From an optimization exercise on the open Yosys and OpenROAD flow, aimed at small area and a short achievable clock period; shortcuts taken in it are not production practice.
The RTL was checked by simulation tests, not by an equivalence proof against the original design.
Not every run is shown, and edits may drop behaviour that the tests do not exercise.

`flow/design.v`:
```
`timescale 1ns / 1ps
module RISCV_Processor(
    input  logic        reset,
    input  logic        clk,
    input  logic [31:0] Instruction,
    output logic [31:0] PC_out,
    output logic [31:0] ALU_Output
    );
    logic [31:0] I;
    assign I = Instruction;
    logic b2, b3, b4, b5, b6;
    assign {b6, b5, b4, b3, b2} = I[6:2];
    logic [2:0] f3;
    assign f3 = I[14:12];
    logic is_lui, is_auipc, is_jal, is_jalr, is_br, is_ld, is_st, is_imm, is_op;
    assign is_jal   = b3;
    assign is_jalr  = b6 & b2 & ~b3;
    assign is_br    = b6 & ~b2;
    assign is_ld    = ~b6 & ~b4 & ~b5;
    assign is_st    = ~b6 & ~b4 & b5;
    assign is_lui   = ~b6 & b4 & b5 & b2;
    assign is_auipc = ~b6 & b4 & ~b5 & b2;
    assign is_imm   = ~b6 & b4 & ~b5 & ~b2;
    assign is_op    = ~b6 & b4 & b5 & ~b2;
    logic arith;                      
    assign arith = ~b6 & b4 & ~b2;
    logic [31:0] imm_is;              
    assign imm_is = {{21{I[31]}}, I[30:25], is_st ? I[11:7] : I[24:20]};
    logic [31:0] imm_pc;              
    always_comb begin
        if (b6 & ~b2)      imm_pc = {{20{I[31]}}, I[7], I[30:25], I[11:8], 1'b0};      
        else if (b6)       imm_pc = {{12{I[31]}}, I[19:12], I[20], I[30:21], 1'b0};    
        else               imm_pc = {I[31:12], 12'd0};                                 
    end
    logic [31:0] R [1:31];
    logic [31:1] rv;                  
    logic [31:0] rs1v, rs2v;
    logic [31:1] selA, selB, wen;
    logic [31:0] wd;
    logic        rwrite;
    assign rwrite = ~is_br & ~is_st;
    always_comb begin
        rs1v = 32'd0;
        rs2v = 32'd0;
        for (int i = 1; i < 32; i++) begin
            selA[i] = (I[19:15] == 5'(i)) & rv[i];
            selB[i] = (I[24:20] == 5'(i)) & rv[i];
            wen[i]  = (I[11:7]  == 5'(i)) & rwrite;
            rs1v = rs1v | ({32{selA[i]}} & R[i]);
            rs2v = rs2v | ({32{selB[i]}} & R[i]);
        end
    end
    always_ff @(posedge clk or posedge reset) begin
        if (reset) rv <= '0;
        else       rv <= rv | wen;
    end
    always_ff @(posedge clk) begin
        for (int i = 1; i < 32; i++)
            if (wen[i]) R[i] <= wd;
    end
    logic [31:0] opb;
    assign opb = (is_op | is_br) ? rs2v : imm_is;
    logic sub;
    assign sub = is_br | (arith & ((f3 == 3'b010) | (f3 == 3'b011) | (is_op & I[30] & (f3 == 3'b000))));
    logic [32:0] sum;
    assign sum = {1'b0, rs1v} + {1'b0, opb ^ {32{sub}}} + {32'd0, sub};
    logic ltu, lt, eq;
    assign ltu = (rs1v[31] ^ opb[31]) ? opb[31]  : sum[31];
    assign lt  = (rs1v[31] ^ opb[31]) ? rs1v[31] : sum[31];
    logic [31:0] x_xor;
    assign x_xor = rs1v ^ opb;
    assign eq = ~|x_xor;
    logic [4:0] shamt;
    assign shamt = opb[4:0];
    logic [31:0] sll_r, sr_r;
    assign sll_r = rs1v << shamt;
    assign sr_r  = $signed({I[30] & rs1v[31], rs1v}) >>> shamt;
    logic [31:0] alu;
    always_comb begin
        case (arith ? f3 : 3'b000)
            3'b000: alu = sum[31:0];
            3'b001: alu = sll_r;
            3'b010: alu = {31'd0, lt};
            3'b011: alu = {31'd0, ltu};
            3'b100: alu = x_xor;
            3'b101: alu = sr_r;
            3'b110: alu = rs1v | opb;
            default: alu = rs1v & opb;
        endcase
    end
    assign ALU_Output = alu;
    logic [31:1] pc;
    assign PC_out = {pc, 1'b0};
    logic [31:0] pc4, pcimm;
    assign pc4   = PC_out + 32'd4;
    assign pcimm = PC_out + imm_pc;
    logic taken;
    assign taken = (f3[2] ? (f3[1] ? ltu : lt) : eq) ^ f3[0];
    logic [31:1] npc;
    always_comb begin
        if (is_jalr)                      npc = sum[31:1];
        else if (is_jal | (is_br & taken)) npc = pcimm[31:1];
        else                              npc = pc4[31:1];
    end
    always_ff @(posedge clk or posedge reset) begin
        if (reset) pc <= '0;
        else       pc <= npc;
    end
    logic [7:0] M [0:15];
    logic [15:0] mv;
    logic [3:0] a;
    assign a = sum[3:0];
    logic [31:0] wrot;
    always_comb begin
        case (a[1:0])
            2'd0: wrot = rs2v;
            2'd1: wrot = {rs2v[23:0], rs2v[31:24]};
            2'd2: wrot = {rs2v[15:0], rs2v[31:16]};
            default: wrot = {rs2v[7:0], rs2v[31:8]};
        endcase
    end
    logic [15:0] mwen;
    always_comb begin
        for (int j = 0; j < 16; j++) begin
            logic [3:0] d;
            d = 4'(j) - a;
            mwen[j] = is_st & ((d == 4'd0) | ((d == 4'd1) & (f3[1] | f3[0])) | ((d[3:1] == 3'd1) & f3[1]));
        end
    end
    always_ff @(posedge clk or posedge reset) begin
        if (reset) mv <= '0;
        else       mv <= mv | mwen;
    end
    always_ff @(posedge clk) begin
        for (int j = 0; j < 16; j++)
            if (mwen[j]) M[j] <= wrot[8*(j%4) +: 8];
    end
    logic [8:0] E [0:15];
    logic [8:0] cb [0:6];
    logic [8:0] lb [0:3];
    always_comb begin
        for (int j = 0; j < 16; j++) E[j] = {mv[j], M[j]};
        for (int m = 0; m < 7; m++) begin
            case (a[3:2])
                2'd0: cb[m] = E[(m + 0) % 16];
                2'd1: cb[m] = E[(m + 4) % 16];
                2'd2: cb[m] = E[(m + 8) % 16];
                default: cb[m] = E[(m + 12) % 16];
            endcase
        end
        for (int k = 0; k < 4; k++) begin
            case (a[1:0])
                2'd0: lb[k] = cb[k];
                2'd1: lb[k] = cb[k + 1];
                2'd2: lb[k] = cb[k + 2];
                default: lb[k] = cb[k + 3];
            endcase
        end
    end
    logic [7:0] by0, by1, by2, by3;
    assign by0 = lb[0][7:0] & {8{lb[0][8]}};
    assign by1 = lb[1][7:0] & {8{lb[1][8]}};
    assign by2 = lb[2][7:0] & {8{lb[2][8]}};
    assign by3 = lb[3][7:0] & {8{lb[3][8]}};
    logic lsign;
    assign lsign = ~f3[2] & (f3[0] ? by1[7] : by0[7]);
    logic [31:0] ldata;
    assign ldata = {f3[1] ? {by3, by2} : {16{lsign}},
                    (f3[1] | f3[0]) ? by1 : {8{lsign}},
                    by0};
    always_comb begin
        if (is_ld)                  wd = ldata;
        else if (is_lui)            wd = imm_pc;
        else if (is_auipc)          wd = pcimm;
        else if (is_jal | is_jalr)  wd = pc4;
        else                        wd = alu;
    end
endmodule
```
`flow/run.sh`:
```
#!/bin/bash
# synth_recipe.tcl (not shown) runs the flow's synth.tcl, then flattens the netlist and writes it again
# the make line also repeats each setting of config.mk as NAME=value (left out here)
make -C /OpenROAD-flow-scripts/flow DESIGN_CONFIG=/design/flow/config.mk WORK_HOME=/design/flow/orfs CLKGATE_MAP_FILE= SYNTH_SCRIPT=/design/flow/synth_recipe.tcl finish
```
`flow/config.mk`:
```
export PLATFORM = sky130hd
export DESIGN_NAME = RISCV_Processor
export DESIGN_NICKNAME = RISCV_Processor
export VERILOG_FILES = /design/flow/design.v
export SDC_FILE = /design/flow/constraint.sdc
export NUM_CORES = 8
export LEC_CHECK = 0
export CAP_MARGIN = 20
export CORE_MARGIN = 2
export CORE_UTILIZATION = 40
export SETUP_SLACK_MARGIN = 0.5
export SLEW_MARGIN = 20
```
`flow/constraint.sdc`:
```
create_clock -name core_clock -period 13.0 [get_ports {clk}]
set_input_delay 2.6000 -clock core_clock [delete_from_list [all_inputs] [get_ports {clk}]]
set_output_delay 2.6000 -clock core_clock [all_outputs]
set_load 0.01 [all_outputs]
```
==> summary.txt, run 1 <==
Synth async-reset ratio 0.0651; # setup viols final 0; critical path fanouts, max 16; Inst Count DP 8,387; RR Startpoint rv[15]; CTS buffer count 135; status timing/DRC/antenna clean; Routed WL per cell 45.5 um; drc violations 0; post-synth top area share 0.505; most used cell, CP buf_4; DRT Pass-1 Iters 14; crit path capture type output pin; worst-margin pin slew 1280 ps; Crit. path cell count 20; FF+latch count, synth 1,198; Die W 412 um; Seq/Total Area, Yosys 0.534; Root Driver clkbuf_16; Worst setup startpoint Instruction[15]; Rel. slew slack 0.147; main combinational cell family by area after synthesis simple AND/OR/NAND/NOR gates; unrepaired setup endpoints after global routing false; die area 170,000 um^2; CTS max path bufs 3; Placement Cell Area 73,600 um^2; Core Area 165,000 um^2; Reg2Reg Depth 19; CTS Hold Bufs 0; number of enable flip-flop cells after synthesis 1,120; Synth Area in XOR/XNOR 0.0162; gpl congestion 1.03; mapped cell area 66,700 um^2; ratio of cells with drive above 1 in the final layout 0.168; area leader, netlist edfxtp_1; grt ovf 0; Site Rows 149; utilization after layout 0.475; final hold viol count 0; Post-Synth Adder-Cell Area 0.0265; Tcrit/Tclk final 0.963; main area contributors after synthesis edfxtp_1 50%, a22oi_1 4.8%, nand3_1 4.2%, dfrtp_1 2.9%, nand2_1 2.7%; IO Count 98; crit-path cells clkdlybuf4s50_1 > buf_4 > and3b_2 > buf_4 > buf_4 > nand3_1 > nand4_1 > nor4_1 > nand4_1 > ha_1 > buf_4 > or4_1 > a211o_1 > a31o_2 > a21oi_1 > xnor2_1 > a2111oi_1 > buf_4 > nor2_1 > clkdlybuf4s50_1; Synth Instances 6,040; CTS tree yes; Die H 412 um; Worst-Skew Late Latency 860 ps; clock skew 56.7 ps; flop-to-flop setup slack 4870 ps; Clock Pin Slew Worst Setup and Hold Paths 60 ps; global-route usage over all layers 0.451; slowest cell on the critical path a2111oi_1; critical path arrival 9910 ps; # Max-Cap Violations 0; largest net degree at the start of global routing 72; DP HPWL 258,000 um; path category of the worst min-delay check flip-flop to flip-flop; first-pass GRT wire length 521,000 um; CP max stage delay 780 ps; fmax 79.9 MHz; Finished Cell Area 78,400 um^2; Initial Utilization 0.404; via count 65,100; crit path kind input pin to output pin; Fillers 15,200; Sequential Area 35,600 um^2; area share of and/or/nand/nor cells after synthesis 0.174; port buffer count 94; DR iter-0 viols 14,000; ys flop type edfxtp_1; area grow syn2layout 17.7%; CTS sink cnt 1,198; drt total wl 395,000 um; reg2reg end R[16][25]; Setup TNS 0 ps; Compound-Gate Fraction of Synth Area 0.163; post-route ant nets 0; initial antenna violation count 29; CP endpoint ALU_Output[22]; Synthesized Nets 6,214; Final Critical Period 12,510 ps; vias in the first global route 59,700; Ys Warns 6; Worst Setup Start Kind input pin; mux share of post-synthesis cell area 0.0486; Final nets 6,517; Vias/cell 7.51; CP delay by family, top buffers and inverters; Slew Limit Fails 0; CTS H-tree lvls 4
[run 1: flip-flops by register name, indices dropped and copies added (netlist names)]
name / flops
R: 992
M: 128
pc: 31
rv: 31
mv: 16
[run 1: cells by family after synthesis]
family	count (synthesis)
AND/OR/NAND/NOR	2237
AO/OA/AOI/OAI	1468
flip-flops	1198
buffers and inverters	618
multiplexers	255
adder cells (fa/ha/maj)	140
XOR/XNOR	123
other	1
[run 1: per-layer routing]
layer,track usage,vias to the layer above,wire length [um]
met4,0.370,30,41900
met3,0.193,2147,62100
met2,0.636,6828,159000
met1,0.532,31500,131000
met5,0.0122,-,457
li1,-,24600,-
[run 1: area by class of cell]
type	count	share of cell area
Antenna cell	21	0.000670
Clock buffer	164	0.0451
Clock inverter	82	0.0143
Inverter	125	0.00605
Multi-Input combinational cell	4224	0.374
Sequential cell	1198	0.454
Tap cell	2189	0.0349
Timing Repair Buffer	659	0.0716
[run 1: Yosys cell counts (18+ instances only)]
library cell,count
inv_1,119
a21oi_1,201
nor3_1,104
nor4_1,62
a21o_1,40
o31ai_1,18
nand2b_1,25
nand2_1,486
buf_2,62
and3b_1,22
and4_1,46
a2111oi_0,53
ha_1,138
buf_1,70
or2_2,60
nand4_1,214
nor2b_1,27
o21ai_0,152
mux2_2,24
a22oi_1,429
mux4_2,52
a22o_1,42
mux2i_1,177
and2_1,39
dfrtp_1,78
o211ai_1,54
edfxtp_1,1120
xnor2_1,96
a221oi_1,41
nand3_1,558
xor2_1,27
o22ai_1,25
nor2_1,299
and3_1,182
a222oi_1,115
nor4bb_1,33
clkbuf_1,342
a211o_1,23
a211oi_1,38
a31oi_1,41
a221o_1,19
a21boi_0,19
[run 1: how the worst min path moves through the flow]
stage,depth (start not counted),from,endpoint
after floorplan,1,mv[1],mv[1]
after detailed placement,1,mv[1],mv[1]
final,1,mv[1],mv[1]
after CTS,1,mv[1],mv[1]
after global routing,1,mv[1],mv[1]
after global placement,1,mv[1],mv[1]
[run 1: stage by stage]
step	setup WS [ps]	hold WS [ps]
3_5_place_dp	208	460
2_1_floorplan	1880	440
4_1_cts	576	474
5_1_grt	501	503
6_report	486	477
3_3_place_gp	248	462
[run 1: cell usage in the layout (no fill, tap or decap), types with 116 or more instances in the layout]
master / netlist / final
nand2_1: 486 / 486
o21ai_0: 152 / 150
and3_1: 182 / 140
edfxtp_1: 1120 / 1120
nor2_1: 299 / 269
mux2i_1: 177 / 177
ha_1: 138 / 135
nand4_1: 214 / 214
a22oi_1: 429 / 424
a21oi_1: 201 / 197
nand3_1: 558 / 557
buf_4: 8 / 530
clkbuf_16: 0 / 136
inv_1: 119 / 116
[run 1: what timing repair did]
action / CTS / global route
setup endpoints to repair: 5 / 8
hold endpoints to repair: 0 / 0
pin swaps: 1 / 5
gates resized for setup: 6 / 21
setup buffers: 0 / 7
run_1/met1.png
The bar under the picture is 100 um long. Cells faint in the background.
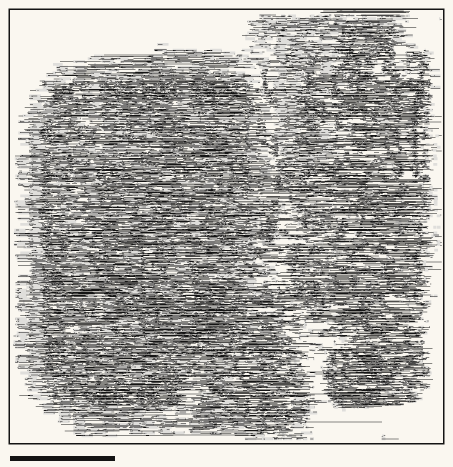
The longest straight run is 98.4 um. The layer holds 33% of the routed length. 6,196 nets have wire on it. The wires run mostly horizontal. The layer carries 131 mm of wire.

run_1/met2.png
The bar under the picture is 100 um long.
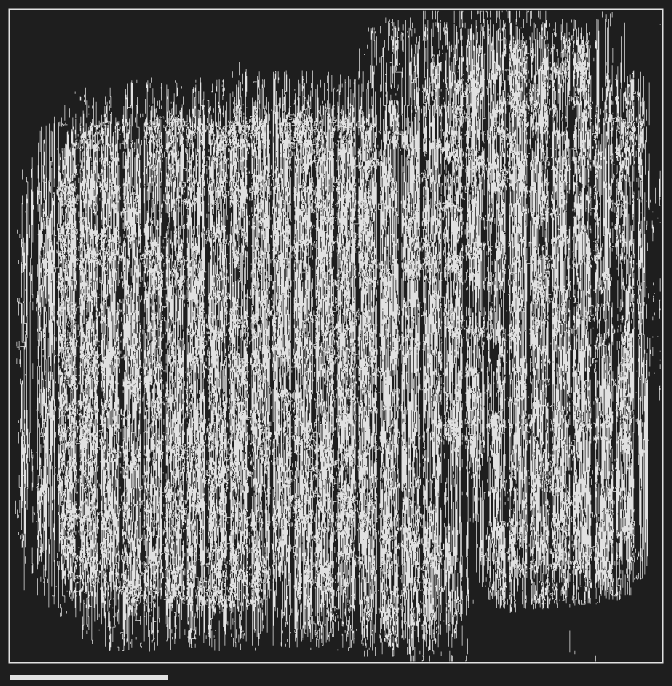
The layer holds 40% of the routed length. The wires run mostly vertical. The longest straight run is 140 um. 5,452 nets have wire on it. The layer carries 159 mm of wire.

run_1/met3.png
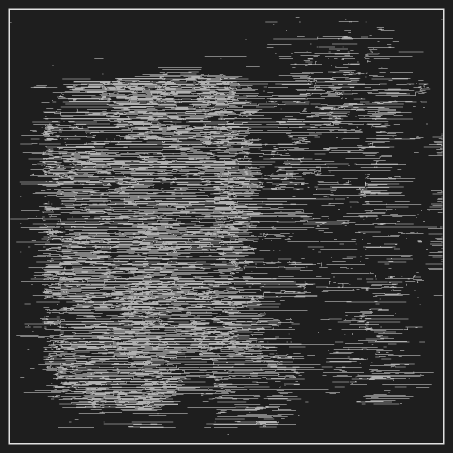
The wires run mostly horizontal. The longest straight run is 196 um.

run_1/met4.png
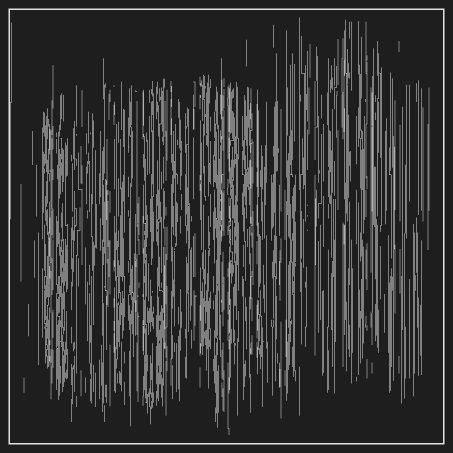
The layer holds 11% of the routed length. 460 nets have wire on it.

run_1/final_clocks.png
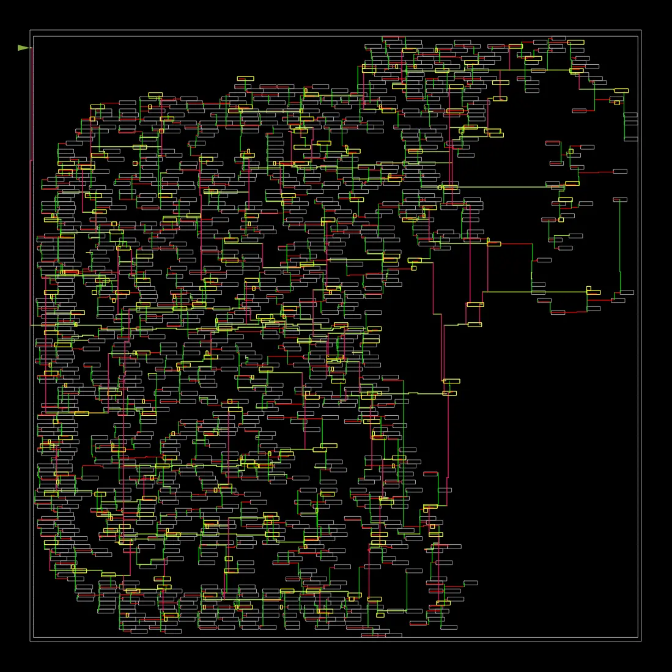

==> run 2, diff against run 1 <==
--- a/flow/config.mk
+++ b/flow/config.mk
@@ -9,4 +9,4 @@
 export CORE_MARGIN = 2
 export CORE_UTILIZATION = 40
-export SETUP_SLACK_MARGIN = 0.5
+export SETUP_SLACK_MARGIN = 5
 export SLEW_MARGIN = 20
run_2/final_clocks.png
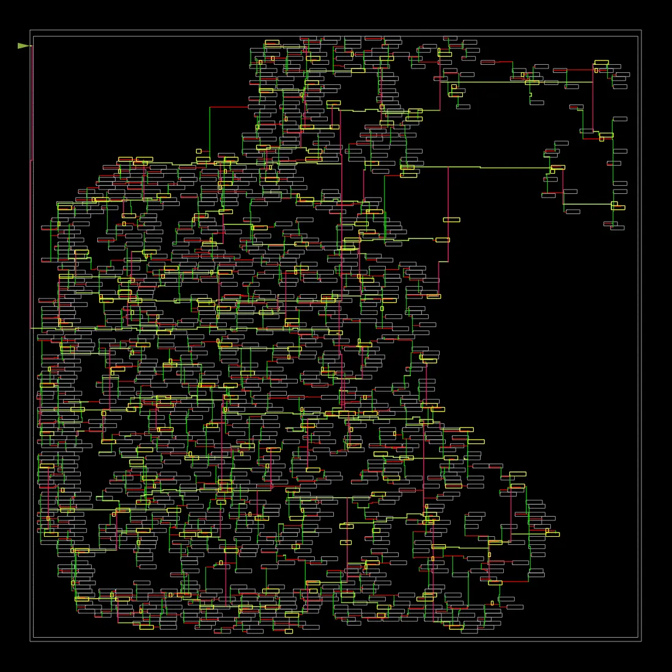
clock skew: 70.8 ps
layout clock buffer count: 161
Worst-Skew Late Latency: 860 ps

==> summary.txt, run 2 <==
Worst Setup Start Kind input pin; Post-Synth Adder-Cell Area 0.0265 (unchanged); IO Count 98 (unchanged); Synth async-reset ratio 0.0651 (unchanged); Die H 412 um (unchanged); port buffer count 94 (unchanged); die area 170,000 um^2 (unchanged); drt total wl 423,000 um (+7.1%); Root Driver clkbuf_16; Vias/cell 7.79 (+3.7%); Die W 412 um (unchanged); vias in the first global route 63,600 (+6.5%); Synthesized Nets 6,214 (unchanged); fmax 93.8 MHz (+17%); DRT Pass-1 Iters 17 (+3); # setup viols final 0 (unchanged); largest net degree at the start of global routing 100 (+39%); met2 usage 0.636 (about the same); gpl congestion 1.08 (+4.0%); unrepaired setup endpoints after global routing true; Compound-Gate Fraction of Synth Area 0.163 (unchanged); pre-CTS WS 782 ps (+574 ps); WHS Path Cells 1 (unchanged); GR Util met3 0.271 (+0.0789); final hold viol count 0 (unchanged); DP HPWL 253,000 um (-1.9%); crit path kind input pin to output pin; ratio of cells with drive above 1 in the final layout 0.295 (+0.127); GR peak layer met2; Rel. slew slack 0.100 (-0.0469); critical path arrival 8060 ps (-1850 ps); Synth Area in XOR/XNOR 0.0162 (unchanged); max reg flops 992 (unchanged); most frequent cells in the layout 1,120 x edfxtp_1, 743 x buf_4, 540 x nand3_1; path category of the worst min-delay check flip-flop to flip-flop; Initial Utilization 0.404 (unchanged); critical path fanouts, max 10 (-6); number of enable flip-flop cells after synthesis 1,120 (unchanged); post-route ant nets 0 (unchanged); CP delay by family, top compound AO/OA/AOI/OAI gates; most instantiated cells after synthesis 1,120 x edfxtp_1, 558 x nand3_1, 486 x nand2_1, 429 x a22oi_1, 342 x clkbuf_1; status timing/DRC/antenna clean; DR iter-0 viols 17,200 (+23%); first-pass GRT wire length 547,000 um (+5.1%); Synth Instances 6,040 (unchanged); grt ovf 0 (unchanged); Clock Pin Slew Worst Setup and Hold Paths 60 ps (about the same); post-synth top area share 0.505 (unchanged); initial antenna violation count 38 (+31%); Final Critical Period 10,660 ps (-1850 ps); Routed WL per cell 45.8 um (+0.67%); crit path capture type output pin; area share of and/or/nand/nor cells after synthesis 0.174 (unchanged); area grow syn2layout 32.1%; biggest regs R (992), M (128); CTS tree yes; global-route usage over all layers 0.475 (+0.0239); CTS max path bufs 3 (unchanged); Setup TNS 0 ps (unchanged); Crit. path cell count 27 (+35%); post-route setup slack 2340 ps (+1850 ps); Final nets 7,019 (+7.7%); Site Rows 149 (unchanged); mapped cell area 66,700 um^2 (unchanged); CTS buffer count 135 (unchanged); drc violations 0 (unchanged); slowest cell on the critical path a222oi_1; worst-margin pin slew 1350 ps (+70.3 ps); Slew Limit Fails 0 (unchanged); CTS H-tree lvls 4 (unchanged); # Max-Cap Violations 0 (unchanged); main combinational cell family by area after synthesis simple AND/OR/NAND/NOR gates; Seq/Total Area, Yosys 0.534 (unchanged); Ys Warns 6 (unchanged); area leader, netlist edfxtp_1; most common cell after layout, fill and taps aside edfxtp_1; Core Area 165,000 um^2 (unchanged)
run_2/met2.png
The bar under the picture is 100 um long.
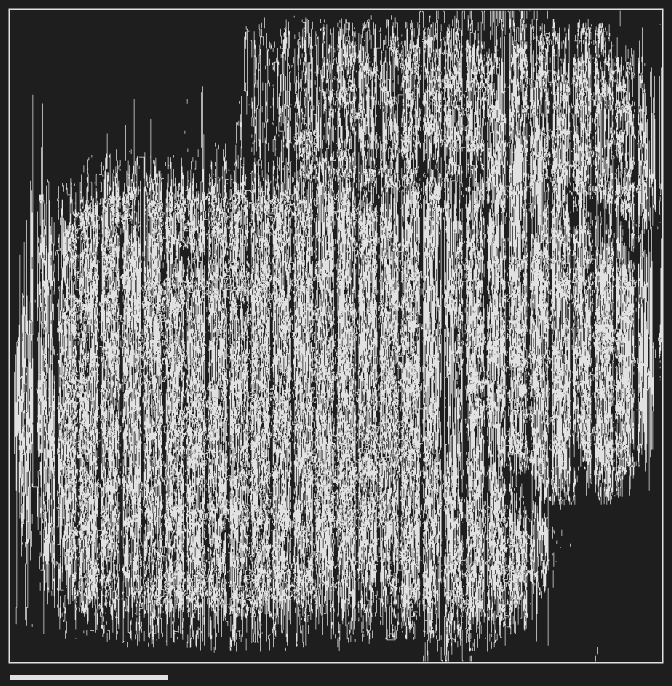
The longest straight run is 168 um. The layer carries 160 mm of wire.

[run 2: cell count changes in the layout (fill, tap and decap cells not counted), moves of 38 or more]
cell,previous run,this run
buf_4,530,743
buf_6,1,163
buf_12,33,125
diode_2,21,72
clkdlybuf4s50_1,89,47
and3_4,11,50
a21oi_1,197,159
[run 2: worst paths after layout]
check,from,slack [ps],endpoint
hold reg to reg,mv[1],470,mv[1]
setup / recovery,Instruction[22],2340,ALU_Output[28]
hold / removal,mv[1],470,mv[1]
min in group asynchronous,reset,2110,rv[18]
max in group asynchronous,reset,9550,mv[2]
setup reg to reg,rv[5],5730,R[27][30]
[run 2: kinds of logic (layout without fill, tap and decap cells)]
family,count (synthesis),in the layout
multiplexers,255,255
XOR/XNOR,123,123
AND/OR/NAND/NOR,2237,2247
buffers and inverters,618,1519
adder cells (fa/ha/maj),140,140
other,1,73
AO/OA/AOI/OAI,1468,1473
flip-flops,1198,1198
[run 2: repair_timing]
action                                 4_1_cts  5_1_grt
gates cloned                                28       14
pin swaps                                  243      160
resized for setup                          908      272
buffers inserted                           370      120
setup endpoints to repair                 1327      998
endpoints found under the hold margin        0        0
[run 2: per-layer routing]
layer	vias to the layer above	part of all wire	wire length, um
met3	2966	0.18	77700
met5	-	0.0029	1220
met1	34400	0.31	133000
met4	39	0.12	50600
met2	8676	0.38	160000
li1	25700	-	-
[run 2: layout make-up]
cell class	count	area, um^2
Inverter	125	514
Fill cell	14300	77200
Clock inverter	87	1060
Sequential cell	1198	35600
Multi-Input combinational cell	4239	32800
Timing Repair Buffer	1146	11600
Antenna cell	72	180
Clock buffer	161	3530
Tap cell	2189	2740
[run 2: through the flow]
| stage | hold WS [ps] | instances | instance area [um^2] | utilization |
|---|---|---|---|---|
| 6_report | 468 | 9217 | 88000 | 0.533 |
| 5_1_grt | 504 | 9149 | 87900 | 0.532 |
| 4_1_cts | 470 | 9010 | 85500 | 0.517 |
| 3_3_place_gp | 458 | 8363 | 73800 | 0.447 |
| 3_5_place_dp | 456 | 8364 | 73800 | 0.447 |
| 2_1_floorplan | 440 | 6040 | 67600 | - |
[run 2: worst reg2reg max path: stages (launching register included)]
cell       delay (ps)
dfrtp_1           610
and3b_1           350
buf_4             380
and3_1            310
a2111oi_1         460
nand4_1           200
or3_4             530
ha_4              350
o2111ai_2         150
and3_4            200
o41ai_4           420
a211o_1           230
buf_6             110
nand2_4            50
o21ai_4           200
a31oi_4           120
o21ai_2           200
buf_4             140
buf_6             100
a311oi_2          100
a211o_4           380
buf_4             170
buf_6             110
buf_6             100
buf_6             130
a221oi_4          340
a22oi_2           300
clkbuf_16         280
run_2/met3.png
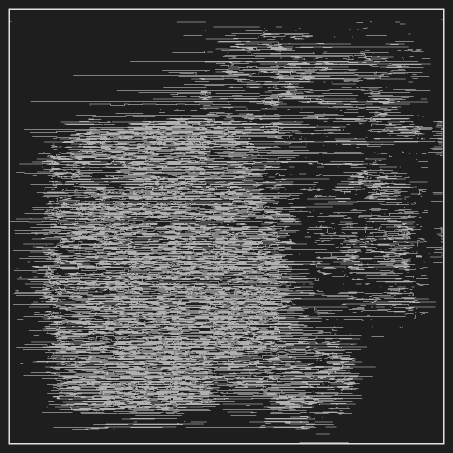

==> run 3, diff against run 2 <==
--- a/flow/design.v
+++ b/flow/design.v
@@ -64,5 +64,7 @@
     assign sub = is_br | (arith & ((f3 == 3'b010) | (f3 == 3'b011) | (is_op & I[30] & (f3 == 3'b000))));
     logic [32:0] sum;
-    assign sum = {1'b0, rs1v} + {1'b0, opb ^ {32{sub}}} + {32'd0, sub};
+    logic [32:0] sum_x;               
+    assign sum_x = {rs1v, 1'b1} + {opb ^ {32{sub}}, sub};
+    assign sum   = {1'b0, sum_x[32:1]};
     logic ltu, lt, eq;
     assign ltu = (rs1v[31] ^ opb[31]) ? opb[31]  : sum[31];
@@ -73,18 +75,27 @@
     logic [4:0] shamt;
     assign shamt = opb[4:0];
-    logic [31:0] sll_r, sr_r;
-    assign sll_r = rs1v << shamt;
-    assign sr_r  = $signed({I[30] & rs1v[31], rs1v}) >>> shamt;
-    logic [31:0] alu;
+    logic [31:0] sh_in, sr_r, sll_r;
+    logic        sh_left;
+    assign sh_left = ~f3[2];
     always_comb begin
-        case (arith ? f3 : 3'b000)
-            3'b000: alu = sum[31:0];
-            3'b001: alu = sll_r;
-            3'b010: alu = {31'd0, lt};
-            3'b011: alu = {31'd0, ltu};
-            3'b100: alu = x_xor;
-            3'b101: alu = sr_r;
-            3'b110: alu = rs1v | opb;
-            default: alu = rs1v & opb;
+        for (int k = 0; k < 32; k++) begin
+            sh_in[k] = sh_left ? rs1v[31 - k] : rs1v[k];
+            sll_r[k] = sr_r[31 - k];
+        end
+    end
+    assign sr_r = 32'($signed({~sh_left & I[30] & rs1v[31], sh_in}) >>> shamt);
+    logic [31:0] alu, alu_o;
+    logic        sel_sum;
+    assign sel_sum = ~arith | (f3 == 3'b000);
+    assign alu = sel_sum ? sum[31:0] : alu_o;
+    always_comb begin
+        case (f3)
+            3'b001: alu_o = sll_r;
+            3'b010: alu_o = {31'd0, lt};
+            3'b011: alu_o = {31'd0, ltu};
+            3'b100: alu_o = x_xor;
+            3'b101: alu_o = sr_r;
+            3'b110: alu_o = rs1v | opb;
+            default: alu_o = rs1v & opb;
         endcase
     end
@@ -137,22 +148,24 @@
     end
     logic [8:0] E [0:15];
-    logic [8:0] cb [0:6];
+    logic [8:0] bw [0:3];
     logic [8:0] lb [0:3];
     always_comb begin
         for (int j = 0; j < 16; j++) E[j] = {mv[j], M[j]};
-        for (int m = 0; m < 7; m++) begin
-            case (a[3:2])
-                2'd0: cb[m] = E[(m + 0) % 16];
-                2'd1: cb[m] = E[(m + 4) % 16];
-                2'd2: cb[m] = E[(m + 8) % 16];
-                default: cb[m] = E[(m + 12) % 16];
+        for (int b = 0; b < 4; b++) begin
+            logic [1:0] w;
+            w = a[3:2] + {1'b0, (2'(b) < a[1:0])};
+            case (w)
+                2'd0: bw[b] = E[b];
+                2'd1: bw[b] = E[4 + b];
+                2'd2: bw[b] = E[8 + b];
+                default: bw[b] = E[12 + b];
             endcase
         end
         for (int k = 0; k < 4; k++) begin
             case (a[1:0])
-                2'd0: lb[k] = cb[k];
-                2'd1: lb[k] = cb[k + 1];
-                2'd2: lb[k] = cb[k + 2];
-                default: lb[k] = cb[k + 3];
+                2'd0: lb[k] = bw[k];
+                2'd1: lb[k] = bw[(k + 1) % 4];
+                2'd2: lb[k] = bw[(k + 2) % 4];
+                default: lb[k] = bw[(k + 3) % 4];
             endcase
         end
--- a/flow/config.mk
+++ b/flow/config.mk
@@ -6,7 +6,10 @@
 export NUM_CORES = 8
 export LEC_CHECK = 0
+export ABC_AREA = 1
 export CAP_MARGIN = 20
 export CORE_MARGIN = 2
 export CORE_UTILIZATION = 40
+export CTS_BUF_LIST = sky130_fd_sc_hd__clkbuf_8
 export SETUP_SLACK_MARGIN = 5
 export SLEW_MARGIN = 20
+export TNS_END_PERCENT = 0
run_3/met3.png
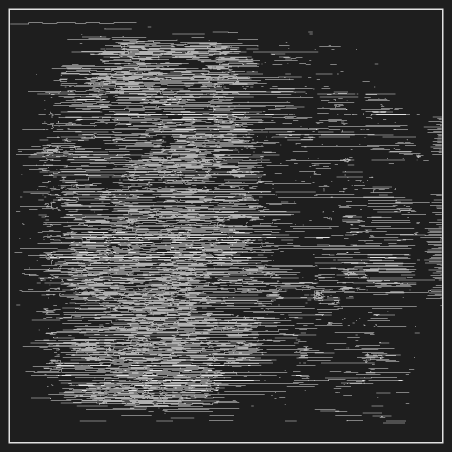
The layer carries 60.8 mm of wire. The layer holds 16% of the routed length.

==> summary.txt, run 3 <==
status timing/DRC/antenna clean; critical path fanouts, max 9 (-1); Rel. slew slack 0.185 (+0.0851); worst-margin pin slew 1220 ps (-128 ps); Worst-Skew Late Latency 1040 ps (+180 ps); crit path capture type output pin; biggest regs R (992), M (128); path category of the worst min-delay check flip-flop to flip-flop; met2 WL 157,000 um (-1.9%); Synthesized Nets 7,732 (+24%); FF+latch count, synth 1,198; Routed WL per cell 36.5 um (-20%); CTS max path bufs 3 (unchanged); global-route usage over all layers 0.450 (-0.0252); Final Critical Period 10,020 ps (-636 ps); most frequent cell after synthesis nand2_1; DP HPWL 253,000 um (about the same); area grow syn2layout 25.7%; CTS buffer count 206 (+53%); fmax 99.8 MHz (+6.3%); Slew Limit Fails 0 (unchanged); met3 WL 60,800 um (-22%); Die W 411 um (-0.34%); CTS sink cnt 1,198; gpl congestion 1.04 (-3.4%); ratio of cells with drive above 1 in the final layout 0.198 (-0.0975); Seq/Total Area, Yosys 0.538 (+0.00370); vias in the first global route 62,500 (-1.8%); largest net degree at the start of global routing 56 (-44%); number of enable flip-flop cells after synthesis 1,120 (unchanged); Core Area 165,000 um^2 (-0.34%); Worst Setup Start Kind input pin; grt ovf 0 (unchanged); Avg Synthesized Cell Area 8.77 um^2; CTS Hold Bufs 0; Final nets 8,490 (+21%); Tcrit/Tclk final 0.771; first-pass GRT wire length 517,000 um (-5.5%); CTS tree yes; Root Driver clkbuf_8; Clock Pin Slew Worst Setup and Hold Paths 60 ps (about the same); Initial Utilization 0.402 (-0.00142); critical path arrival 7420 ps (-640 ps); ys flop type edfxtp_1; Site Rows 149 (unchanged); area leader, netlist edfxtp_1; clock skew 95.0 ps (+24.2 ps); Ys Warns 6 (unchanged); Die H 411 um (-0.34%); Synth async-reset ratio 0.0651 (unchanged); most common cell after layout, fill and taps aside nand2_1; Unique masters post-synth 61; IO Count 98 (unchanged); Setup TNS 0 ps (unchanged); met1 WL 131,000 um (-1.1%); most instantiated cells after synthesis 1,760 x nand2_1, 1,120 x edfxtp_1, 929 x inv_1, 681 x nand3_1, 671 x nor2_1; post-route ant nets 0 (unchanged); main area contributors after synthesis edfxtp_1 51%, nand2_1 10%, inv_1 5.3%, nand3_1 5.1%, o21ai_0 4.1%; post-synth top area share 0.508 (+0.00350); DRT Pass-1 Iters 8 (-9); final hold viol count 0 (unchanged); CTS H-tree lvls 4 (unchanged); die area 169,000 um^2 (-0.68%); # setup viols final 0 (unchanged); initial antenna violation count 38 (unchanged); port buffer count 94 (unchanged); mapped cell area 66,200 um^2 (-0.69%); via count 69,000; most frequent cells in the layout 1,626 x nand2_1, 1,120 x edfxtp_1, 945 x inv_1; DR iter-0 viols 12,600 (-27%); max layer used met5; Fillers 15,600 (+9.0%); max reg flops 992 (unchanged); unrepaired setup endpoints after global routing true; # Max-Cap Violations 0 (unchanged); Synth Instances 7,552 (+25%); Vias/cell 6.44 (-17%); drc violations 0 (unchanged); crit path kind input pin to output pin; drt total wl 391,000 um (-7.5%)
run_3/met2.png
The bar under the picture is 100 um long.
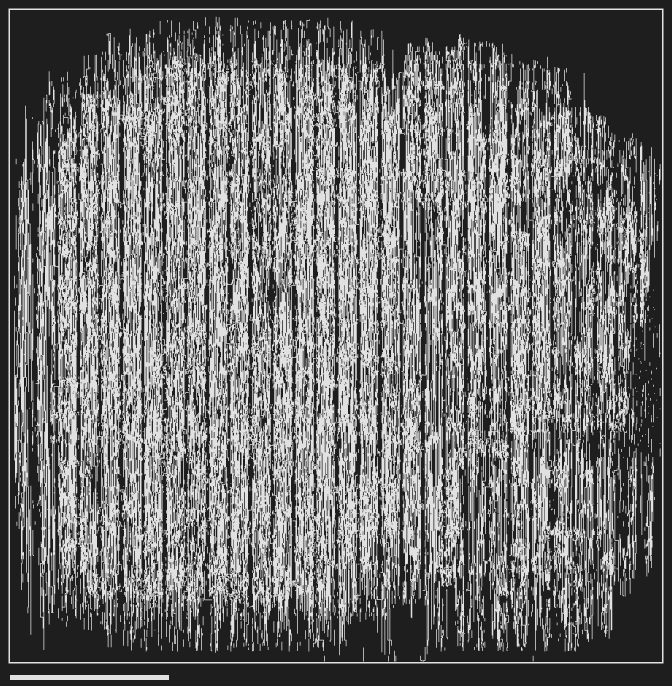
The wires run mostly vertical. The layer holds 40% of the routed length. The layer carries 157 mm of wire.

run 3: layout make-up:
type / instances / area [um^2] / share of cell area
tap: 2189 / 2740 / 0.0329
sequential: 1198 / 35600 / 0.428
multi-input combinational: 5077 / 28700 / 0.344
clock buffer: 211 / 2900 / 0.0349
inverter: 956 / 3810 / 0.0458
clock inverter: 156 / 1000 / 0.0121
timing repair buffer: 869 / 8400 / 0.101
timing repair inverter: 2 / 15.0 / 0.000180
antenna: 43 / 108 / 0.00129
run 3: path summary, 6_finish.rpt:
check                      cells past startpoint       startpoint             end  slack [ps]
setup / recovery                              24  Instruction[15]  ALU_Output[11]        2980
hold / removal                                 2           mv[11]          mv[11]         460
setup reg to reg                              32           rv[31]        R[24][9]        5240
hold reg to reg                                2           mv[11]          mv[11]         460
max in group asynchronous                      3            reset          rv[10]        9710
min in group asynchronous                      2            reset           pc[4]        2080
run 3: layer usage:
layer / GRT usage / up-vias
li1: - / 27700
met1: 0.533 / 32900
met2: 0.635 / 6437
met3: 0.191 / 1980
met4: 0.364 / 24
met5: 0 / -
run 3: cells by family (layout without fill, tap and decap cells):
group | after synthesis | in the layout | synth area share
simple gates | 3379 | 3379 | 0.215
fa+ha+maj | 146 | 146 | 0.0277
buf+inv | 1277 | 2194 | 0.0735
flops | 1198 | 1198 | 0.538
compound gates | 1435 | 1435 | 0.131
other cells | 1 | 44 | 0.0000566
xor+xnor | 116 | 116 | 0.0153
run 3: through the flow:
| stage | cells | utilization | area (um^2) | setup WS (ps) | hold slack, ps |
|---|---|---|---|---|---|
| 2_1_floorplan | 7552 | - | 66500 | 4220 | 421 |
| 3_3_place_gp | 10000 | 0.445 | 73200 | 691 | 441 |
| 3_5_place_dp | 10000 | 0.445 | 73200 | 610 | 450 |
| 4_1_cts | 10600 | 0.490 | 80700 | 3140 | 465 |
| 5_1_grt | 10700 | 0.505 | 83100 | 3000 | 486 |
| 6_report | 10700 | 0.506 | 83200 | 2980 | 459 |
run 3: critical path: stages:
cell,delay [ps]
clkdlybuf4s15_2,320
inv_2,290
nand2_1,160
nor2_4,460
buf_4,350
buf_4,270
nand3_1,140
nand2_1,120
nor2_1,60
nand2_1,60
nor2_1,50
buf_4,190
nand3_1,90
nand2_1,240
nand2_1,160
nand3_1,100
nand3_1,110
nand3_1,140
nand3_1,310
nand3_1,200
nand4_1,230
nand2_2,130
inv_1,80
clkdlybuf4s50_1,530
run 3: timing repair:
action	in CTS	in global routing
setup buffers	162	93
resized for setup	607	340
gates cloned	7	2
endpoints found under the setup margin	1322	1041
pin swaps	112	165
run_3/met4.png
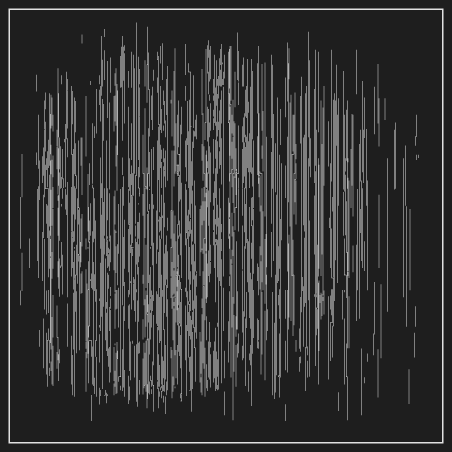

==> run 4, diff against run 3 <==
==> flow/flow/run.sh (new file) <==
#!/bin/bash
# Layout flow: the standard ORFS flow (standard.sh) with three changes.
#  1. Synthesis is synth_recipe.tcl unchanged except that its ABC technology-mapping
#     call uses the script flow/area.abc (area-recovering mapping) instead of ORFS's.
#     Registers are mapped before ABC runs, so they are the standard synthesis's.
#  2. Clock tree synthesis uses clkbuf_8 buffers and inserts no dummy loads.
#  3. Ports are buffered with buf_1 cells; timing repair resizes them where needed.
# Each tool's full output goes to the ORFS logs under orfs/logs/, and make's own
# output to flow_make.log, in the folder this runs in.
set -euo pipefail
W=$(pwd)

# synthesis script: an abc wrapper that swaps in our ABC script, then the standard flow's script
{
  cat <<'TCL'
proc abc {args} {
  set i [lsearch -exact $args -script]
  if {$i >= 0} { set args [lreplace $args [expr {$i + 1}] [expr {$i + 1}] $::env(OWN_ABC_SCRIPT)] }
  yosys abc {*}$args
}
TCL
  cat "$W/synth_recipe.tcl"
} > "$W/own_synth.tcl"
export OWN_ABC_SCRIPT="$W/flow/area.abc"

sed -e "s#SYNTH_SCRIPT=[^ ]*#SYNTH_SCRIPT=$W/own_synth.tcl#" "$W/standard.sh" > "$W/own_standard.sh"
grep -q "SYNTH_SCRIPT=$W/own_synth.tcl" "$W/own_standard.sh"

bash "$W/own_standard.sh" \
  "CTS_ARGS=-sink_clustering_enable -repair_clock_nets -buf_list sky130_fd_sc_hd__clkbuf_8 -dont_use_dummy_load" \
  "BUFFER_PORTS_ARGS=-buffer_cell sky130_fd_sc_hd__buf_1" \
  finish > "$W/flow_make.log" 2>&1
test -s "$W/out/final.def"
==> flow/flow/area.abc (new file) <==
strash
&get -n
&dch -f
&nf
&put
strash
&get -n
&dch -f
&nf
&put
strash
&get -n
&dch -f
&nf
&put
buffer -c
upsize -c
dnsize -c
==> flow/standard.sh (new file) <==
#!/bin/bash
# synth_recipe.tcl (not shown) runs the flow's synth.tcl, then flattens the netlist and writes it again
# the make line also repeats each setting of config.mk as NAME=value (left out here)
make -C /OpenROAD-flow-scripts/flow DESIGN_CONFIG=/design/flow/config.mk WORK_HOME=/design/flow/orfs CLKGATE_MAP_FILE= SYNTH_SCRIPT=/design/flow/synth_recipe.tcl "${@:-finish}"
--- a/flow/config.mk
+++ b/flow/config.mk
@@ -6,9 +6,7 @@
 export NUM_CORES = 8
 export LEC_CHECK = 0
-export ABC_AREA = 1
 export CAP_MARGIN = 20
 export CORE_MARGIN = 2
 export CORE_UTILIZATION = 40
-export CTS_BUF_LIST = sky130_fd_sc_hd__clkbuf_8
 export SETUP_SLACK_MARGIN = 5
 export SLEW_MARGIN = 20
removed: flow/run.sh
run_4/met4.png
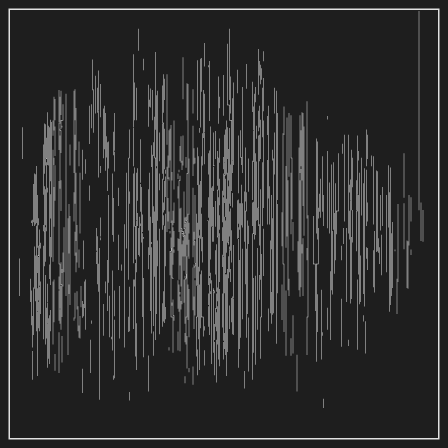
346 nets have wire on it. The wires run mostly vertical. The longest straight run is 231 um.

==> summary.txt, run 4 <==
drc violations 0 (unchanged); clock skew 175 ps (+79.8 ps); CTS buffer count 198 (-3.9%); Final nets 5,356 (-37%); fmax 93.2 MHz (-6.6%); RR Startpoint rv[15]; port buffer count 94 (unchanged); Synth Instances 4,855 (-36%); Vias/cell 7.48 (+16%); utilization after layout 0.466 (-0.0400); Worst Setup Start Kind input pin; CTS H-tree lvls 4 (unchanged); Reg2Reg Depth 27 (-16%); Ys Warns 6 (unchanged); final hold viol count 0 (unchanged); most instantiated cells after synthesis 1,120 x edfxtp_1, 446 x a222oi_1, 366 x nand2_1, 330 x clkbuf_1, 286 x nor2_1; CTS sink cnt 1,198 (unchanged); # Max-Cap Violations 0 (unchanged); Initial Utilization 0.403 (+0.00114); status timing/DRC/antenna clean; main combinational cell family by area after synthesis compound AO/OA/AOI/OAI gates; Post-Synth Adder-Cell Area 0.0307 (+0.00302); gpl congestion 1.03 (-1.1%); Fillers 13,100 (-16%); Worst setup startpoint Instruction[17]; die area 152,000 um^2 (-9.7%); biggest regs R (992), M (128); mux share of post-synthesis cell area 0.0241 (+0.0241); critical path arrival 8130 ps (+710 ps); crit path capture type output pin; Seq/Total Area, Yosys 0.596 (+0.0586); most common cell after layout, fill and taps aside edfxtp_1; post-route ant nets 0 (unchanged); Site Rows 141 (-5.4%); post-synth top area share 0.563 (+0.0554); # setup viols final 0 (unchanged); first-pass GRT wire length 388,000 um (-25%); DP HPWL 176,000 um (-30%); worst-margin pin slew 1130 ps (-89.7 ps); FF+latch count, synth 1,198 (unchanged); area leader, netlist edfxtp_1
run_4/met1.png
The bar under the picture is 100 um long. Cells faint in the background.
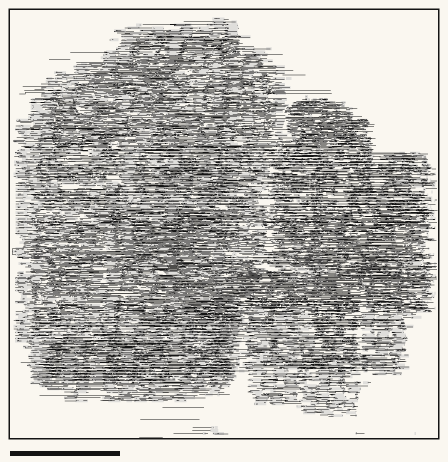
The layer holds 34% of the routed length. 5,087 nets have wire on it. The longest straight run is 111 um. The wires run mostly horizontal. The layer carries 96.3 mm of wire.

-- run 4: logic make-up after synthesis --
| family | after synthesis |
|---|---|
| AND/OR/NAND/NOR | 1158 |
| flip-flops | 1198 |
| other | 1 |
| XOR/XNOR | 127 |
| buffers and inverters | 507 |
| AO/OA/AOI/OAI | 1591 |
| multiplexers | 127 |
| adder cells (fa/ha/maj) | 146 |
-- run 4: how the worst min path moves through the flow --
stage	slack [ps]	start	depth (start not counted)	endpoint
2_1_floorplan	430	mv[5]	1	mv[5]
3_3_place_gp	450	mv[5]	1	mv[5]
3_5_place_dp	450	mv[5]	1	mv[5]
4_1_cts	460	mv[5]	1	mv[5]
5_1_grt	470	mv[5]	1	mv[5]
6_report	460	mv[10]	1	mv[10]
-- run 4: critical path: stages --
cell and delay [ps]:
buf_4 200, nor2_1 150, and2_1 240, and3_4 310
a222oi_1 530, nand3_1 200, nor4_2 380, nand3_2 260
ha_1 400, a21o_1 180, a31o_4 210, a21oi_2 130
o21bai_1 90, buf_4 140, buf_4 120, buf_4 120
buf_4 120, buf_4 120, buf_4 120, buf_4 120
buf_4 120, buf_4 120, buf_4 120, xor2_1 470
o22a_1 350, buf_1 200
-- run 4: final cells by class --
cell class                 count  area [um^2]  area share
inverter                     109          449     0.00652
tap                         1930         2410      0.0350
multi-input combinational   3153        23600       0.342
sequential                  1198        35600       0.516
clock buffer                 198         2730      0.0395
timing repair buffer         516         4140      0.0600
antenna                       19         47.5    0.000690
-- run 4: what timing repair did --
item                       4_1_cts  5_1_grt
pin swaps                       90       49
setup buffers                  166       24
gates cloned                     6        0
gates resized for setup        193       40
setup endpoints to repair     1213     1075
-- run 4: per-layer routing --
| metal | vias to the layer above | share of wire | GRT usage | wire length (um) |
|---|---|---|---|---|
| met5 | - | 0.00081 | 0.00287 | 232 |
| met4 | 18 | 0.091 | 0.256 | 26100 |
| met3 | 1441 | 0.17 | 0.159 | 49700 |
| met2 | 5605 | 0.40 | 0.510 | 115000 |
| met1 | 25700 | 0.34 | 0.447 | 96300 |
| li1 | 20500 | - | - | - |
-- run 4: per-stage QoR --
stage / cell area (um^2) / worst slack, ps / hold WS, ps / instances
global route: 68900 / 2270 / 471 / 7105
finish: 68900 / 2270 / 463 / 7123
CTS: 68500 / 2560 / 463 / 7080
floorplan: 59900 / 3200 / 431 / 4855
detailed placement: 63400 / 1190 / 451 / 6710
global placement: 63300 / 1230 / 448 / 6710
run_4/met2.png
The bar under the picture is 100 um long.
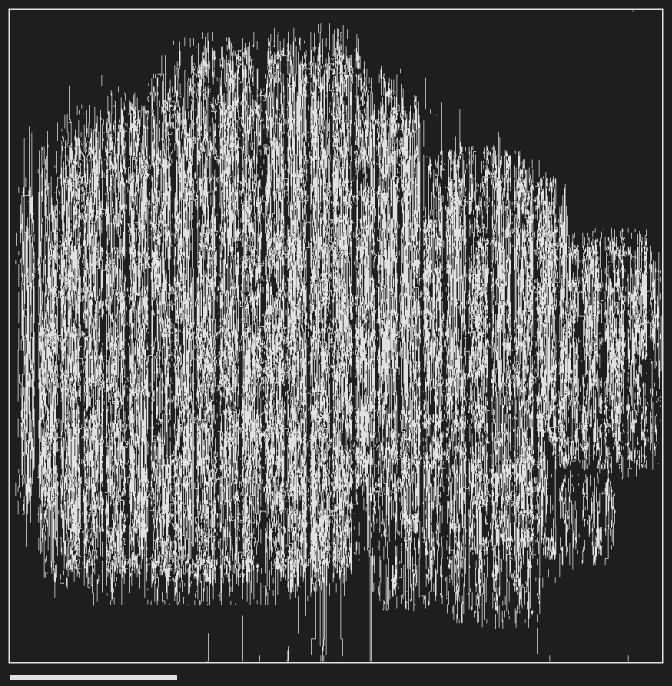

==> run 5, diff against run 4 <==
--- a/flow/flow/run.sh
+++ b/flow/flow/run.sh
@@ -4,5 +4,6 @@
 #     call uses the script flow/area.abc (area-recovering mapping) instead of ORFS's.
 #     Registers are mapped before ABC runs, so they are the standard synthesis's.
-#  2. Clock tree synthesis uses clkbuf_8 buffers and inserts no dummy loads.
+#  2. Clock tree synthesis uses clkbuf_8 buffers, clusters of at most 16 sinks
+#     within 60 um, and inserts no dummy loads.
 #  3. Ports are buffered with buf_1 cells; timing repair resizes them where needed.
 # Each tool's full output goes to the ORFS logs under orfs/logs/, and make's own
@@ -28,5 +29,5 @@
 
 bash "$W/own_standard.sh" \
-  "CTS_ARGS=-sink_clustering_enable -repair_clock_nets -buf_list sky130_fd_sc_hd__clkbuf_8 -dont_use_dummy_load" \
+  "CTS_ARGS=-sink_clustering_enable -repair_clock_nets -buf_list sky130_fd_sc_hd__clkbuf_8 -dont_use_dummy_load -sink_clustering_size 16 -sink_clustering_max_diameter 60" \
   "BUFFER_PORTS_ARGS=-buffer_cell sky130_fd_sc_hd__buf_1" \
   finish > "$W/flow_make.log" 2>&1
run_5/met2.png
The bar under the picture is 100 um long.
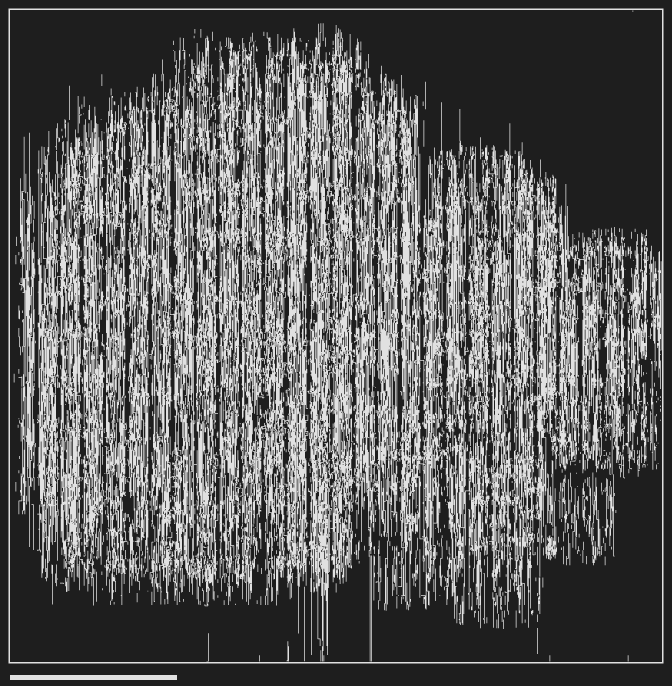
4,578 nets have wire on it. The layer holds 40% of the routed length.

run_5/met3.png
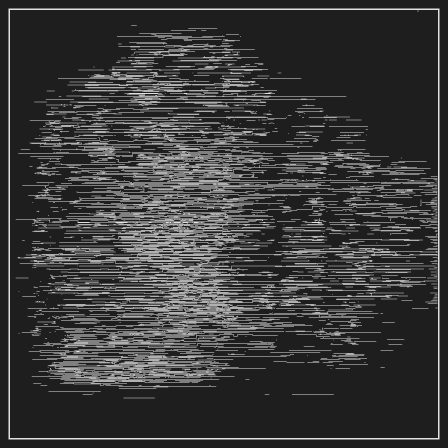
The longest straight run is 241 um. 1,155 nets have wire on it.

==> summary.txt, run 5 <==
# Max-Cap Violations 0 (unchanged); Routed WL per cell 40.5 um; Tcrit/Tclk final 0.827; critical path arrival 8150 ps (+20 ps); status timing/DRC/antenna clean; Final Critical Period 10,750 ps; CTS buffer count 101 (-49%); Final nets 5,273 (-1.5%); most common cell after layout, fill and taps aside edfxtp_1; # setup viols final 0 (unchanged); CTS sink cnt 1,198 (unchanged); fmax 93.0 MHz (-0.19%); Die W 390 um; via count 52,700; port buffer count 94 (unchanged); Synth async-reset ratio 0.0651; Hold Slack 471 ps (+8.55 ps); Sequential Area 35,600 um^2 (unchanged); most instantiated cells after synthesis 1,120 x edfxtp_1, 446 x a222oi_1, 366 x nand2_1, 330 x clkbuf_1, 286 x nor2_1; unrepaired setup endpoints after global routing true; Unique masters post-synth 84; Finished Cell Area 67,800 um^2 (-1.6%); global-route usage over all layers 0.362; Setup TNS 0 ps; Root Driver clkbuf_8; die area 152,000 um^2 (unchanged); Worst Setup Start Kind input pin; post-route ant nets 0 (unchanged); final hold viol count 0 (unchanged); area of the multi-input gates 23,600 um^2 (+0.38%); path category of the worst min-delay check flip-flop to flip-flop; Avg Synthesized Cell Area 12.3 um^2; area grow syn2layout 13.5%; drc violations 0 (unchanged); clock skew 167 ps (-8.11 ps); CP max stage delay 740 ps (+210 ps); vias in the first global route 48,600; mux share of post-synthesis cell area 0.0241 (unchanged); DRT Pass-1 Iters 15; Fillers 13,300 (+1.0%); main area contributors after synthesis edfxtp_1 56%, a222oi_1 7.5%, a22oi_1 3.5%, dfrtp_1 3.3%, ha_1 3.0%; number of enable flip-flop cells after synthesis 1,120; biggest regs R (992), M (128); drt total wl 285,000 um; main combinational cell family by area after synthesis compound AO/OA/AOI/OAI gates; post-synth top area share 0.563 (unchanged); first-pass GRT wire length 386,000 um (-0.51%); slowest cell on the critical path nor2_4; CTS max path bufs 3; Biggest register R; crit path capture type output pin; DP HPWL 176,000 um (unchanged); Seq/Total Area, Yosys 0.596 (unchanged); Ys Warns 6 (unchanged); flop-to-flop setup slack 4910 ps; Synthesized Nets 5,035; Site Rows 141 (unchanged); CTS H-tree lvls 3 (-1); Worst Path Required 10,400 ps; Post-Synth Adder-Cell Area 0.0307 (unchanged); CTS Hold Bufs 0; DR iter-0 viols 12,500; most used cell, CP buf_4; largest net degree at the start of global routing 93; area leader, netlist edfxtp_1; Initial Utilization 0.403 (unchanged); Core Area 148,000 um^2; IO Count 98; gpl congestion 1.03 (unchanged); Placement Cell Area 63,400 um^2 (unchanged); ys flop type edfxtp_1; Die H 390 um; FF+latch count, synth 1,198 (unchanged); Vias/cell 7.49 (+0.14%); mapped cell area 59,700 um^2; utilization after layout 0.458 (-0.00765); initial antenna violation count 19; ratio of cells with drive above 1 in the final layout 0.178; Synth Instances 4,855 (unchanged); Compound-Gate Fraction of Synth Area 0.204; worst-margin pin slew 1150 ps (+17.3 ps)
-- run 5: cell count changes in the layout (fill, tap and decap cells not counted), sizes merged --
| cell | before | now |
|---|---|---|
| and3 | 81 | 82 |
| buf | 512 | 526 |
| bufbuf | 3 | 2 |
| clkbuf | 199 | 102 |
| diode | 19 | 15 |
-- run 5: worst paths after layout --
| kind | end | depth (start not counted) | from |
|---|---|---|---|
| setup / recovery | ALU_Output[4] | 26 | Instruction[16] |
| hold / removal | mv[11] | 1 | mv[11] |
| setup reg to reg | R[2][21] | 27 | rv[4] |
| hold reg to reg | mv[11] | 1 | mv[11] |
| max in group asynchronous | pc[11] | 3 | reset |
| min in group asynchronous | rv[12] | 2 | reset |
-- run 5: metal layers --
| layer | part of all wire | global-route usage |
|---|---|---|
| met1 | 0.34 | 0.447 |
| met2 | 0.40 | 0.514 |
| met3 | 0.17 | 0.150 |
| met4 | 0.090 | 0.246 |
| met5 | 0.00085 | 0.00893 |
-- run 5: worst max-delay path: cells and delay by family --
kind | cells | cell delay [ps]
AO/OA/AOI/OAI | 6 | 990
XOR/XNOR | 1 | 470
adder cells (fa/ha/maj) | 1 | 320
buffers and inverters | 13 | 1990
AND/OR/NAND/NOR | 5 | 1770
-- run 5: repair_timing --
item | 4_1_cts | 5_1_grt
endpoints found under the setup margin | 1265 | 1091
cloned | 6 | 0
pin swaps | 102 | 55
resized for setup | 214 | 51
setup buffers | 178 | 26
-- run 5: area by class of cell --
| class | count | area share |
|---|---|---|
| tap | 1930 | 0.0356 |
| inverter | 109 | 0.00674 |
| clock buffer | 101 | 0.0205 |
| timing repair buffer | 529 | 0.0627 |
| antenna | 15 | 0.000554 |
| sequential | 1198 | 0.525 |
| multi-input combinational | 3154 | 0.349 |
-- run 5: through the flow --
stage                     instances  setup slack [ps]
after global placement         6710              1230
after CTS                      6995              2610
after floorplan                4855              3200
after detailed placement       6710              1190
after global routing           7026              2270
final                          7036              2250
-- run 5: cell families after synthesis --
kind of cell,count (synthesis)
buffers and inverters,507
AND/OR/NAND/NOR,1158
other,1
AO/OA/AOI/OAI,1591
multiplexers,127
flip-flops,1198
adder cells (fa/ha/maj),146
XOR/XNOR,127
run_5/final_clocks.png
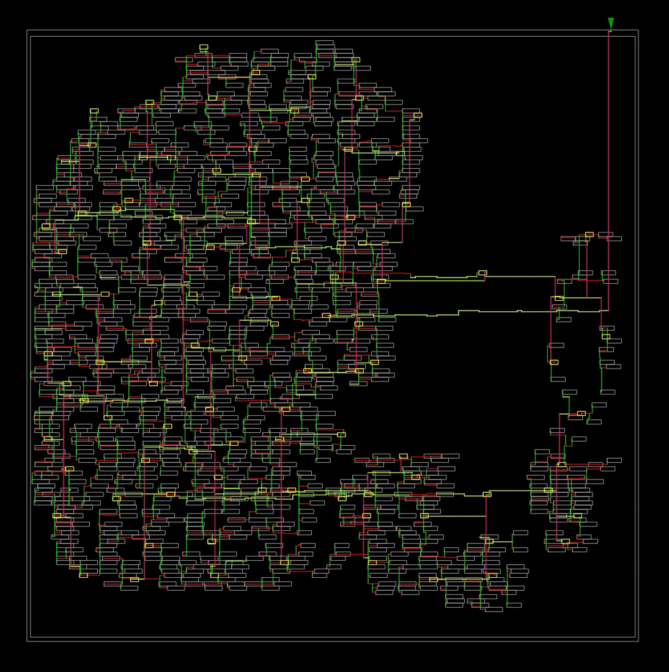

==> run 6, diff against run 5 <==
--- a/flow/design.v
+++ b/flow/design.v
@@ -1,2 +1,36 @@
+`timescale 1ns / 1ps
+module ALU(
+    input  logic [31:0] a,
+    input  logic [31:0] b,
+    input  logic        sub,         
+    input  logic        sel_sum,
+    input  logic        sel_slt,     
+    input  logic        uns,         
+    input  logic [31:0] other,
+    output logic [31:0] sum,
+    output logic        lt,          
+    output logic        ltu,         
+    output logic [31:0] y
+    );
+    logic [32:0] sum_x;              
+    assign sum_x = {a, 1'b1} + {b ^ {32{sub}}, sub};
+    assign sum   = sum_x[32:1];
+    assign ltu = (a[31] ^ b[31]) ? b[31] : sum[31];
+    assign lt  = (a[31] ^ b[31]) ? a[31] : sum[31];
+    assign y = sel_sum ? sum : sel_slt ? {31'd0, uns ? ltu : lt} : other;
+endmodule
+`timescale 1ns / 1ps
+module Register_File(
+    input  logic [32*31-1:0] r,      
+    input  logic [31:1]      v,
+    input  logic [4:0]       a,
+    output logic [31:0]      q
+    );
+    always_comb begin
+        q = 32'd0;
+        for (int i = 1; i < 32; i++)
+            q = q | ({32{(a == 5'(i)) & v[i]}} & r[32*(i-1) +: 32]);
+    end
+endmodule
 `timescale 1ns / 1ps
 module RISCV_Processor(
@@ -36,19 +70,17 @@
     logic [31:1] rv;                  
     logic [31:0] rs1v, rs2v;
-    logic [31:1] selA, selB, wen;
+    logic [31:1] wen;
     logic [31:0] wd;
     logic        rwrite;
     assign rwrite = ~is_br & ~is_st;
-    always_comb begin
-        rs1v = 32'd0;
-        rs2v = 32'd0;
+    logic [32*31-1:0] Rf;             
+    always_comb begin
         for (int i = 1; i < 32; i++) begin
-            selA[i] = (I[19:15] == 5'(i)) & rv[i];
-            selB[i] = (I[24:20] == 5'(i)) & rv[i];
-            wen[i]  = (I[11:7]  == 5'(i)) & rwrite;
-            rs1v = rs1v | ({32{selA[i]}} & R[i]);
-            rs2v = rs2v | ({32{selB[i]}} & R[i]);
-        end
-    end
+            Rf[32*(i-1) +: 32] = R[i];
+            wen[i] = (I[11:7] == 5'(i)) & rwrite;
+        end
+    end
+    Register_File RA (.r(Rf), .v(rv), .a(I[19:15]), .q(rs1v));
+    Register_File RB (.r(Rf), .v(rv), .a(I[24:20]), .q(rs2v));
     always_ff @(posedge clk or posedge reset) begin
         if (reset) rv <= '0;
@@ -64,10 +96,13 @@
     assign sub = is_br | (arith & ((f3 == 3'b010) | (f3 == 3'b011) | (is_op & I[30] & (f3 == 3'b000))));
     logic [32:0] sum;
-    logic [32:0] sum_x;               
-    assign sum_x = {rs1v, 1'b1} + {opb ^ {32{sub}}, sub};
-    assign sum   = {1'b0, sum_x[32:1]};
     logic ltu, lt, eq;
-    assign ltu = (rs1v[31] ^ opb[31]) ? opb[31]  : sum[31];
-    assign lt  = (rs1v[31] ^ opb[31]) ? rs1v[31] : sum[31];
+    logic [31:0] alu, alu_o;
+    logic        sel_sum;
+    assign sel_sum = ~arith | (f3 == 3'b000);
+    logic sel_slt;
+    assign sel_slt = arith & (f3[2:1] == 2'b01);
+    ALU AL (.a(rs1v), .b(opb), .sub(sub), .sel_sum(sel_sum), .sel_slt(sel_slt), .uns(f3[0]),
+            .other(alu_o), .sum(sum[31:0]), .lt(lt), .ltu(ltu), .y(alu));
+    assign sum[32] = 1'b0;
     logic [31:0] x_xor;
     assign x_xor = rs1v ^ opb;
@@ -85,13 +120,7 @@
     end
     assign sr_r = 32'($signed({~sh_left & I[30] & rs1v[31], sh_in}) >>> shamt);
-    logic [31:0] alu, alu_o;
-    logic        sel_sum;
-    assign sel_sum = ~arith | (f3 == 3'b000);
-    assign alu = sel_sum ? sum[31:0] : alu_o;
     always_comb begin
         case (f3)
             3'b001: alu_o = sll_r;
-            3'b010: alu_o = {31'd0, lt};
-            3'b011: alu_o = {31'd0, ltu};
             3'b100: alu_o = x_xor;
             3'b101: alu_o = sr_r;
==> flow/flow/run.sh (replaced) <==
#!/bin/bash
# Layout flow: the standard ORFS flow (standard.sh) with these changes.
#  1. Synthesis is synth_recipe.tcl unchanged except for its ABC technology-mapping
#     call. The modules ALU (adder and output select) and Register_File (one read
#     port) are kept apart until that call, which maps ALU with ORFS's speed script
#     (flow/speed.abc), Register_File with a delay-relaxed area script
#     (flow/relaxed.abc) and the rest with an area script (flow/area.abc).
#     synth_recipe.tcl then flattens the design as usual. Registers are mapped
#     before ABC runs and all sit in the top module, so they are the standard
#     synthesis's.
#  2. Clock tree synthesis uses clkbuf_8 buffers, clusters of at most 16 sinks
#     within 60 um, and inserts no dummy loads.
#  3. Ports are buffered with buf_1 cells; timing repair resizes them where needed.
# Each tool's full output goes to the ORFS logs under orfs/logs/, and make's own
# output to flow_make.log, in the folder this runs in.
set -euo pipefail
W=$(pwd)

{
  cat <<'TCL'
proc abc {args} {
  set i [lsearch -exact $args -script]
  set j [expr {$i + 1}]
  set done [list]
  foreach {m sc} $::env(OWN_ABC_MAP) {
    yosys abc {*}[lreplace $args $j $j $sc] $m
    lappend done $m
  }
  foreach m [split [string trim [tee -q -s result.string select -list-mod *]] "\n"] {
    if {[lsearch -exact $done $m] < 0} {
      yosys abc {*}[lreplace $args $j $j $::env(OWN_ABC_SCRIPT)] $m
    }
  }
}
TCL
  cat "$W/synth_recipe.tcl"
} > "$W/own_synth.tcl"
export OWN_ABC_SCRIPT="$W/flow/area.abc"
export OWN_ABC_MAP="ALU $W/flow/speed.abc Register_File $W/flow/relaxed.abc"

sed -e "s#SYNTH_SCRIPT=[^ ]*#SYNTH_SCRIPT=$W/own_synth.tcl#" "$W/standard.sh" > "$W/own_standard.sh"
grep -q "SYNTH_SCRIPT=$W/own_synth.tcl" "$W/own_standard.sh"

bash "$W/own_standard.sh" \
  "SYNTH_KEEP_MODULES=ALU Register_File" \
  "CTS_ARGS=-sink_clustering_enable -repair_clock_nets -buf_list sky130_fd_sc_hd__clkbuf_8 -dont_use_dummy_load -sink_clustering_size 16 -sink_clustering_max_diameter 60" \
  "BUFFER_PORTS_ARGS=-buffer_cell sky130_fd_sc_hd__buf_1" \
  finish > "$W/flow_make.log" 2>&1
test -s "$W/out/final.def"
==> flow/flow/relaxed.abc (new file) <==
strash
&get -n
&dch -f
&nf -R 30
&put
strash
&get -n
&dch -f
&nf -R 30
&put
strash
&get -n
&dch -f
&nf -R 30
&put
buffer -c
upsize -c
dnsize -c
==> flow/flow/speed.abc (new file) <==
&get -n
&st
&dch
&nf
&st
&syn2
&if -g -K 6
&synch2
&nf
&st
&syn2
&if -g -K 6
&synch2
&nf
&st
&syn2
&if -g -K 6
&synch2
&nf
&st
&syn2
&if -g -K 6
&synch2
&nf
&st
&syn2
&if -g -K 6
&synch2
&nf
&put
buffer -c
topo
stime -c
upsize -c
dnsize -c
run_6/final_clocks.png
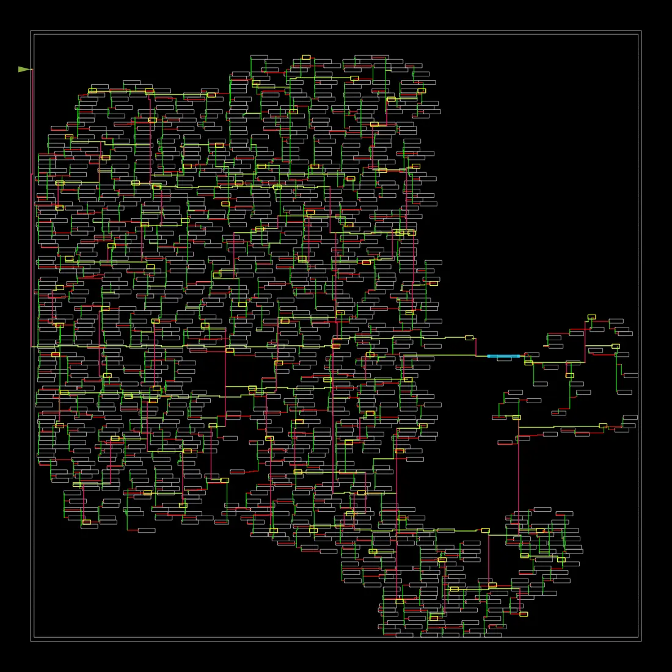
layout clock buffer count: 102
CTS sink cnt: 1,198

==> summary.txt, run 6 <==
status timing/DRC/antenna clean; Finished Cell Area 68,700 um^2 (+1.3%); worst-margin pin slew 1090 ps (-57.8 ps); Placement Cell Area 65,300 um^2 (+3.1%); ratio of cells with drive above 1 in the final layout 0.160 (-0.0186); most instantiated cells after synthesis 1,120 x edfxtp_1, 485 x a22oi_1, 342 x clkbuf_1, 297 x nand2_1, 253 x o21ai_0; Tcrit/Tclk final 0.807 (-0.0204); post-synth top area share 0.545 (-0.0185); most common cell after layout, fill and taps aside edfxtp_1; fmax 95.4 MHz (+2.5%); Biggest register R; crit path capture type output pin; Core Area 154,000 um^2 (+3.8%); unrepaired setup endpoints after global routing true; area grow syn2layout 11.3%; slowest cell on the critical path and3_2; CTS max path bufs 3 (unchanged); DRT Pass-1 Iters 11 (-4); Compound-Gate Fraction of Synth Area 0.237 (+0.0323); WP buf/inv 4 (-9); Hold Slack 463 ps (-8.77 ps); clock skew 170 ps (+3.70 ps); CP delay by family, top simple AND/OR/NAND/NOR gates; initial antenna violation count 19 (unchanged); area of the multi-input gates 25,800 um^2 (+9.2%); Setup TNS 0 ps (unchanged); gpl congestion 1.00 (-2.5%); Post-Synth Adder-Cell Area 0.0302 (-0.000484); drc violations 0 (unchanged); drt total wl 257,000 um (-9.6%); # setup viols final 0 (unchanged); # Max-Cap Violations 0 (unchanged); DP HPWL 165,000 um (-6.5%); final hold viol count 0 (unchanged); biggest regs R (992), M (128); CTS Hold Bufs 0 (unchanged); Final nets 5,404 (+2.5%); CP max stage delay 580 ps (-160 ps); critical path arrival 7890 ps (-260 ps); Final Critical Period 10,490 ps (-266 ps); Avg Synthesized Cell Area 12.0 um^2 (-2.3%)
run_6/met3.png
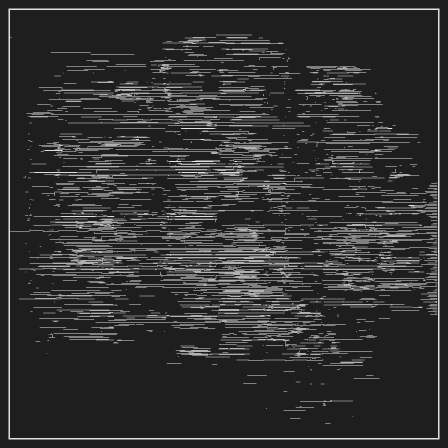
The wires run mostly horizontal. The longest straight run is 202 um. 929 nets have wire on it. The layer holds 12% of the routed length. The layer carries 31.9 mm of wire.

-- run 6: cell types whose count changed after synthesis, moves of 42 or more --
cell | previous run | this run
mux2i_1 | 100 | 39
a22oi_1 | 278 | 485
a32oi_1 | 9 | 72
a222oi_1 | 446 | 140
a22o_1 | 44 | 232
a221oi_1 | 94 | 175
a21oi_1 | 201 | 247
nand4_1 | 128 | 216
nand2_1 | 366 | 297
o21ai_0 | 211 | 253
or3_1 | 11 | 76
nor2_1 | 286 | 227
-- run 6: final timing paths --
path,from,to,slack [ps],cells past startpoint
setup / recovery,Instruction[15],ALU_Output[13],2510,19
setup reg to reg,rv[7],R[6][31],4600,27
min in group asynchronous,reset,rv[21],1730,2
hold / removal,mv[0],mv[0],460,1
max in group asynchronous,reset,pc[26],9910,3
hold reg to reg,mv[0],mv[0],460,1
-- run 6: timing repair --
| item | in CTS | in global routing |
|---|---|---|
| cloned | 12 | 0 |
| endpoints found under the setup margin | 1327 | 1082 |
| gates resized for setup | 226 | 61 |
| hold endpoints to repair | 0 | 0 |
| setup buffers | 64 | 22 |
| pin swaps | 68 | 56 |
-- run 6: kinds of logic after synthesis --
family | Yosys count
other | 1
xor gates and xnor gates | 119
AOI/OAI and AO/OA | 1941
muxes | 50
adders and majority gates | 149
buffers and inverters | 516
and+or+nand+nor | 1164
DFF | 1198
-- run 6: layout make-up --
| cell class | count | share of cell area |
|---|---|---|
| Antenna cell | 9 | 0.000328 |
| Clock buffer | 102 | 0.0204 |
| Inverter | 108 | 0.00608 |
| Multi-Input combinational cell | 3434 | 0.376 |
| Sequential cell | 1198 | 0.518 |
| Tap cell | 2044 | 0.0372 |
| Timing Repair Buffer | 378 | 0.0420 |
| Timing Repair inverter | 1 | 0.0000729 |
-- run 6: routing by layer --
metal  global-route usage  part of all wire
met1                0.414              0.37
met5                    0           0.00056
met2                0.476              0.44
met4                0.178             0.066
met3               0.0803              0.12
-- run 6: worst reg2reg max path: cells and delay by family, from the launching register on --
kind	cells	cell delay, ps
AO/OA/AOI/OAI	10	2410
adder cells (fa/ha/maj)	2	560
multiplexers	1	490
flip-flops	1	530
AND/OR/NAND/NOR	6	2450
buffers and inverters	6	940
XOR/XNOR	2	660
-- run 6: Yosys stat by module (local to each module, per instance) --
module / cell area, um^2 / cells inside / flip-flops and latches / times used
ALU: 2570 / 365 / 0 / 1
RISCV_Processor: 47800 / 3207 / 1198 / 1
Register_File: 5660 / 783 / 0 / 2
-- run 6: stage by stage --
step,cells,setup WS (ps),utilization
floorplan,5138,3420,-
global placement,7065,1230,0.425
detailed placement,7065,1220,0.425
CTS,7243,2710,0.444
global route,7266,2540,0.447
finish,7274,2510,0.447
run_6/met4.png
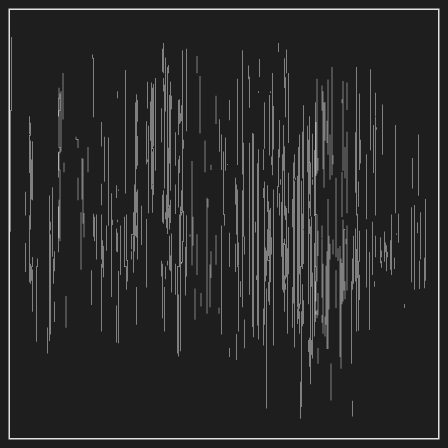

==> run 7, diff against run 6 <==
--- a/flow/flow/run.sh
+++ b/flow/flow/run.sh
@@ -9,6 +9,6 @@
 #     before ABC runs and all sit in the top module, so they are the standard
 #     synthesis's.
-#  2. Clock tree synthesis uses clkbuf_8 buffers, clusters of at most 16 sinks
-#     within 60 um, and inserts no dummy loads.
+#  2. Clock tree synthesis uses clkbuf_8 buffers, clusters of at most 12 sinks
+#     within 50 um, and inserts no dummy loads.
 #  3. Ports are buffered with buf_1 cells; timing repair resizes them where needed.
 # Each tool's full output goes to the ORFS logs under orfs/logs/, and make's own
@@ -44,5 +44,5 @@
 bash "$W/own_standard.sh" \
   "SYNTH_KEEP_MODULES=ALU Register_File" \
-  "CTS_ARGS=-sink_clustering_enable -repair_clock_nets -buf_list sky130_fd_sc_hd__clkbuf_8 -dont_use_dummy_load -sink_clustering_size 16 -sink_clustering_max_diameter 60" \
+  "CTS_ARGS=-sink_clustering_enable -repair_clock_nets -buf_list sky130_fd_sc_hd__clkbuf_8 -dont_use_dummy_load -sink_clustering_size 12 -sink_clustering_max_diameter 50" \
   "BUFFER_PORTS_ARGS=-buffer_cell sky130_fd_sc_hd__buf_1" \
   finish > "$W/flow_make.log" 2>&1
--- a/flow/config.mk
+++ b/flow/config.mk
@@ -8,5 +8,6 @@
 export CAP_MARGIN = 20
 export CORE_MARGIN = 2
-export CORE_UTILIZATION = 40
+export CORE_UTILIZATION = 55
+export PLACE_DENSITY = 0.7
 export SETUP_SLACK_MARGIN = 5
 export SLEW_MARGIN = 20
run_7/met4.png
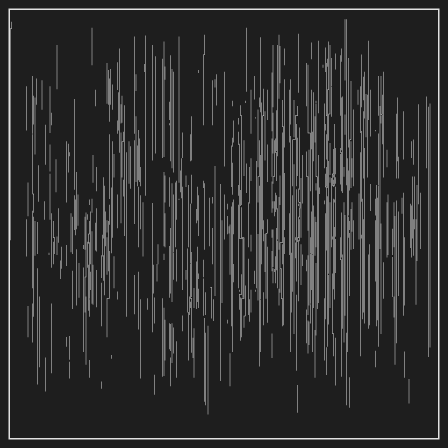
The layer carries 21.3 mm of wire. The layer holds 8.6% of the routed length. The longest straight run is 198 um. The wires run mostly vertical. 298 nets have wire on it.

==> summary.txt, run 7 <==
Synthesized Nets 5,319; Core Area 111,000 um^2 (-28%); Tcrit/Tclk final 0.791 (-0.0154); unrepaired setup endpoints after global routing true; gpl congestion 1.11 (+11%); post-synth top area share 0.545 (unchanged); Avg Synthesized Cell Area 12.0 um^2 (unchanged); CTS sink cnt 1,198 (unchanged); # Max-Cap Violations 0 (unchanged); CTS max path bufs 3 (unchanged); Worst-Skew Late Latency 880 ps; pre-CTS WS 1260 ps (+38.3 ps); Setup TNS 0 ps (unchanged); Inst Count DP 6,510 (-7.9%); crit path capture type output pin; Final Critical Period 10,280 ps (-200 ps); post-route setup slack 2720 ps (+200 ps); utilization after layout 0.619 (+0.172); DR iter-0 viols 9,434; most instantiated cells after synthesis 1,120 x edfxtp_1, 485 x a22oi_1, 342 x clkbuf_1, 297 x nand2_1, 253 x o21ai_0; biggest regs R (992), M (128); clock skew 114 ps (-56.0 ps); crit path kind input pin to output pin; drt total wl 246,000 um (-4.4%); most common cell after layout, fill and taps aside edfxtp_1; most frequent cell after synthesis edfxtp_1; number of enable flip-flop cells after synthesis 1,120; Die W 339 um; Slew Limit Fails 0; Worst Path Required 10,400 ps; final hold viol count 0 (unchanged); Post-Layout Cell Count 6,776 (-6.8%); Worst setup startpoint Instruction[22]; worst-margin pin slew 1210 ps (+118 ps); ratio of cells with drive above 1 in the final layout 0.171 (+0.0110); Reg2Reg Depth 27 (unchanged); Site Rows 122; initial antenna violation count 12 (-7); reg2reg end R[11][31]; via count 52,300; flop-to-flop setup slack 4630 ps (+30 ps); area grow syn2layout 11.4% (about the same); Synth async-reset ratio 0.0651; status timing/DRC/antenna clean; # setup viols final 0 (unchanged); DP HPWL 157,000 um (-4.8%); Biggest register R; Hold Slack 472 ps (+8.96 ps); CTS buffer count 131; Synth Instances 5,138; critical path arrival 7680 ps (-210 ps); Initial Utilization 0.556; FF+latch count, synth 1,198; Clock Pin Slew Worst Setup and Hold Paths 50 ps; Worst Setup Start Kind input pin; drc violations 0 (unchanged); Rel. slew slack 0.193; fmax 97.2 MHz (+1.9%); DRT Pass-1 Iters 13 (+2); CP endpoint ALU_Output[28]; RR Startpoint rv[8]; Final nets 5,467 (+1.2%); Seq/Total Area, Yosys 0.577
run_7/met3.png
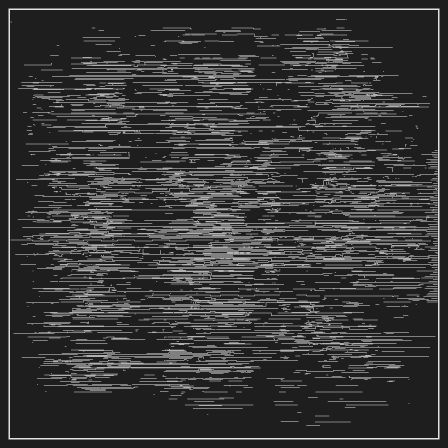
The wires run mostly horizontal. The layer carries 37.2 mm of wire. 1,016 nets have wire on it. The longest straight run is 213 um.

==> run 7: cell counts after synthesis <==
Identical to the previous run, type by type.
==> run 7: cells by family after synthesis <==
logic type,Yosys count,share of synthesized area
compound gates,1941,0.237
flops,1198,0.577
other cells,1,0.0000608
buf+inv,516,0.0334
xor+xnor,119,0.0169
fa+ha+maj,149,0.0302
simple gates,1164,0.0969
mux,50,0.00924
==> run 7: worst min path at each step <==
stage	start	to	cells after the start
floorplan	mv[0]	mv[0]	1
global placement	mv[0]	mv[0]	1
detailed placement	mv[5]	mv[5]	1
CTS	mv[5]	mv[5]	1
global route	mv[5]	mv[5]	1
finish	mv[0]	mv[0]	1
==> run 7: stage by stage <==
stage	instance area, um^2
after floorplan	62000
after global placement	64600
after detailed placement	64700
after CTS	67700
after global routing	68700
final	68700
==> run 7: worst max-delay path: stages <==
cell	delay, ps
buf_8	160
nand2b_4	240
nor4bb_4	60
buf_4	170
buf_12	160
buf_4	160
a22o_1	190
a221oi_1	280
nand4_1	350
or3_4	550
o21a_1	300
xor2_1	170
ha_1	420
a21o_1	220
a21o_1	170
a21oi_1	200
nor4b_4	400
nor3_2	110
or4_1	410
o211ai_1	140
buf_2	180
==> run 7: what timing repair did <==
action                                  CTS  global route
pin swaps                                54            87
hold buffers                              0             0
cloned                                    6             2
buffers inserted                         60            63
setup endpoints to repair              1327          1065
gates resized for setup                 189           114
endpoints found under the hold margin     0             0
==> run 7: per-module statistics from Yosys, one instance, submodules excluded <==
module | times used | cells inside
ALU | 1 | 365
RISCV_Processor | 1 | 3207
Register_File | 2 | 783
==> run 7: final cells by class <==
| cell class | instances | area, um^2 |
|---|---|---|
| Fill cell | 8776 | 42200 |
| Sequential cell | 1198 | 35600 |
| Multi-Input combinational cell | 3428 | 25800 |
| Timing Repair Buffer | 419 | 3240 |
| Tap cell | 1488 | 1860 |
| Clock buffer | 131 | 1800 |
| Inverter | 108 | 420 |
| Antenna cell | 4 | 10.0 |
==> run 7: per-layer routing <==
metal / track usage / vias up / wire length (um)
li1: - / 21300 / -
met1: 0.523 / 25300 / 83300
met2: 0.598 / 4520 / 104000
met3: 0.132 / 1164 / 37200
met4: 0.301 / 18 / 21300
met5: 0 / - / 125
run_7/met2.png
The bar under the picture is 100 um long.
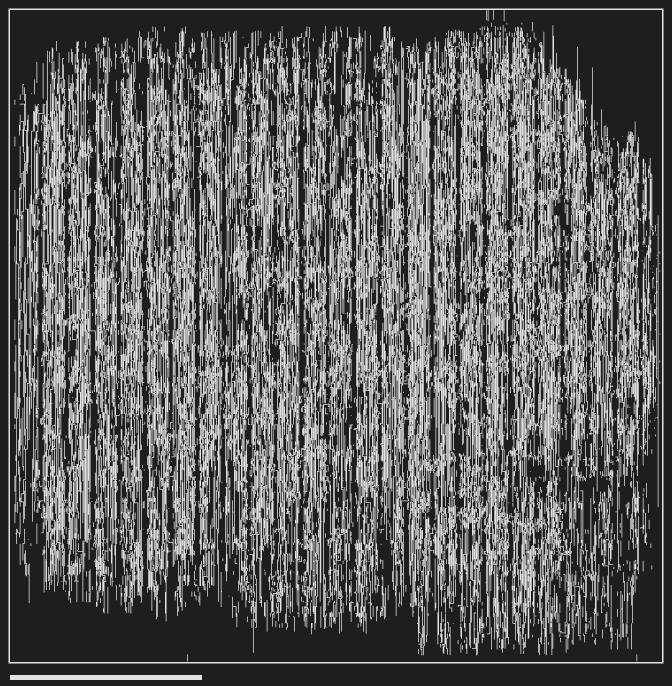

==> run 8, diff against run 7 <==
--- a/flow/design.v
+++ b/flow/design.v
@@ -4,11 +4,11 @@
     input  logic [31:0] b,
     input  logic        sub,         
-    input  logic        sel_sum,
-    input  logic        sel_slt,     
-    input  logic        uns,         
-    input  logic [31:0] other,
+    input  logic        arith,       
+    input  logic [2:0]  f3,
+    input  logic        i30,         
     output logic [31:0] sum,
     output logic        lt,          
     output logic        ltu,         
+    output logic        eq,          
     output logic [31:0] y
     );
@@ -18,11 +18,35 @@
     assign ltu = (a[31] ^ b[31]) ? b[31] : sum[31];
     assign lt  = (a[31] ^ b[31]) ? a[31] : sum[31];
-    assign y = sel_sum ? sum : sel_slt ? {31'd0, uns ? ltu : lt} : other;
+    logic [31:0] x_xor;
+    assign x_xor = a ^ b;
+    assign eq = ~|x_xor;
+    logic [31:0] sh_in, sr_r, sll_r;
+    logic        sh_left;
+    assign sh_left = ~f3[2];
+    always_comb begin
+        for (int k = 0; k < 32; k++) begin
+            sh_in[k] = sh_left ? a[31 - k] : a[k];
+            sll_r[k] = sr_r[31 - k];
+        end
+    end
+    assign sr_r = 32'($signed({~sh_left & i30 & a[31], sh_in}) >>> b[4:0]);
+    always_comb begin
+        if (~arith) y = sum;
+        else case (f3)
+            3'b000: y = sum;
+            3'b001: y = sll_r;
+            3'b010: y = {31'd0, lt};
+            3'b011: y = {31'd0, ltu};
+            3'b100: y = x_xor;
+            3'b101: y = sr_r;
+            3'b110: y = a | b;
+            default: y = a & b;
+        endcase
+    end
 endmodule
 `timescale 1ns / 1ps
 module Register_File(
     input  logic [32*31-1:0] r,      
-    input  logic [31:1]      v,
-    input  logic [4:0]       a,
+    input  logic [31:1]      sel,
     output logic [31:0]      q
     );
@@ -30,5 +54,18 @@
         q = 32'd0;
         for (int i = 1; i < 32; i++)
-            q = q | ({32{(a == 5'(i)) & v[i]}} & r[32*(i-1) +: 32]);
+            q = q | ({32{sel[i]}} & r[32*(i-1) +: 32]);
+    end
+endmodule
+module RF_Decode(
+    input  logic [31:1] v,
+    input  logic [4:0]  a,
+    output logic [31:1] sel
+    );
+    logic [3:0] lo;
+    logic [7:0] hi;
+    always_comb begin
+        for (int k = 0; k < 4; k++) lo[k] = (a[1:0] == 2'(k));
+        for (int k = 0; k < 8; k++) hi[k] = (a[4:2] == 3'(k));
+        for (int i = 1; i < 32; i++) sel[i] = lo[i % 4] & hi[i / 4] & v[i];
     end
 endmodule
@@ -81,6 +118,9 @@
         end
     end
-    Register_File RA (.r(Rf), .v(rv), .a(I[19:15]), .q(rs1v));
-    Register_File RB (.r(Rf), .v(rv), .a(I[24:20]), .q(rs2v));
+    logic [31:1] selA, selB;
+    RF_Decode DA (.v(rv), .a(I[19:15]), .sel(selA));
+    RF_Decode DB (.v(rv), .a(I[24:20]), .sel(selB));
+    Register_File RA (.r(Rf), .sel(selA), .q(rs1v));
+    Register_File RB (.r(Rf), .sel(selB), .q(rs2v));
     always_ff @(posedge clk or posedge reset) begin
         if (reset) rv <= '0;
@@ -95,38 +135,8 @@
     logic sub;
     assign sub = is_br | (arith & ((f3 == 3'b010) | (f3 == 3'b011) | (is_op & I[30] & (f3 == 3'b000))));
-    logic [32:0] sum;
-    logic ltu, lt, eq;
-    logic [31:0] alu, alu_o;
-    logic        sel_sum;
-    assign sel_sum = ~arith | (f3 == 3'b000);
-    logic sel_slt;
-    assign sel_slt = arith & (f3[2:1] == 2'b01);
-    ALU AL (.a(rs1v), .b(opb), .sub(sub), .sel_sum(sel_sum), .sel_slt(sel_slt), .uns(f3[0]),
-            .other(alu_o), .sum(sum[31:0]), .lt(lt), .ltu(ltu), .y(alu));
-    assign sum[32] = 1'b0;
-    logic [31:0] x_xor;
-    assign x_xor = rs1v ^ opb;
-    assign eq = ~|x_xor;
-    logic [4:0] shamt;
-    assign shamt = opb[4:0];
-    logic [31:0] sh_in, sr_r, sll_r;
-    logic        sh_left;
-    assign sh_left = ~f3[2];
-    always_comb begin
-        for (int k = 0; k < 32; k++) begin
-            sh_in[k] = sh_left ? rs1v[31 - k] : rs1v[k];
-            sll_r[k] = sr_r[31 - k];
-        end
-    end
-    assign sr_r = 32'($signed({~sh_left & I[30] & rs1v[31], sh_in}) >>> shamt);
-    always_comb begin
-        case (f3)
-            3'b001: alu_o = sll_r;
-            3'b100: alu_o = x_xor;
-            3'b101: alu_o = sr_r;
-            3'b110: alu_o = rs1v | opb;
-            default: alu_o = rs1v & opb;
-        endcase
-    end
+    logic [31:0] sum, alu;
+    logic        ltu, lt, eq;
+    ALU AL (.a(rs1v), .b(opb), .sub(sub), .arith(arith), .f3(f3), .i30(I[30]),
+            .sum(sum), .lt(lt), .ltu(ltu), .eq(eq), .y(alu));
     assign ALU_Output = alu;
     logic [31:1] pc;
--- a/flow/flow/run.sh
+++ b/flow/flow/run.sh
@@ -2,11 +2,12 @@
 # Layout flow: the standard ORFS flow (standard.sh) with these changes.
 #  1. Synthesis is synth_recipe.tcl unchanged except for its ABC technology-mapping
-#     call. The modules ALU (adder and output select) and Register_File (one read
-#     port) are kept apart until that call, which maps ALU with ORFS's speed script
-#     (flow/speed.abc), Register_File with a delay-relaxed area script
-#     (flow/relaxed.abc) and the rest with an area script (flow/area.abc).
-#     synth_recipe.tcl then flattens the design as usual. Registers are mapped
-#     before ABC runs and all sit in the top module, so they are the standard
-#     synthesis's.
+#     call. The modules ALU, Register_File (one read port's AND-OR) and RF_Decode
+#     (one read port's select decoder) are kept apart until that call, which maps
+#     ALU with ORFS's area script (flow/map.abc), RF_Decode with ORFS's speed
+#     script (flow/speed.abc), Register_File with a delay-relaxed area-recovering
+#     script (flow/relaxed.abc) and the rest with an area-recovering script
+#     (flow/area.abc). synth_recipe.tcl then flattens the design as usual.
+#     Registers are mapped before ABC runs and all sit in the top module, so they
+#     are the standard synthesis's.
 #  2. Clock tree synthesis uses clkbuf_8 buffers, clusters of at most 12 sinks
 #     within 50 um, and inserts no dummy loads.
@@ -37,5 +38,5 @@
 } > "$W/own_synth.tcl"
 export OWN_ABC_SCRIPT="$W/flow/area.abc"
-export OWN_ABC_MAP="ALU $W/flow/speed.abc Register_File $W/flow/relaxed.abc"
+export OWN_ABC_MAP="ALU $W/flow/map.abc RF_Decode $W/flow/speed.abc Register_File $W/flow/relaxed.abc"
 
 sed -e "s#SYNTH_SCRIPT=[^ ]*#SYNTH_SCRIPT=$W/own_synth.tcl#" "$W/standard.sh" > "$W/own_standard.sh"
@@ -43,5 +44,5 @@
 
 bash "$W/own_standard.sh" \
-  "SYNTH_KEEP_MODULES=ALU Register_File" \
+  "SYNTH_KEEP_MODULES=ALU Register_File RF_Decode" \
   "CTS_ARGS=-sink_clustering_enable -repair_clock_nets -buf_list sky130_fd_sc_hd__clkbuf_8 -dont_use_dummy_load -sink_clustering_size 12 -sink_clustering_max_diameter 50" \
   "BUFFER_PORTS_ARGS=-buffer_cell sky130_fd_sc_hd__buf_1" \
==> flow/flow/map.abc (new file) <==
strash
dch
map -B 0.9
topo
stime -c
buffer -c
upsize -c
dnsize -c
--- a/flow/config.mk
+++ b/flow/config.mk
@@ -8,6 +8,5 @@
 export CAP_MARGIN = 20
 export CORE_MARGIN = 2
-export CORE_UTILIZATION = 55
-export PLACE_DENSITY = 0.7
+export CORE_UTILIZATION = 40
 export SETUP_SLACK_MARGIN = 5
 export SLEW_MARGIN = 20
run_8/met2.png
The bar under the picture is 100 um long.
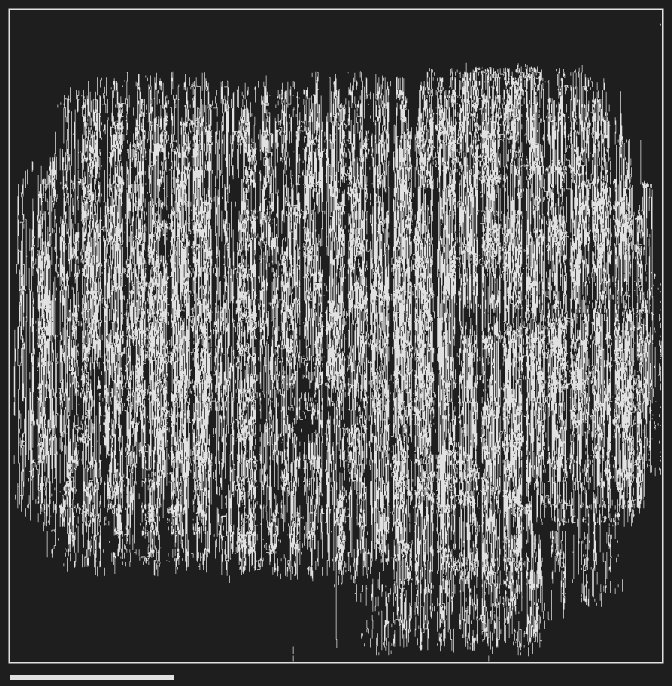
The layer carries 116 mm of wire. 5,096 nets have wire on it. The longest straight run is 119 um. The wires run mostly vertical. The layer holds 44% of the routed length.

run_8/met3.png
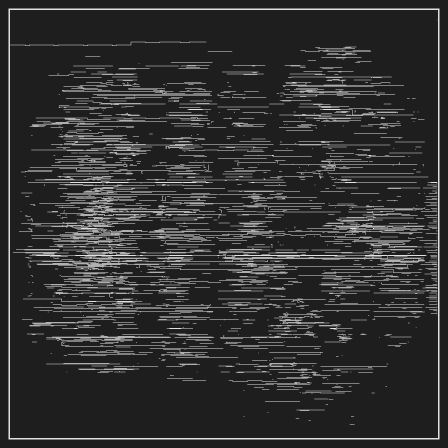
The wires run mostly horizontal. The layer carries 31.4 mm of wire. 992 nets have wire on it. The longest straight run is 181 um.

==> summary.txt, run 8 <==
status timing/DRC/antenna clean; gpl congestion 1.01 (-9.1%); DRT Pass-1 Iters 13 (unchanged); Synth async-reset ratio 0.0651 (unchanged); Core Area 154,000 um^2 (+39%); Avg Synthesized Cell Area 11.6 um^2 (-3.2%); Tcrit/Tclk final 0.753 (-0.0378); RR Startpoint rv[23]; via count 53,000 (+1.4%); Rel. slew slack 0.204 (+0.0108); crit path capture type output pin; Fillers 14,200 (+61%); # Max-Cap Violations 0 (unchanged); crit-path cells buf_1 > buf_4 > and3b_2 > and3_2 > buf_4 > a221oi_1 > nand4_1 > nor2_4 > nand4_1 > buf_4 > buf_4 > o21ai_1 > nand2_1 > nand3_1 > nand3_1 > nand3_1 > nand3_1 > nand3_1 > nand4_1 > nand2_1 > nand2_1 > buf_1; Worst-Skew Late Latency 910 ps (+30 ps); biggest regs R (992), M (128); Post-Synth Adder-Cell Area 0.0296 (-0.000607); slowest cell on the critical path nand4_1; Worst Path Required 10,400 ps (about the same); Seq/Total Area, Yosys 0.571 (-0.00545); area grow syn2layout 14.5%; critical path arrival 7190 ps (-490 ps); Sequential Area 35,600 um^2 (unchanged); unrepaired setup endpoints after global routing true; DP HPWL 169,000 um (+7.6%); CP max stage delay 430 ps (-120 ps); post-synth top area share 0.540 (-0.00515); Die W 399 um (+18%); most instantiated cells after synthesis 1,120 x edfxtp_1, 504 x nand2_1, 391 x a22oi_1, 360 x nand3_1, 309 x nor2_1; clock skew 125 ps (+10.8 ps); pre-CTS WS 1250 ps (-7.81 ps); Setup TNS 0 ps (unchanged); mux share of post-synthesis cell area 0.00791 (-0.00133); min-delay src mv[14]; Compound-Gate Fraction of Synth Area 0.211 (-0.0255); WHS Path Cells 1 (unchanged); DR iter-0 viols 8,176 (-13%); most frequent cell after synthesis edfxtp_1; flop-to-flop setup slack 4900 ps (+270 ps); Final nets 5,853 (+7.1%); Clock Pin Slew Worst Setup and Hold Paths 50 ps (about the same); Final Critical Period 9790 ps (-492 ps); worst-margin pin slew 1180 ps (-28.7 ps); number of enable flip-flop cells after synthesis 1,120 (unchanged); area share of and/or/nand/nor cells after synthesis 0.129 (+0.0322); Reg2Reg Depth 24 (-11%)
## run 8: cell count changes after synthesis, sizes merged, moves of 59 or more
| cell | change |
|---|---|
| a21oi | -59 |
| a22oi | -88 |
| a32oi | -65 |
| buf | +64 |
| clkbuf | -109 |
| nand2 | +217 |
| nand3 | +299 |
| nor2 | +82 |
| or3 | -72 |
## run 8: layout make-up
| type | instances | share of cell area |
|---|---|---|
| clock buffers | 135 | 0.0260 |
| diodes | 12 | 0.000421 |
| repair buffers | 520 | 0.0568 |
| repair inverters | 2 | 0.000175 |
| flip-flops and latches | 1198 | 0.499 |
| well taps | 2044 | 0.0358 |
| inverters | 143 | 0.00787 |
| multi-input cells | 3672 | 0.374 |
## run 8: worst max-delay path by stage
stage / start / to / cells after the start
after floorplan: Instruction[21] / R[10][20] / 32
after global placement: Instruction[20] / R[17][19] / 25
after detailed placement: Instruction[24] / R[4][19] / 25
after CTS: Instruction[23] / ALU_Output[0] / 31
after global routing: Instruction[23] / ALU_Output[28] / 23
final: Instruction[16] / ALU_Output[2] / 22
## run 8: modules after synthesis (local to each module, per instance)
module | times used | cells inside | flops+latches | cell area (um^2)
Register_File | 2 | 701 | 0 | 5400
RF_Decode | 2 | 47 | 0 | 318
ALU | 1 | 1277 | 0 | 6930
RISCV_Processor | 1 | 2585 | 1198 | 43900
## run 8: what timing repair did
action | in CTS | in global routing
hold buffers | 0 | 0
pin swaps | 189 | 105
resized for setup | 352 | 106
setup buffers | 195 | 37
endpoints found under the setup margin | 1322 | 1059
hold endpoints to repair | 0 | 0
gates cloned | 19 | 2
## run 8: kinds of logic (layout without fill, tap and decap cells)
kind of cell / after synthesis / after routing
AOI/OAI and AO/OA: 1690 / 1690
and+or+nand+nor: 1674 / 1692
DFF: 1198 / 1198
buffers and inverters: 506 / 800
adders and majority gates: 147 / 147
xor gates and xnor gates: 106 / 106
muxes: 36 / 36
other: 1 / 13
## run 8: routing by layer
| layer | vias to the layer above | GRT usage | part of all wire |
|---|---|---|---|
| li1 | 22100 | - | - |
| met1 | 26500 | 0.411 | 0.37 |
| met2 | 3720 | 0.493 | 0.44 |
| met3 | 793 | 0.0859 | 0.12 |
| met4 | 10 | 0.171 | 0.064 |
| met5 | - | 0 | 0.00031 |
## run 8: per-stage QoR
step	cell area, um^2	hold WS [ps]	std cells	util
3_3_place_gp	65600	449	7326	0.425
2_1_floorplan	62700	434	5358	-
4_1_cts	70600	469	7675	0.457
5_1_grt	71400	480	7721	0.462
3_5_place_dp	65600	451	7326	0.425
6_report	71400	462	7726	0.462
## run 8: worst max-delay path, delay by kind of cell
| kind | cells | cell delay (ps) |
|---|---|---|
| buffers and inverters | 6 | 1190 |
| and+or+nand+nor | 14 | 2720 |
| AOI/OAI and AO/OA | 2 | 600 |
run_8/final_clocks.png
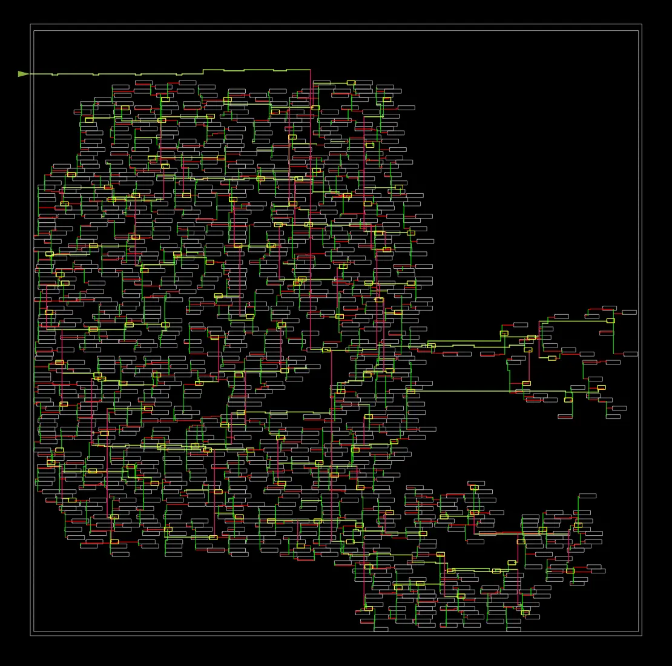

==> run 9, diff against run 8 <==
--- a/flow/design.v
+++ b/flow/design.v
@@ -51,9 +51,12 @@
     output logic [31:0]      q
     );
-    always_comb begin
-        q = 32'd0;
-        for (int i = 1; i < 32; i++)
-            q = q | ({32{sel[i]}} & r[32*(i-1) +: 32]);
-    end
+    logic [31:0] t [0:31];
+    always_comb begin
+        t[0] = 32'd0;
+        for (int i = 1; i < 32; i++) t[i] = {32{sel[i]}} & r[32*(i-1) +: 32];
+        for (int w = 16; w >= 1; w = w / 2)
+            for (int i = 0; i < w; i++) t[i] = t[2*i] | t[2*i + 1];
+    end
+    assign q = t[0];
 endmodule
 module RF_Decode(
run_9/final_clocks.png
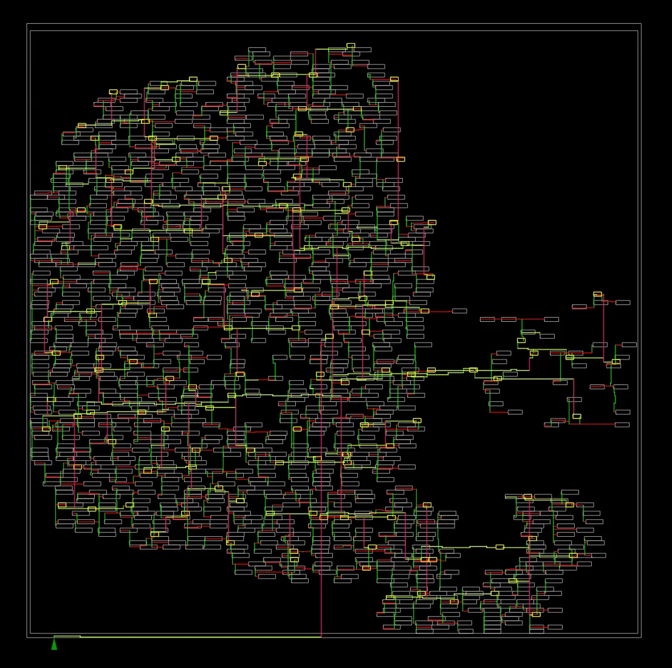
layout clock buffer count: 138
sequential cell count: 1,198
Worst-Skew Late Latency: 950 ps

==> summary.txt, run 9 <==
unrepaired setup endpoints after global routing true; utilization after layout 0.462 (about the same); status failed layout checks; met1 usage 0.427 (+0.0156); Final Critical Period 9800 ps (+5.84 ps); Seq/Total Area, Yosys 0.578 (+0.00675); Post-Layout Cell Count 7,532 (-2.5%); Rel. slew slack -0.493 (-0.697); Synth async-reset ratio 0.0651 (unchanged); flop-to-flop setup slack 5090 ps (+190 ps); WHS Path Cells 1 (unchanged); CP max stage delay 570 ps (+140 ps); worst-margin pin slew 2220 ps (+1030 ps); RR Startpoint rv[1]; slowest cell on the critical path or3_4; Reg2Reg Depth 28 (+17%); Synthesized Nets 5,443; DP HPWL 174,000 um (+3.1%); GR Util met3 0.107 (+0.0214); Core Area 152,000 um^2 (-1.3%); Clock Pin Slew Worst Setup and Hold Paths 70 ps (+20 ps); post-synth top area share 0.546 (+0.00638); Final nets 5,677 (-3.0%); clock skew 150 ps (+25.0 ps); Worst Path Required 10,400 ps (about the same); crit path capture type output pin; pre-CTS WS 1190 ps (-59.0 ps); Slew Limit Fails 3; GR peak layer met2; Routed WL per cell 36.2 um; crit-path cells buf_12 > buf_8 > and3b_2 > and3_4 > buf_12 > a222oi_1 > nand4_1 > or3_4 > nand2_1 > o21ai_4 > buf_4 > inv_6 > nand3_1 > nand3_1 > nand3_1 > nand3_1 > nand3_1 > nand3_1 > o211ai_1 > nand2_1 > buf_1; Setup TNS 0 ps (unchanged); DR iter-0 viols 7,907 (-3.3%); Finished Cell Area 70,500 um^2 (-1.2%); Layout Check Fails capacitance limit, slew limit; Tcrit/Tclk final 0.754 (about the same); most instantiated cells after synthesis 1,120 x edfxtp_1, 516 x a22oi_1, 471 x nand2_1, 351 x nand3_1, 261 x clkbuf_1; DRT Pass-1 Iters 10 (-3); most frequent cell after synthesis edfxtp_1; # Max-Cap Violations 1 (+1); via count 52,500 (-1.0%); area grow syn2layout 14.5% (about the same); critical path arrival 7200 ps (about the same); met2 usage 0.506 (+0.0136); Inst Count DP 7,206 (-1.6%); biggest regs R (992), M (128); Placement Cell Area 64,900 um^2 (-1.1%); gpl congestion 1.02 (+0.57%); Hold Slack 469 ps (+7.70 ps); min-delay src mv[9]; Die W 396 um (-0.58%); drt total wl 273,000 um; Avg Synthesized Cell Area 11.7 um^2 (+0.63%)
run_9/met4.png
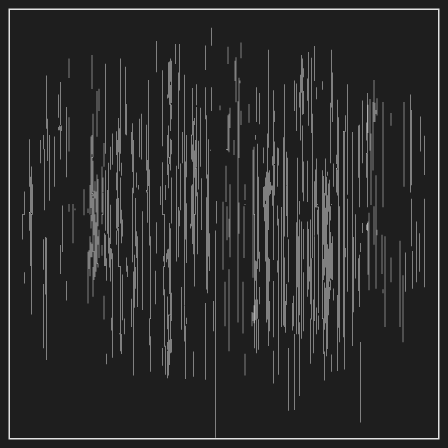
The wires run mostly vertical. 282 nets have wire on it. The longest straight run is 220 um. The layer carries 19,400 um of wire.

==> run 9: per-layer routing <==
layer | vias to the layer above | share of wire
met5 | - | 0.00092
met4 | 24 | 0.071
met3 | 967 | 0.13
met2 | 4035 | 0.43
met1 | 25900 | 0.36
li1 | 21600 | -
==> run 9: modules after synthesis, one instance, submodules excluded <==
module / times used / flops+latches
RISCV_Processor: 1 / 1198
ALU: 1 / 0
Register_File: 2 / 0
RF_Decode: 2 / 0
==> run 9: cells by family after synthesis <==
group                    Yosys count  synth area share
AO/OA/AOI/OAI                   1647             0.199
XOR/XNOR                         117            0.0171
adder cells (fa/ha/maj)          147            0.0300
buffers and inverters            503            0.0363
flip-flops                      1198             0.578
multiplexers                      35            0.0111
other                              1         0.0000609
AND/OR/NAND/NOR                 1614             0.129
==> run 9: final cells by class <==
| cell class | instances | area (um^2) |
|---|---|---|
| fill | 13900 | 81900 |
| sequential | 1198 | 35600 |
| multi-input combinational | 3583 | 26300 |
| timing repair buffer | 432 | 3560 |
| tap | 2030 | 2540 |
| clock buffer | 138 | 1900 |
| inverter | 141 | 548 |
| antenna | 8 | 20.0 |
| timing repair inverter | 2 | 15.0 |
==> run 9: how the worst max path moves through the flow <==
stage / from / endpoint / slack [ps] / cells after the start
5_1_grt: Instruction[24] / ALU_Output[22] / 3190 / 24
2_1_floorplan: Instruction[22] / ALU_Output[18] / 4220 / 23
6_report: Instruction[24] / ALU_Output[11] / 3200 / 21
4_1_cts: Instruction[24] / ALU_Output[0] / 3450 / 30
3_3_place_gp: Instruction[20] / R[5][25] / 1300 / 26
3_5_place_dp: Instruction[20] / R[1][19] / 1190 / 27
==> run 9: timing repair <==
item | 4_1_cts | 5_1_grt
resized for setup | 426 | 42
pin swaps | 184 | 58
hold buffers | 0 | 0
gates cloned | 30 | 1
setup buffers | 136 | 9
setup endpoints to repair | 1231 | 1055
==> run 9: critical path, delay by kind of cell <==
kind | cells | cell delay (ps)
buffers and inverters | 6 | 1220
AOI/OAI and AO/OA | 3 | 540
and+or+nand+nor | 12 | 2740
run_9/met2.png
The bar under the picture is 100 um long.
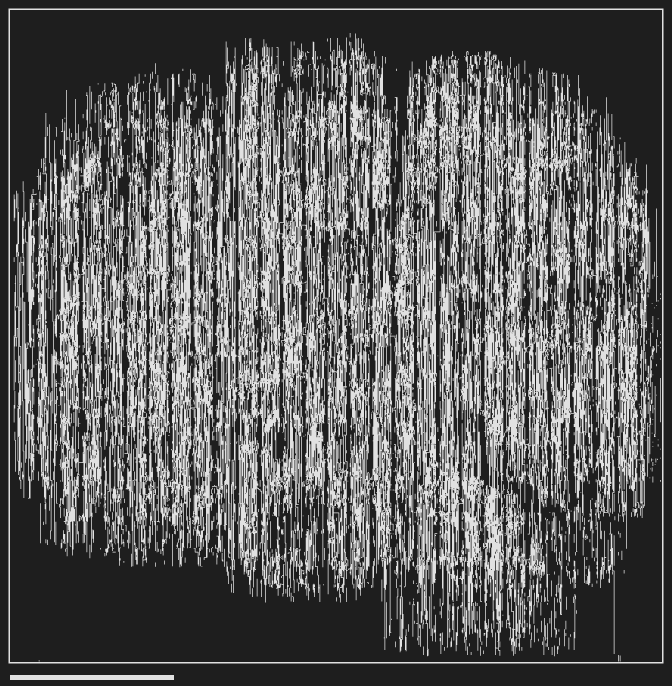

==> run 10, diff against run 9 <==
--- a/flow/config.mk
+++ b/flow/config.mk
@@ -8,5 +8,6 @@
 export CAP_MARGIN = 20
 export CORE_MARGIN = 2
-export CORE_UTILIZATION = 40
+export CORE_UTILIZATION = 55
+export PLACE_DENSITY = 0.7
 export SETUP_SLACK_MARGIN = 5
 export SLEW_MARGIN = 20
run_10/met2.png
The bar under the picture is 100 um long.
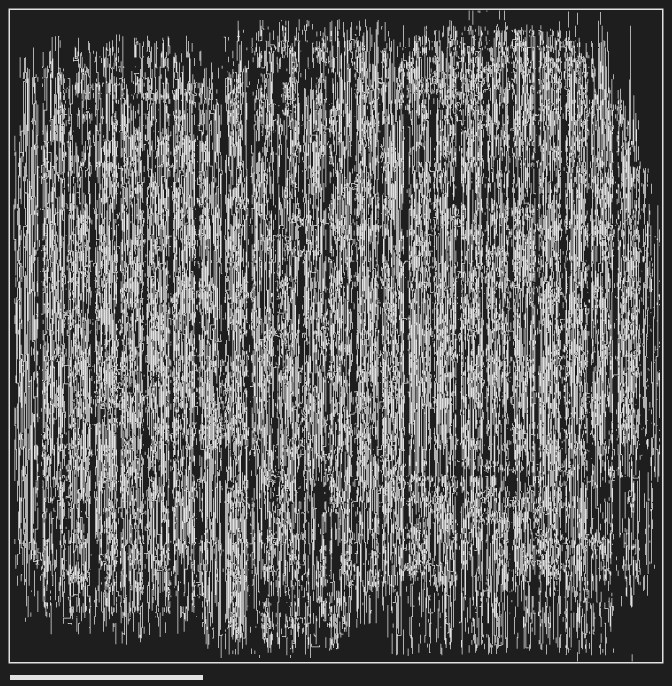
The wires run mostly vertical. The longest straight run is 130 um. 4,982 nets have wire on it. The layer carries 109 mm of wire.

==> summary.txt, run 10 <==
status failed layout checks; Layout Check Fails capacitance limit, slew limit; die area 115,000 um^2; CTS Hold Bufs 0 (unchanged); grt ovf 0; Post-Layout Cell Count 6,994 (-7.1%); RR Startpoint rv[19]; Setup TNS 0 ps (unchanged); Rel. slew slack -0.125 (+0.368); CTS max path bufs 3; Tcrit/Tclk final 0.752 (-0.00169); IO Count 98; crit-path cells buf_8 > and3b_2 > and3_4 > bufbuf_16 > a22o_1 > a221oi_1 > nand4_1 > or3_4 > a21o_2 > xor2_1 > ha_2 > nand2_2 > nor2_1 > inv_1 > o21ai_2 > a31oi_1 > xnor2_1 > nand2_1 > nand2_1 > buf_1; FF+latch count, synth 1,198; first-pass GRT wire length 359,000 um; number of enable flip-flop cells after synthesis 1,120; global-route usage over all layers 0.438; drc violations 0; port buffer count 94; CTS H-tree lvls 4; min-delay src mv[5]; via count 53,400 (+1.7%); Slew Limit Fails 9 (+6); fmax 102 MHz; met1 WL 87,400 um (-11%); Site Rows 122; reg2reg end R[11][28]; Worst Path Required 10,400 ps (about the same); Synth Instances 5,262; critical path fanouts, max 12; mapped cell area 61,600 um^2; main combinational cell family by area after synthesis compound AO/OA/AOI/OAI gates; Synth async-reset ratio 0.0651 (unchanged); Final Critical Period 9780 ps (-22.0 ps); Worst Hold End mv[5]; Vias/cell 7.63; path category of the worst min-delay check flip-flop to flip-flop; most frequent cell after synthesis edfxtp_1; Biggest register R; slowest cell on the critical path or3_4; DRT Pass-1 Iters 14 (+4); Avg Synthesized Cell Area 11.7 um^2 (unchanged); Placement Cell Area 64,200 um^2 (-1.1%); Initial Utilization 0.556; CP max stage delay 500 ps (-70 ps); vias in the first global route 50,100; most common cell after layout, fill and taps aside edfxtp_1; Seq/Total Area, Yosys 0.578 (unchanged); most instantiated cells after synthesis 1,120 x edfxtp_1, 516 x a22oi_1, 471 x nand2_1, 351 x nand3_1, 261 x clkbuf_1; Synthesized Nets 5,443 (unchanged); Die H 339 um; Final nets 5,679 (+0.035%); Finished Cell Area 69,900 um^2 (-0.87%); met2 WL 109,000 um (-7.2%); met3 WL 41,900 um (+15%); # Max-Cap Violations 3 (+2); max reg flops 992; mux share of post-synthesis cell area 0.0111 (unchanged); biggest regs R (992), M (128); clock skew 89.4 ps (-60.7 ps); Synth Area in XOR/XNOR 0.0171 (unchanged); worst-margin pin slew 1670 ps (-546 ps); largest net degree at the start of global routing 103; Clock Pin Slew Worst Setup and Hold Paths 70 ps (about the same); ratio of cells with drive above 1 in the final layout 0.193; most frequent cells in the layout 1,120 x edfxtp_1, 515 x a22oi_1, 426 x nand2_1; Ys Warns 10; ys flop type edfxtp_1; Post-Synth Adder-Cell Area 0.0300 (unchanged); Routed WL per cell 37.1 um (+2.5%); Reg2Reg Depth 25 (-11%); utilization after layout 0.631 (+0.168); post-route ant nets 0; area share of and/or/nand/nor cells after synthesis 0.129 (unchanged); Unique masters post-synth 83; main area contributors after synthesis edfxtp_1 55%, a22oi_1 6.3%, dfrtp_1 3.2%, ha_1 3.0%, nand2_1 2.9%; Die W 339 um (-15%); crit path kind input pin to output pin; area grow syn2layout 13.5%; CTS sink cnt 1,198; critical path arrival 7180 ps (-20 ps); post-synth top area share 0.546 (unchanged); DR iter-0 viols 9,970 (+26%); initial antenna violation count 19; max layer used met5; unrepaired setup endpoints after global routing true; gpl congestion 1.06 (+3.7%); # setup viols final 0; crit path capture type output pin; Compound-Gate Fraction of Synth Area 0.199 (unchanged); Worst-Skew Late Latency 860 ps (-90 ps); most used cell, CP nand2_1; drt total wl 260,000 um (-4.8%); WHS Path Cells 1 (unchanged); Worst Setup Start Kind input pin; Core Area 111,000 um^2 (-27%); CTS tree yes; Inst Count DP 6,659 (-7.6%); DP HPWL 164,000 um (-5.7%); Root Driver clkbuf_8; flop-to-flop setup slack 4920 ps (-170 ps); final hold viol count 0; Fillers 8,812 (-37%)
run_10/met1.png
The bar under the picture is 100 um long. Cells faint in the background.
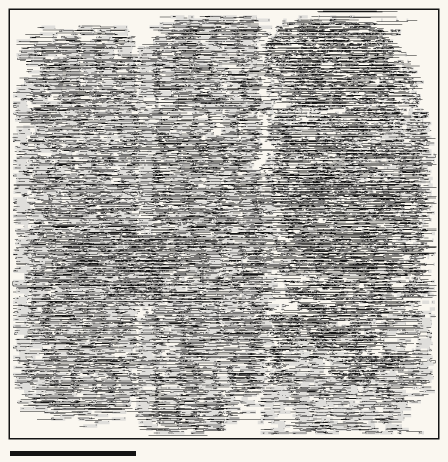
The wires run mostly horizontal. 5,314 nets have wire on it. The longest straight run is 82.8 um. The layer carries 87.4 mm of wire. The layer holds 34% of the routed length.

run 10: cell counts after synthesis:
Identical to the previous run, type by type.
run 10: metal layers:
metal	vias to the layer above	GRT usage
met2	4751	0.638
li1	21600	-
met3	1163	0.163
met4	18	0.286
met5	-	0
met1	25900	0.548
run 10: through the flow:
| stage | setup WS [ps] | hold slack (ps) |
|---|---|---|
| finish | 3220 | 468 |
| global route | 3200 | 492 |
| CTS | 3450 | 468 |
| detailed placement | 1410 | 453 |
| global placement | 1560 | 447 |
| floorplan | 4220 | 434 |
run 10: area by class of cell:
class | instances | area (um^2) | share of cell area
tap | 1488 | 1860 | 0.0266
timing repair buffer | 445 | 3730 | 0.0533
multi-input combinational | 3578 | 26300 | 0.376
timing repair inverter | 2 | 15.0 | 0.000215
antenna | 10 | 25.0 | 0.000358
sequential | 1198 | 35600 | 0.509
clock buffer | 132 | 1820 | 0.0260
inverter | 141 | 556 | 0.00795
run 10: worst max-delay path by stage:
stage                    start  slack (ps)  cells after the start              to
6_report       Instruction[21]        3220                     20  ALU_Output[17]
2_1_floorplan  Instruction[22]        4220                     23  ALU_Output[18]
4_1_cts        Instruction[24]        3450                     28  ALU_Output[21]
3_3_place_gp   Instruction[22]        1560                     27        R[7][22]
3_5_place_dp   Instruction[23]        1410                     27       R[19][22]
5_1_grt        Instruction[21]        3200                     23  ALU_Output[27]
run 10: what timing repair did:
action | in CTS | in global routing
gates cloned | 23 | 4
hold endpoints to repair | 0 | 0
pin swaps | 140 | 120
gates resized for setup | 376 | 123
endpoints found under the setup margin | 1234 | 1055
buffers inserted | 126 | 36
run 10: per-module statistics from Yosys (local to each module, per instance):
module,cell area (um^2),times used,flip-flops and latches,cells inside
Register_File,5220,2,0,701
ALU,6930,1,0,1277
RISCV_Processor,43600,1,1198,2489
RF_Decode,318,2,0,47
run 10: kinds of logic (layout without fill, tap and decap cells):
group           after synthesis  count (layout)
flops                      1198            1198
other cells                   1              11
simple gates               1614            1622
mux                          35              35
compound gates             1647            1656
buf+inv                     503             720
fa+ha+maj                   147             147
xor+xnor                    117             117
run 10: critical path: cells and delay by family:
kind,cells,cell delay [ps]
compound gates,5,1040
xor+xnor,2,460
fa+ha+maj,1,420
buf+inv,4,740
simple gates,8,1880

## Gallery

M3 wires.
Plate I
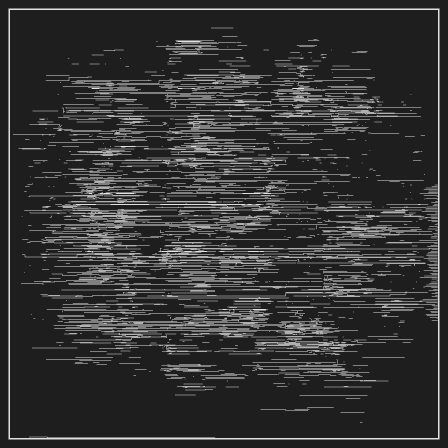
Plate II
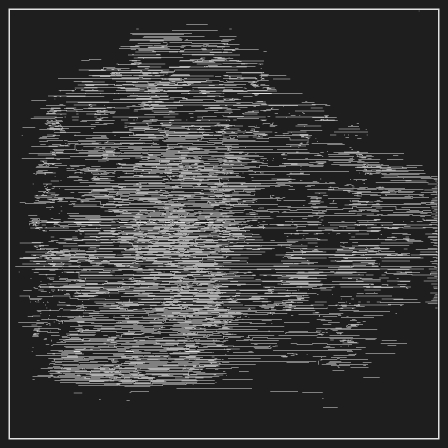
Plate I: run 9
Plate II: run 4

Key to Plate I:
The longest straight run is 191 um. The wires run mostly horizontal. The layer holds 13% of the routed length. The layer carries 36.6 mm of wire. 992 nets have wire on it.


==> screenshots <==
M4 wires.
shot_01.png
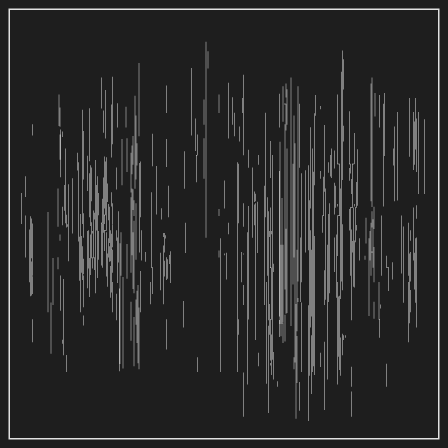
shot_02.png
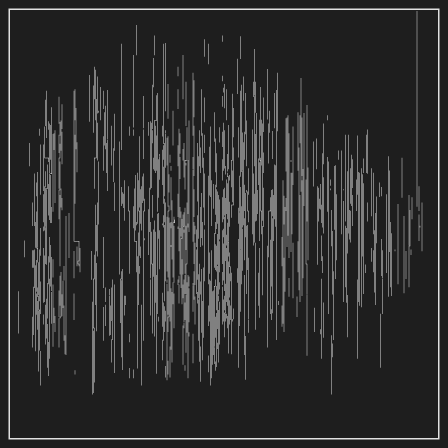
shot_03.png
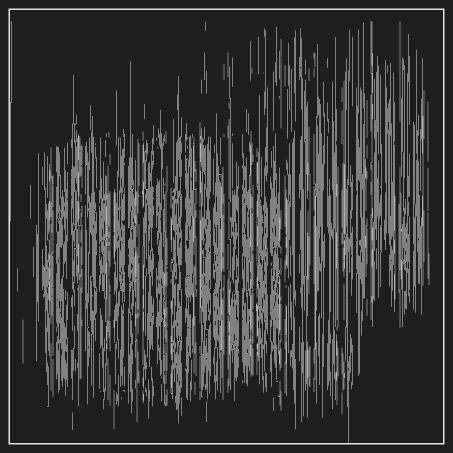
| picture | from |
|---|---|
| shot_03.png | run 2 |
| shot_02.png | run 5 |
| shot_01.png | run 8 |

port drivers added, routing unchanged:
Ports are ideal in the flow. The routed layouts listed here were re-timed in OpenROAD. Step 1 (the two cells are an assumption about what drives the block):
set clk [get_ports {clk}]
set_driving_cell -lib_cell sky130_fd_sc_hd__clkbuf_16 $clk
set_driving_cell -lib_cell sky130_fd_sc_hd__buf_2 [delete_from_list [all_inputs] $clk]
Step 2 times the ports against the registers' clock, not the clock port: input delays grow and output delays shrink by t, the midpoint of the rising clock arrivals with the driver on. Slacks: no drivers / after step 1 / after step 2; pairs: no drivers / after step 1.
run	shift t [ns]	setup slack, ns	worst setup path after step 2	worst register clock-pin slew, ns	worst data-port slew with drivers (ns)
run 1	0.917	0.486 / 0.463 / 0.463	input to output	0.07 / 0.07	0.04
run 2	0.914	2.341 / 2.303 / 2.303	input to output	0.07 / 0.07	0.16
run 3	1.087	2.977 / 2.934 / 2.486	input to register	0.07 / 0.07	0.17
run 4	0.972	2.270 / 2.237 / 2.237	input to output	0.08 / 0.08	0.10
run 5	0.946	2.249 / 2.193 / 2.111	input to register	0.12 / 0.12	0.10
run 6	0.920	2.515 / 2.482 / 2.025	input to register	0.11 / 0.11	0.09
run 7	0.895	2.715 / 2.633 / 2.085	input to register	0.09 / 0.09	0.09
run 8	0.930	3.207 / 3.029 / 2.356	input to register	0.09 / 0.09	0.24
run 9	0.943	3.201 / 3.150 / 2.519	input to register	0.09 / 0.09	0.07
run 10	0.895	3.223 / 3.168 / 2.459	input to register	0.09 / 0.09	0.08
For run 8, which loses most, drivers alone change the setup slack by -0.178 ns; drivers and shift together by -0.851 ns.
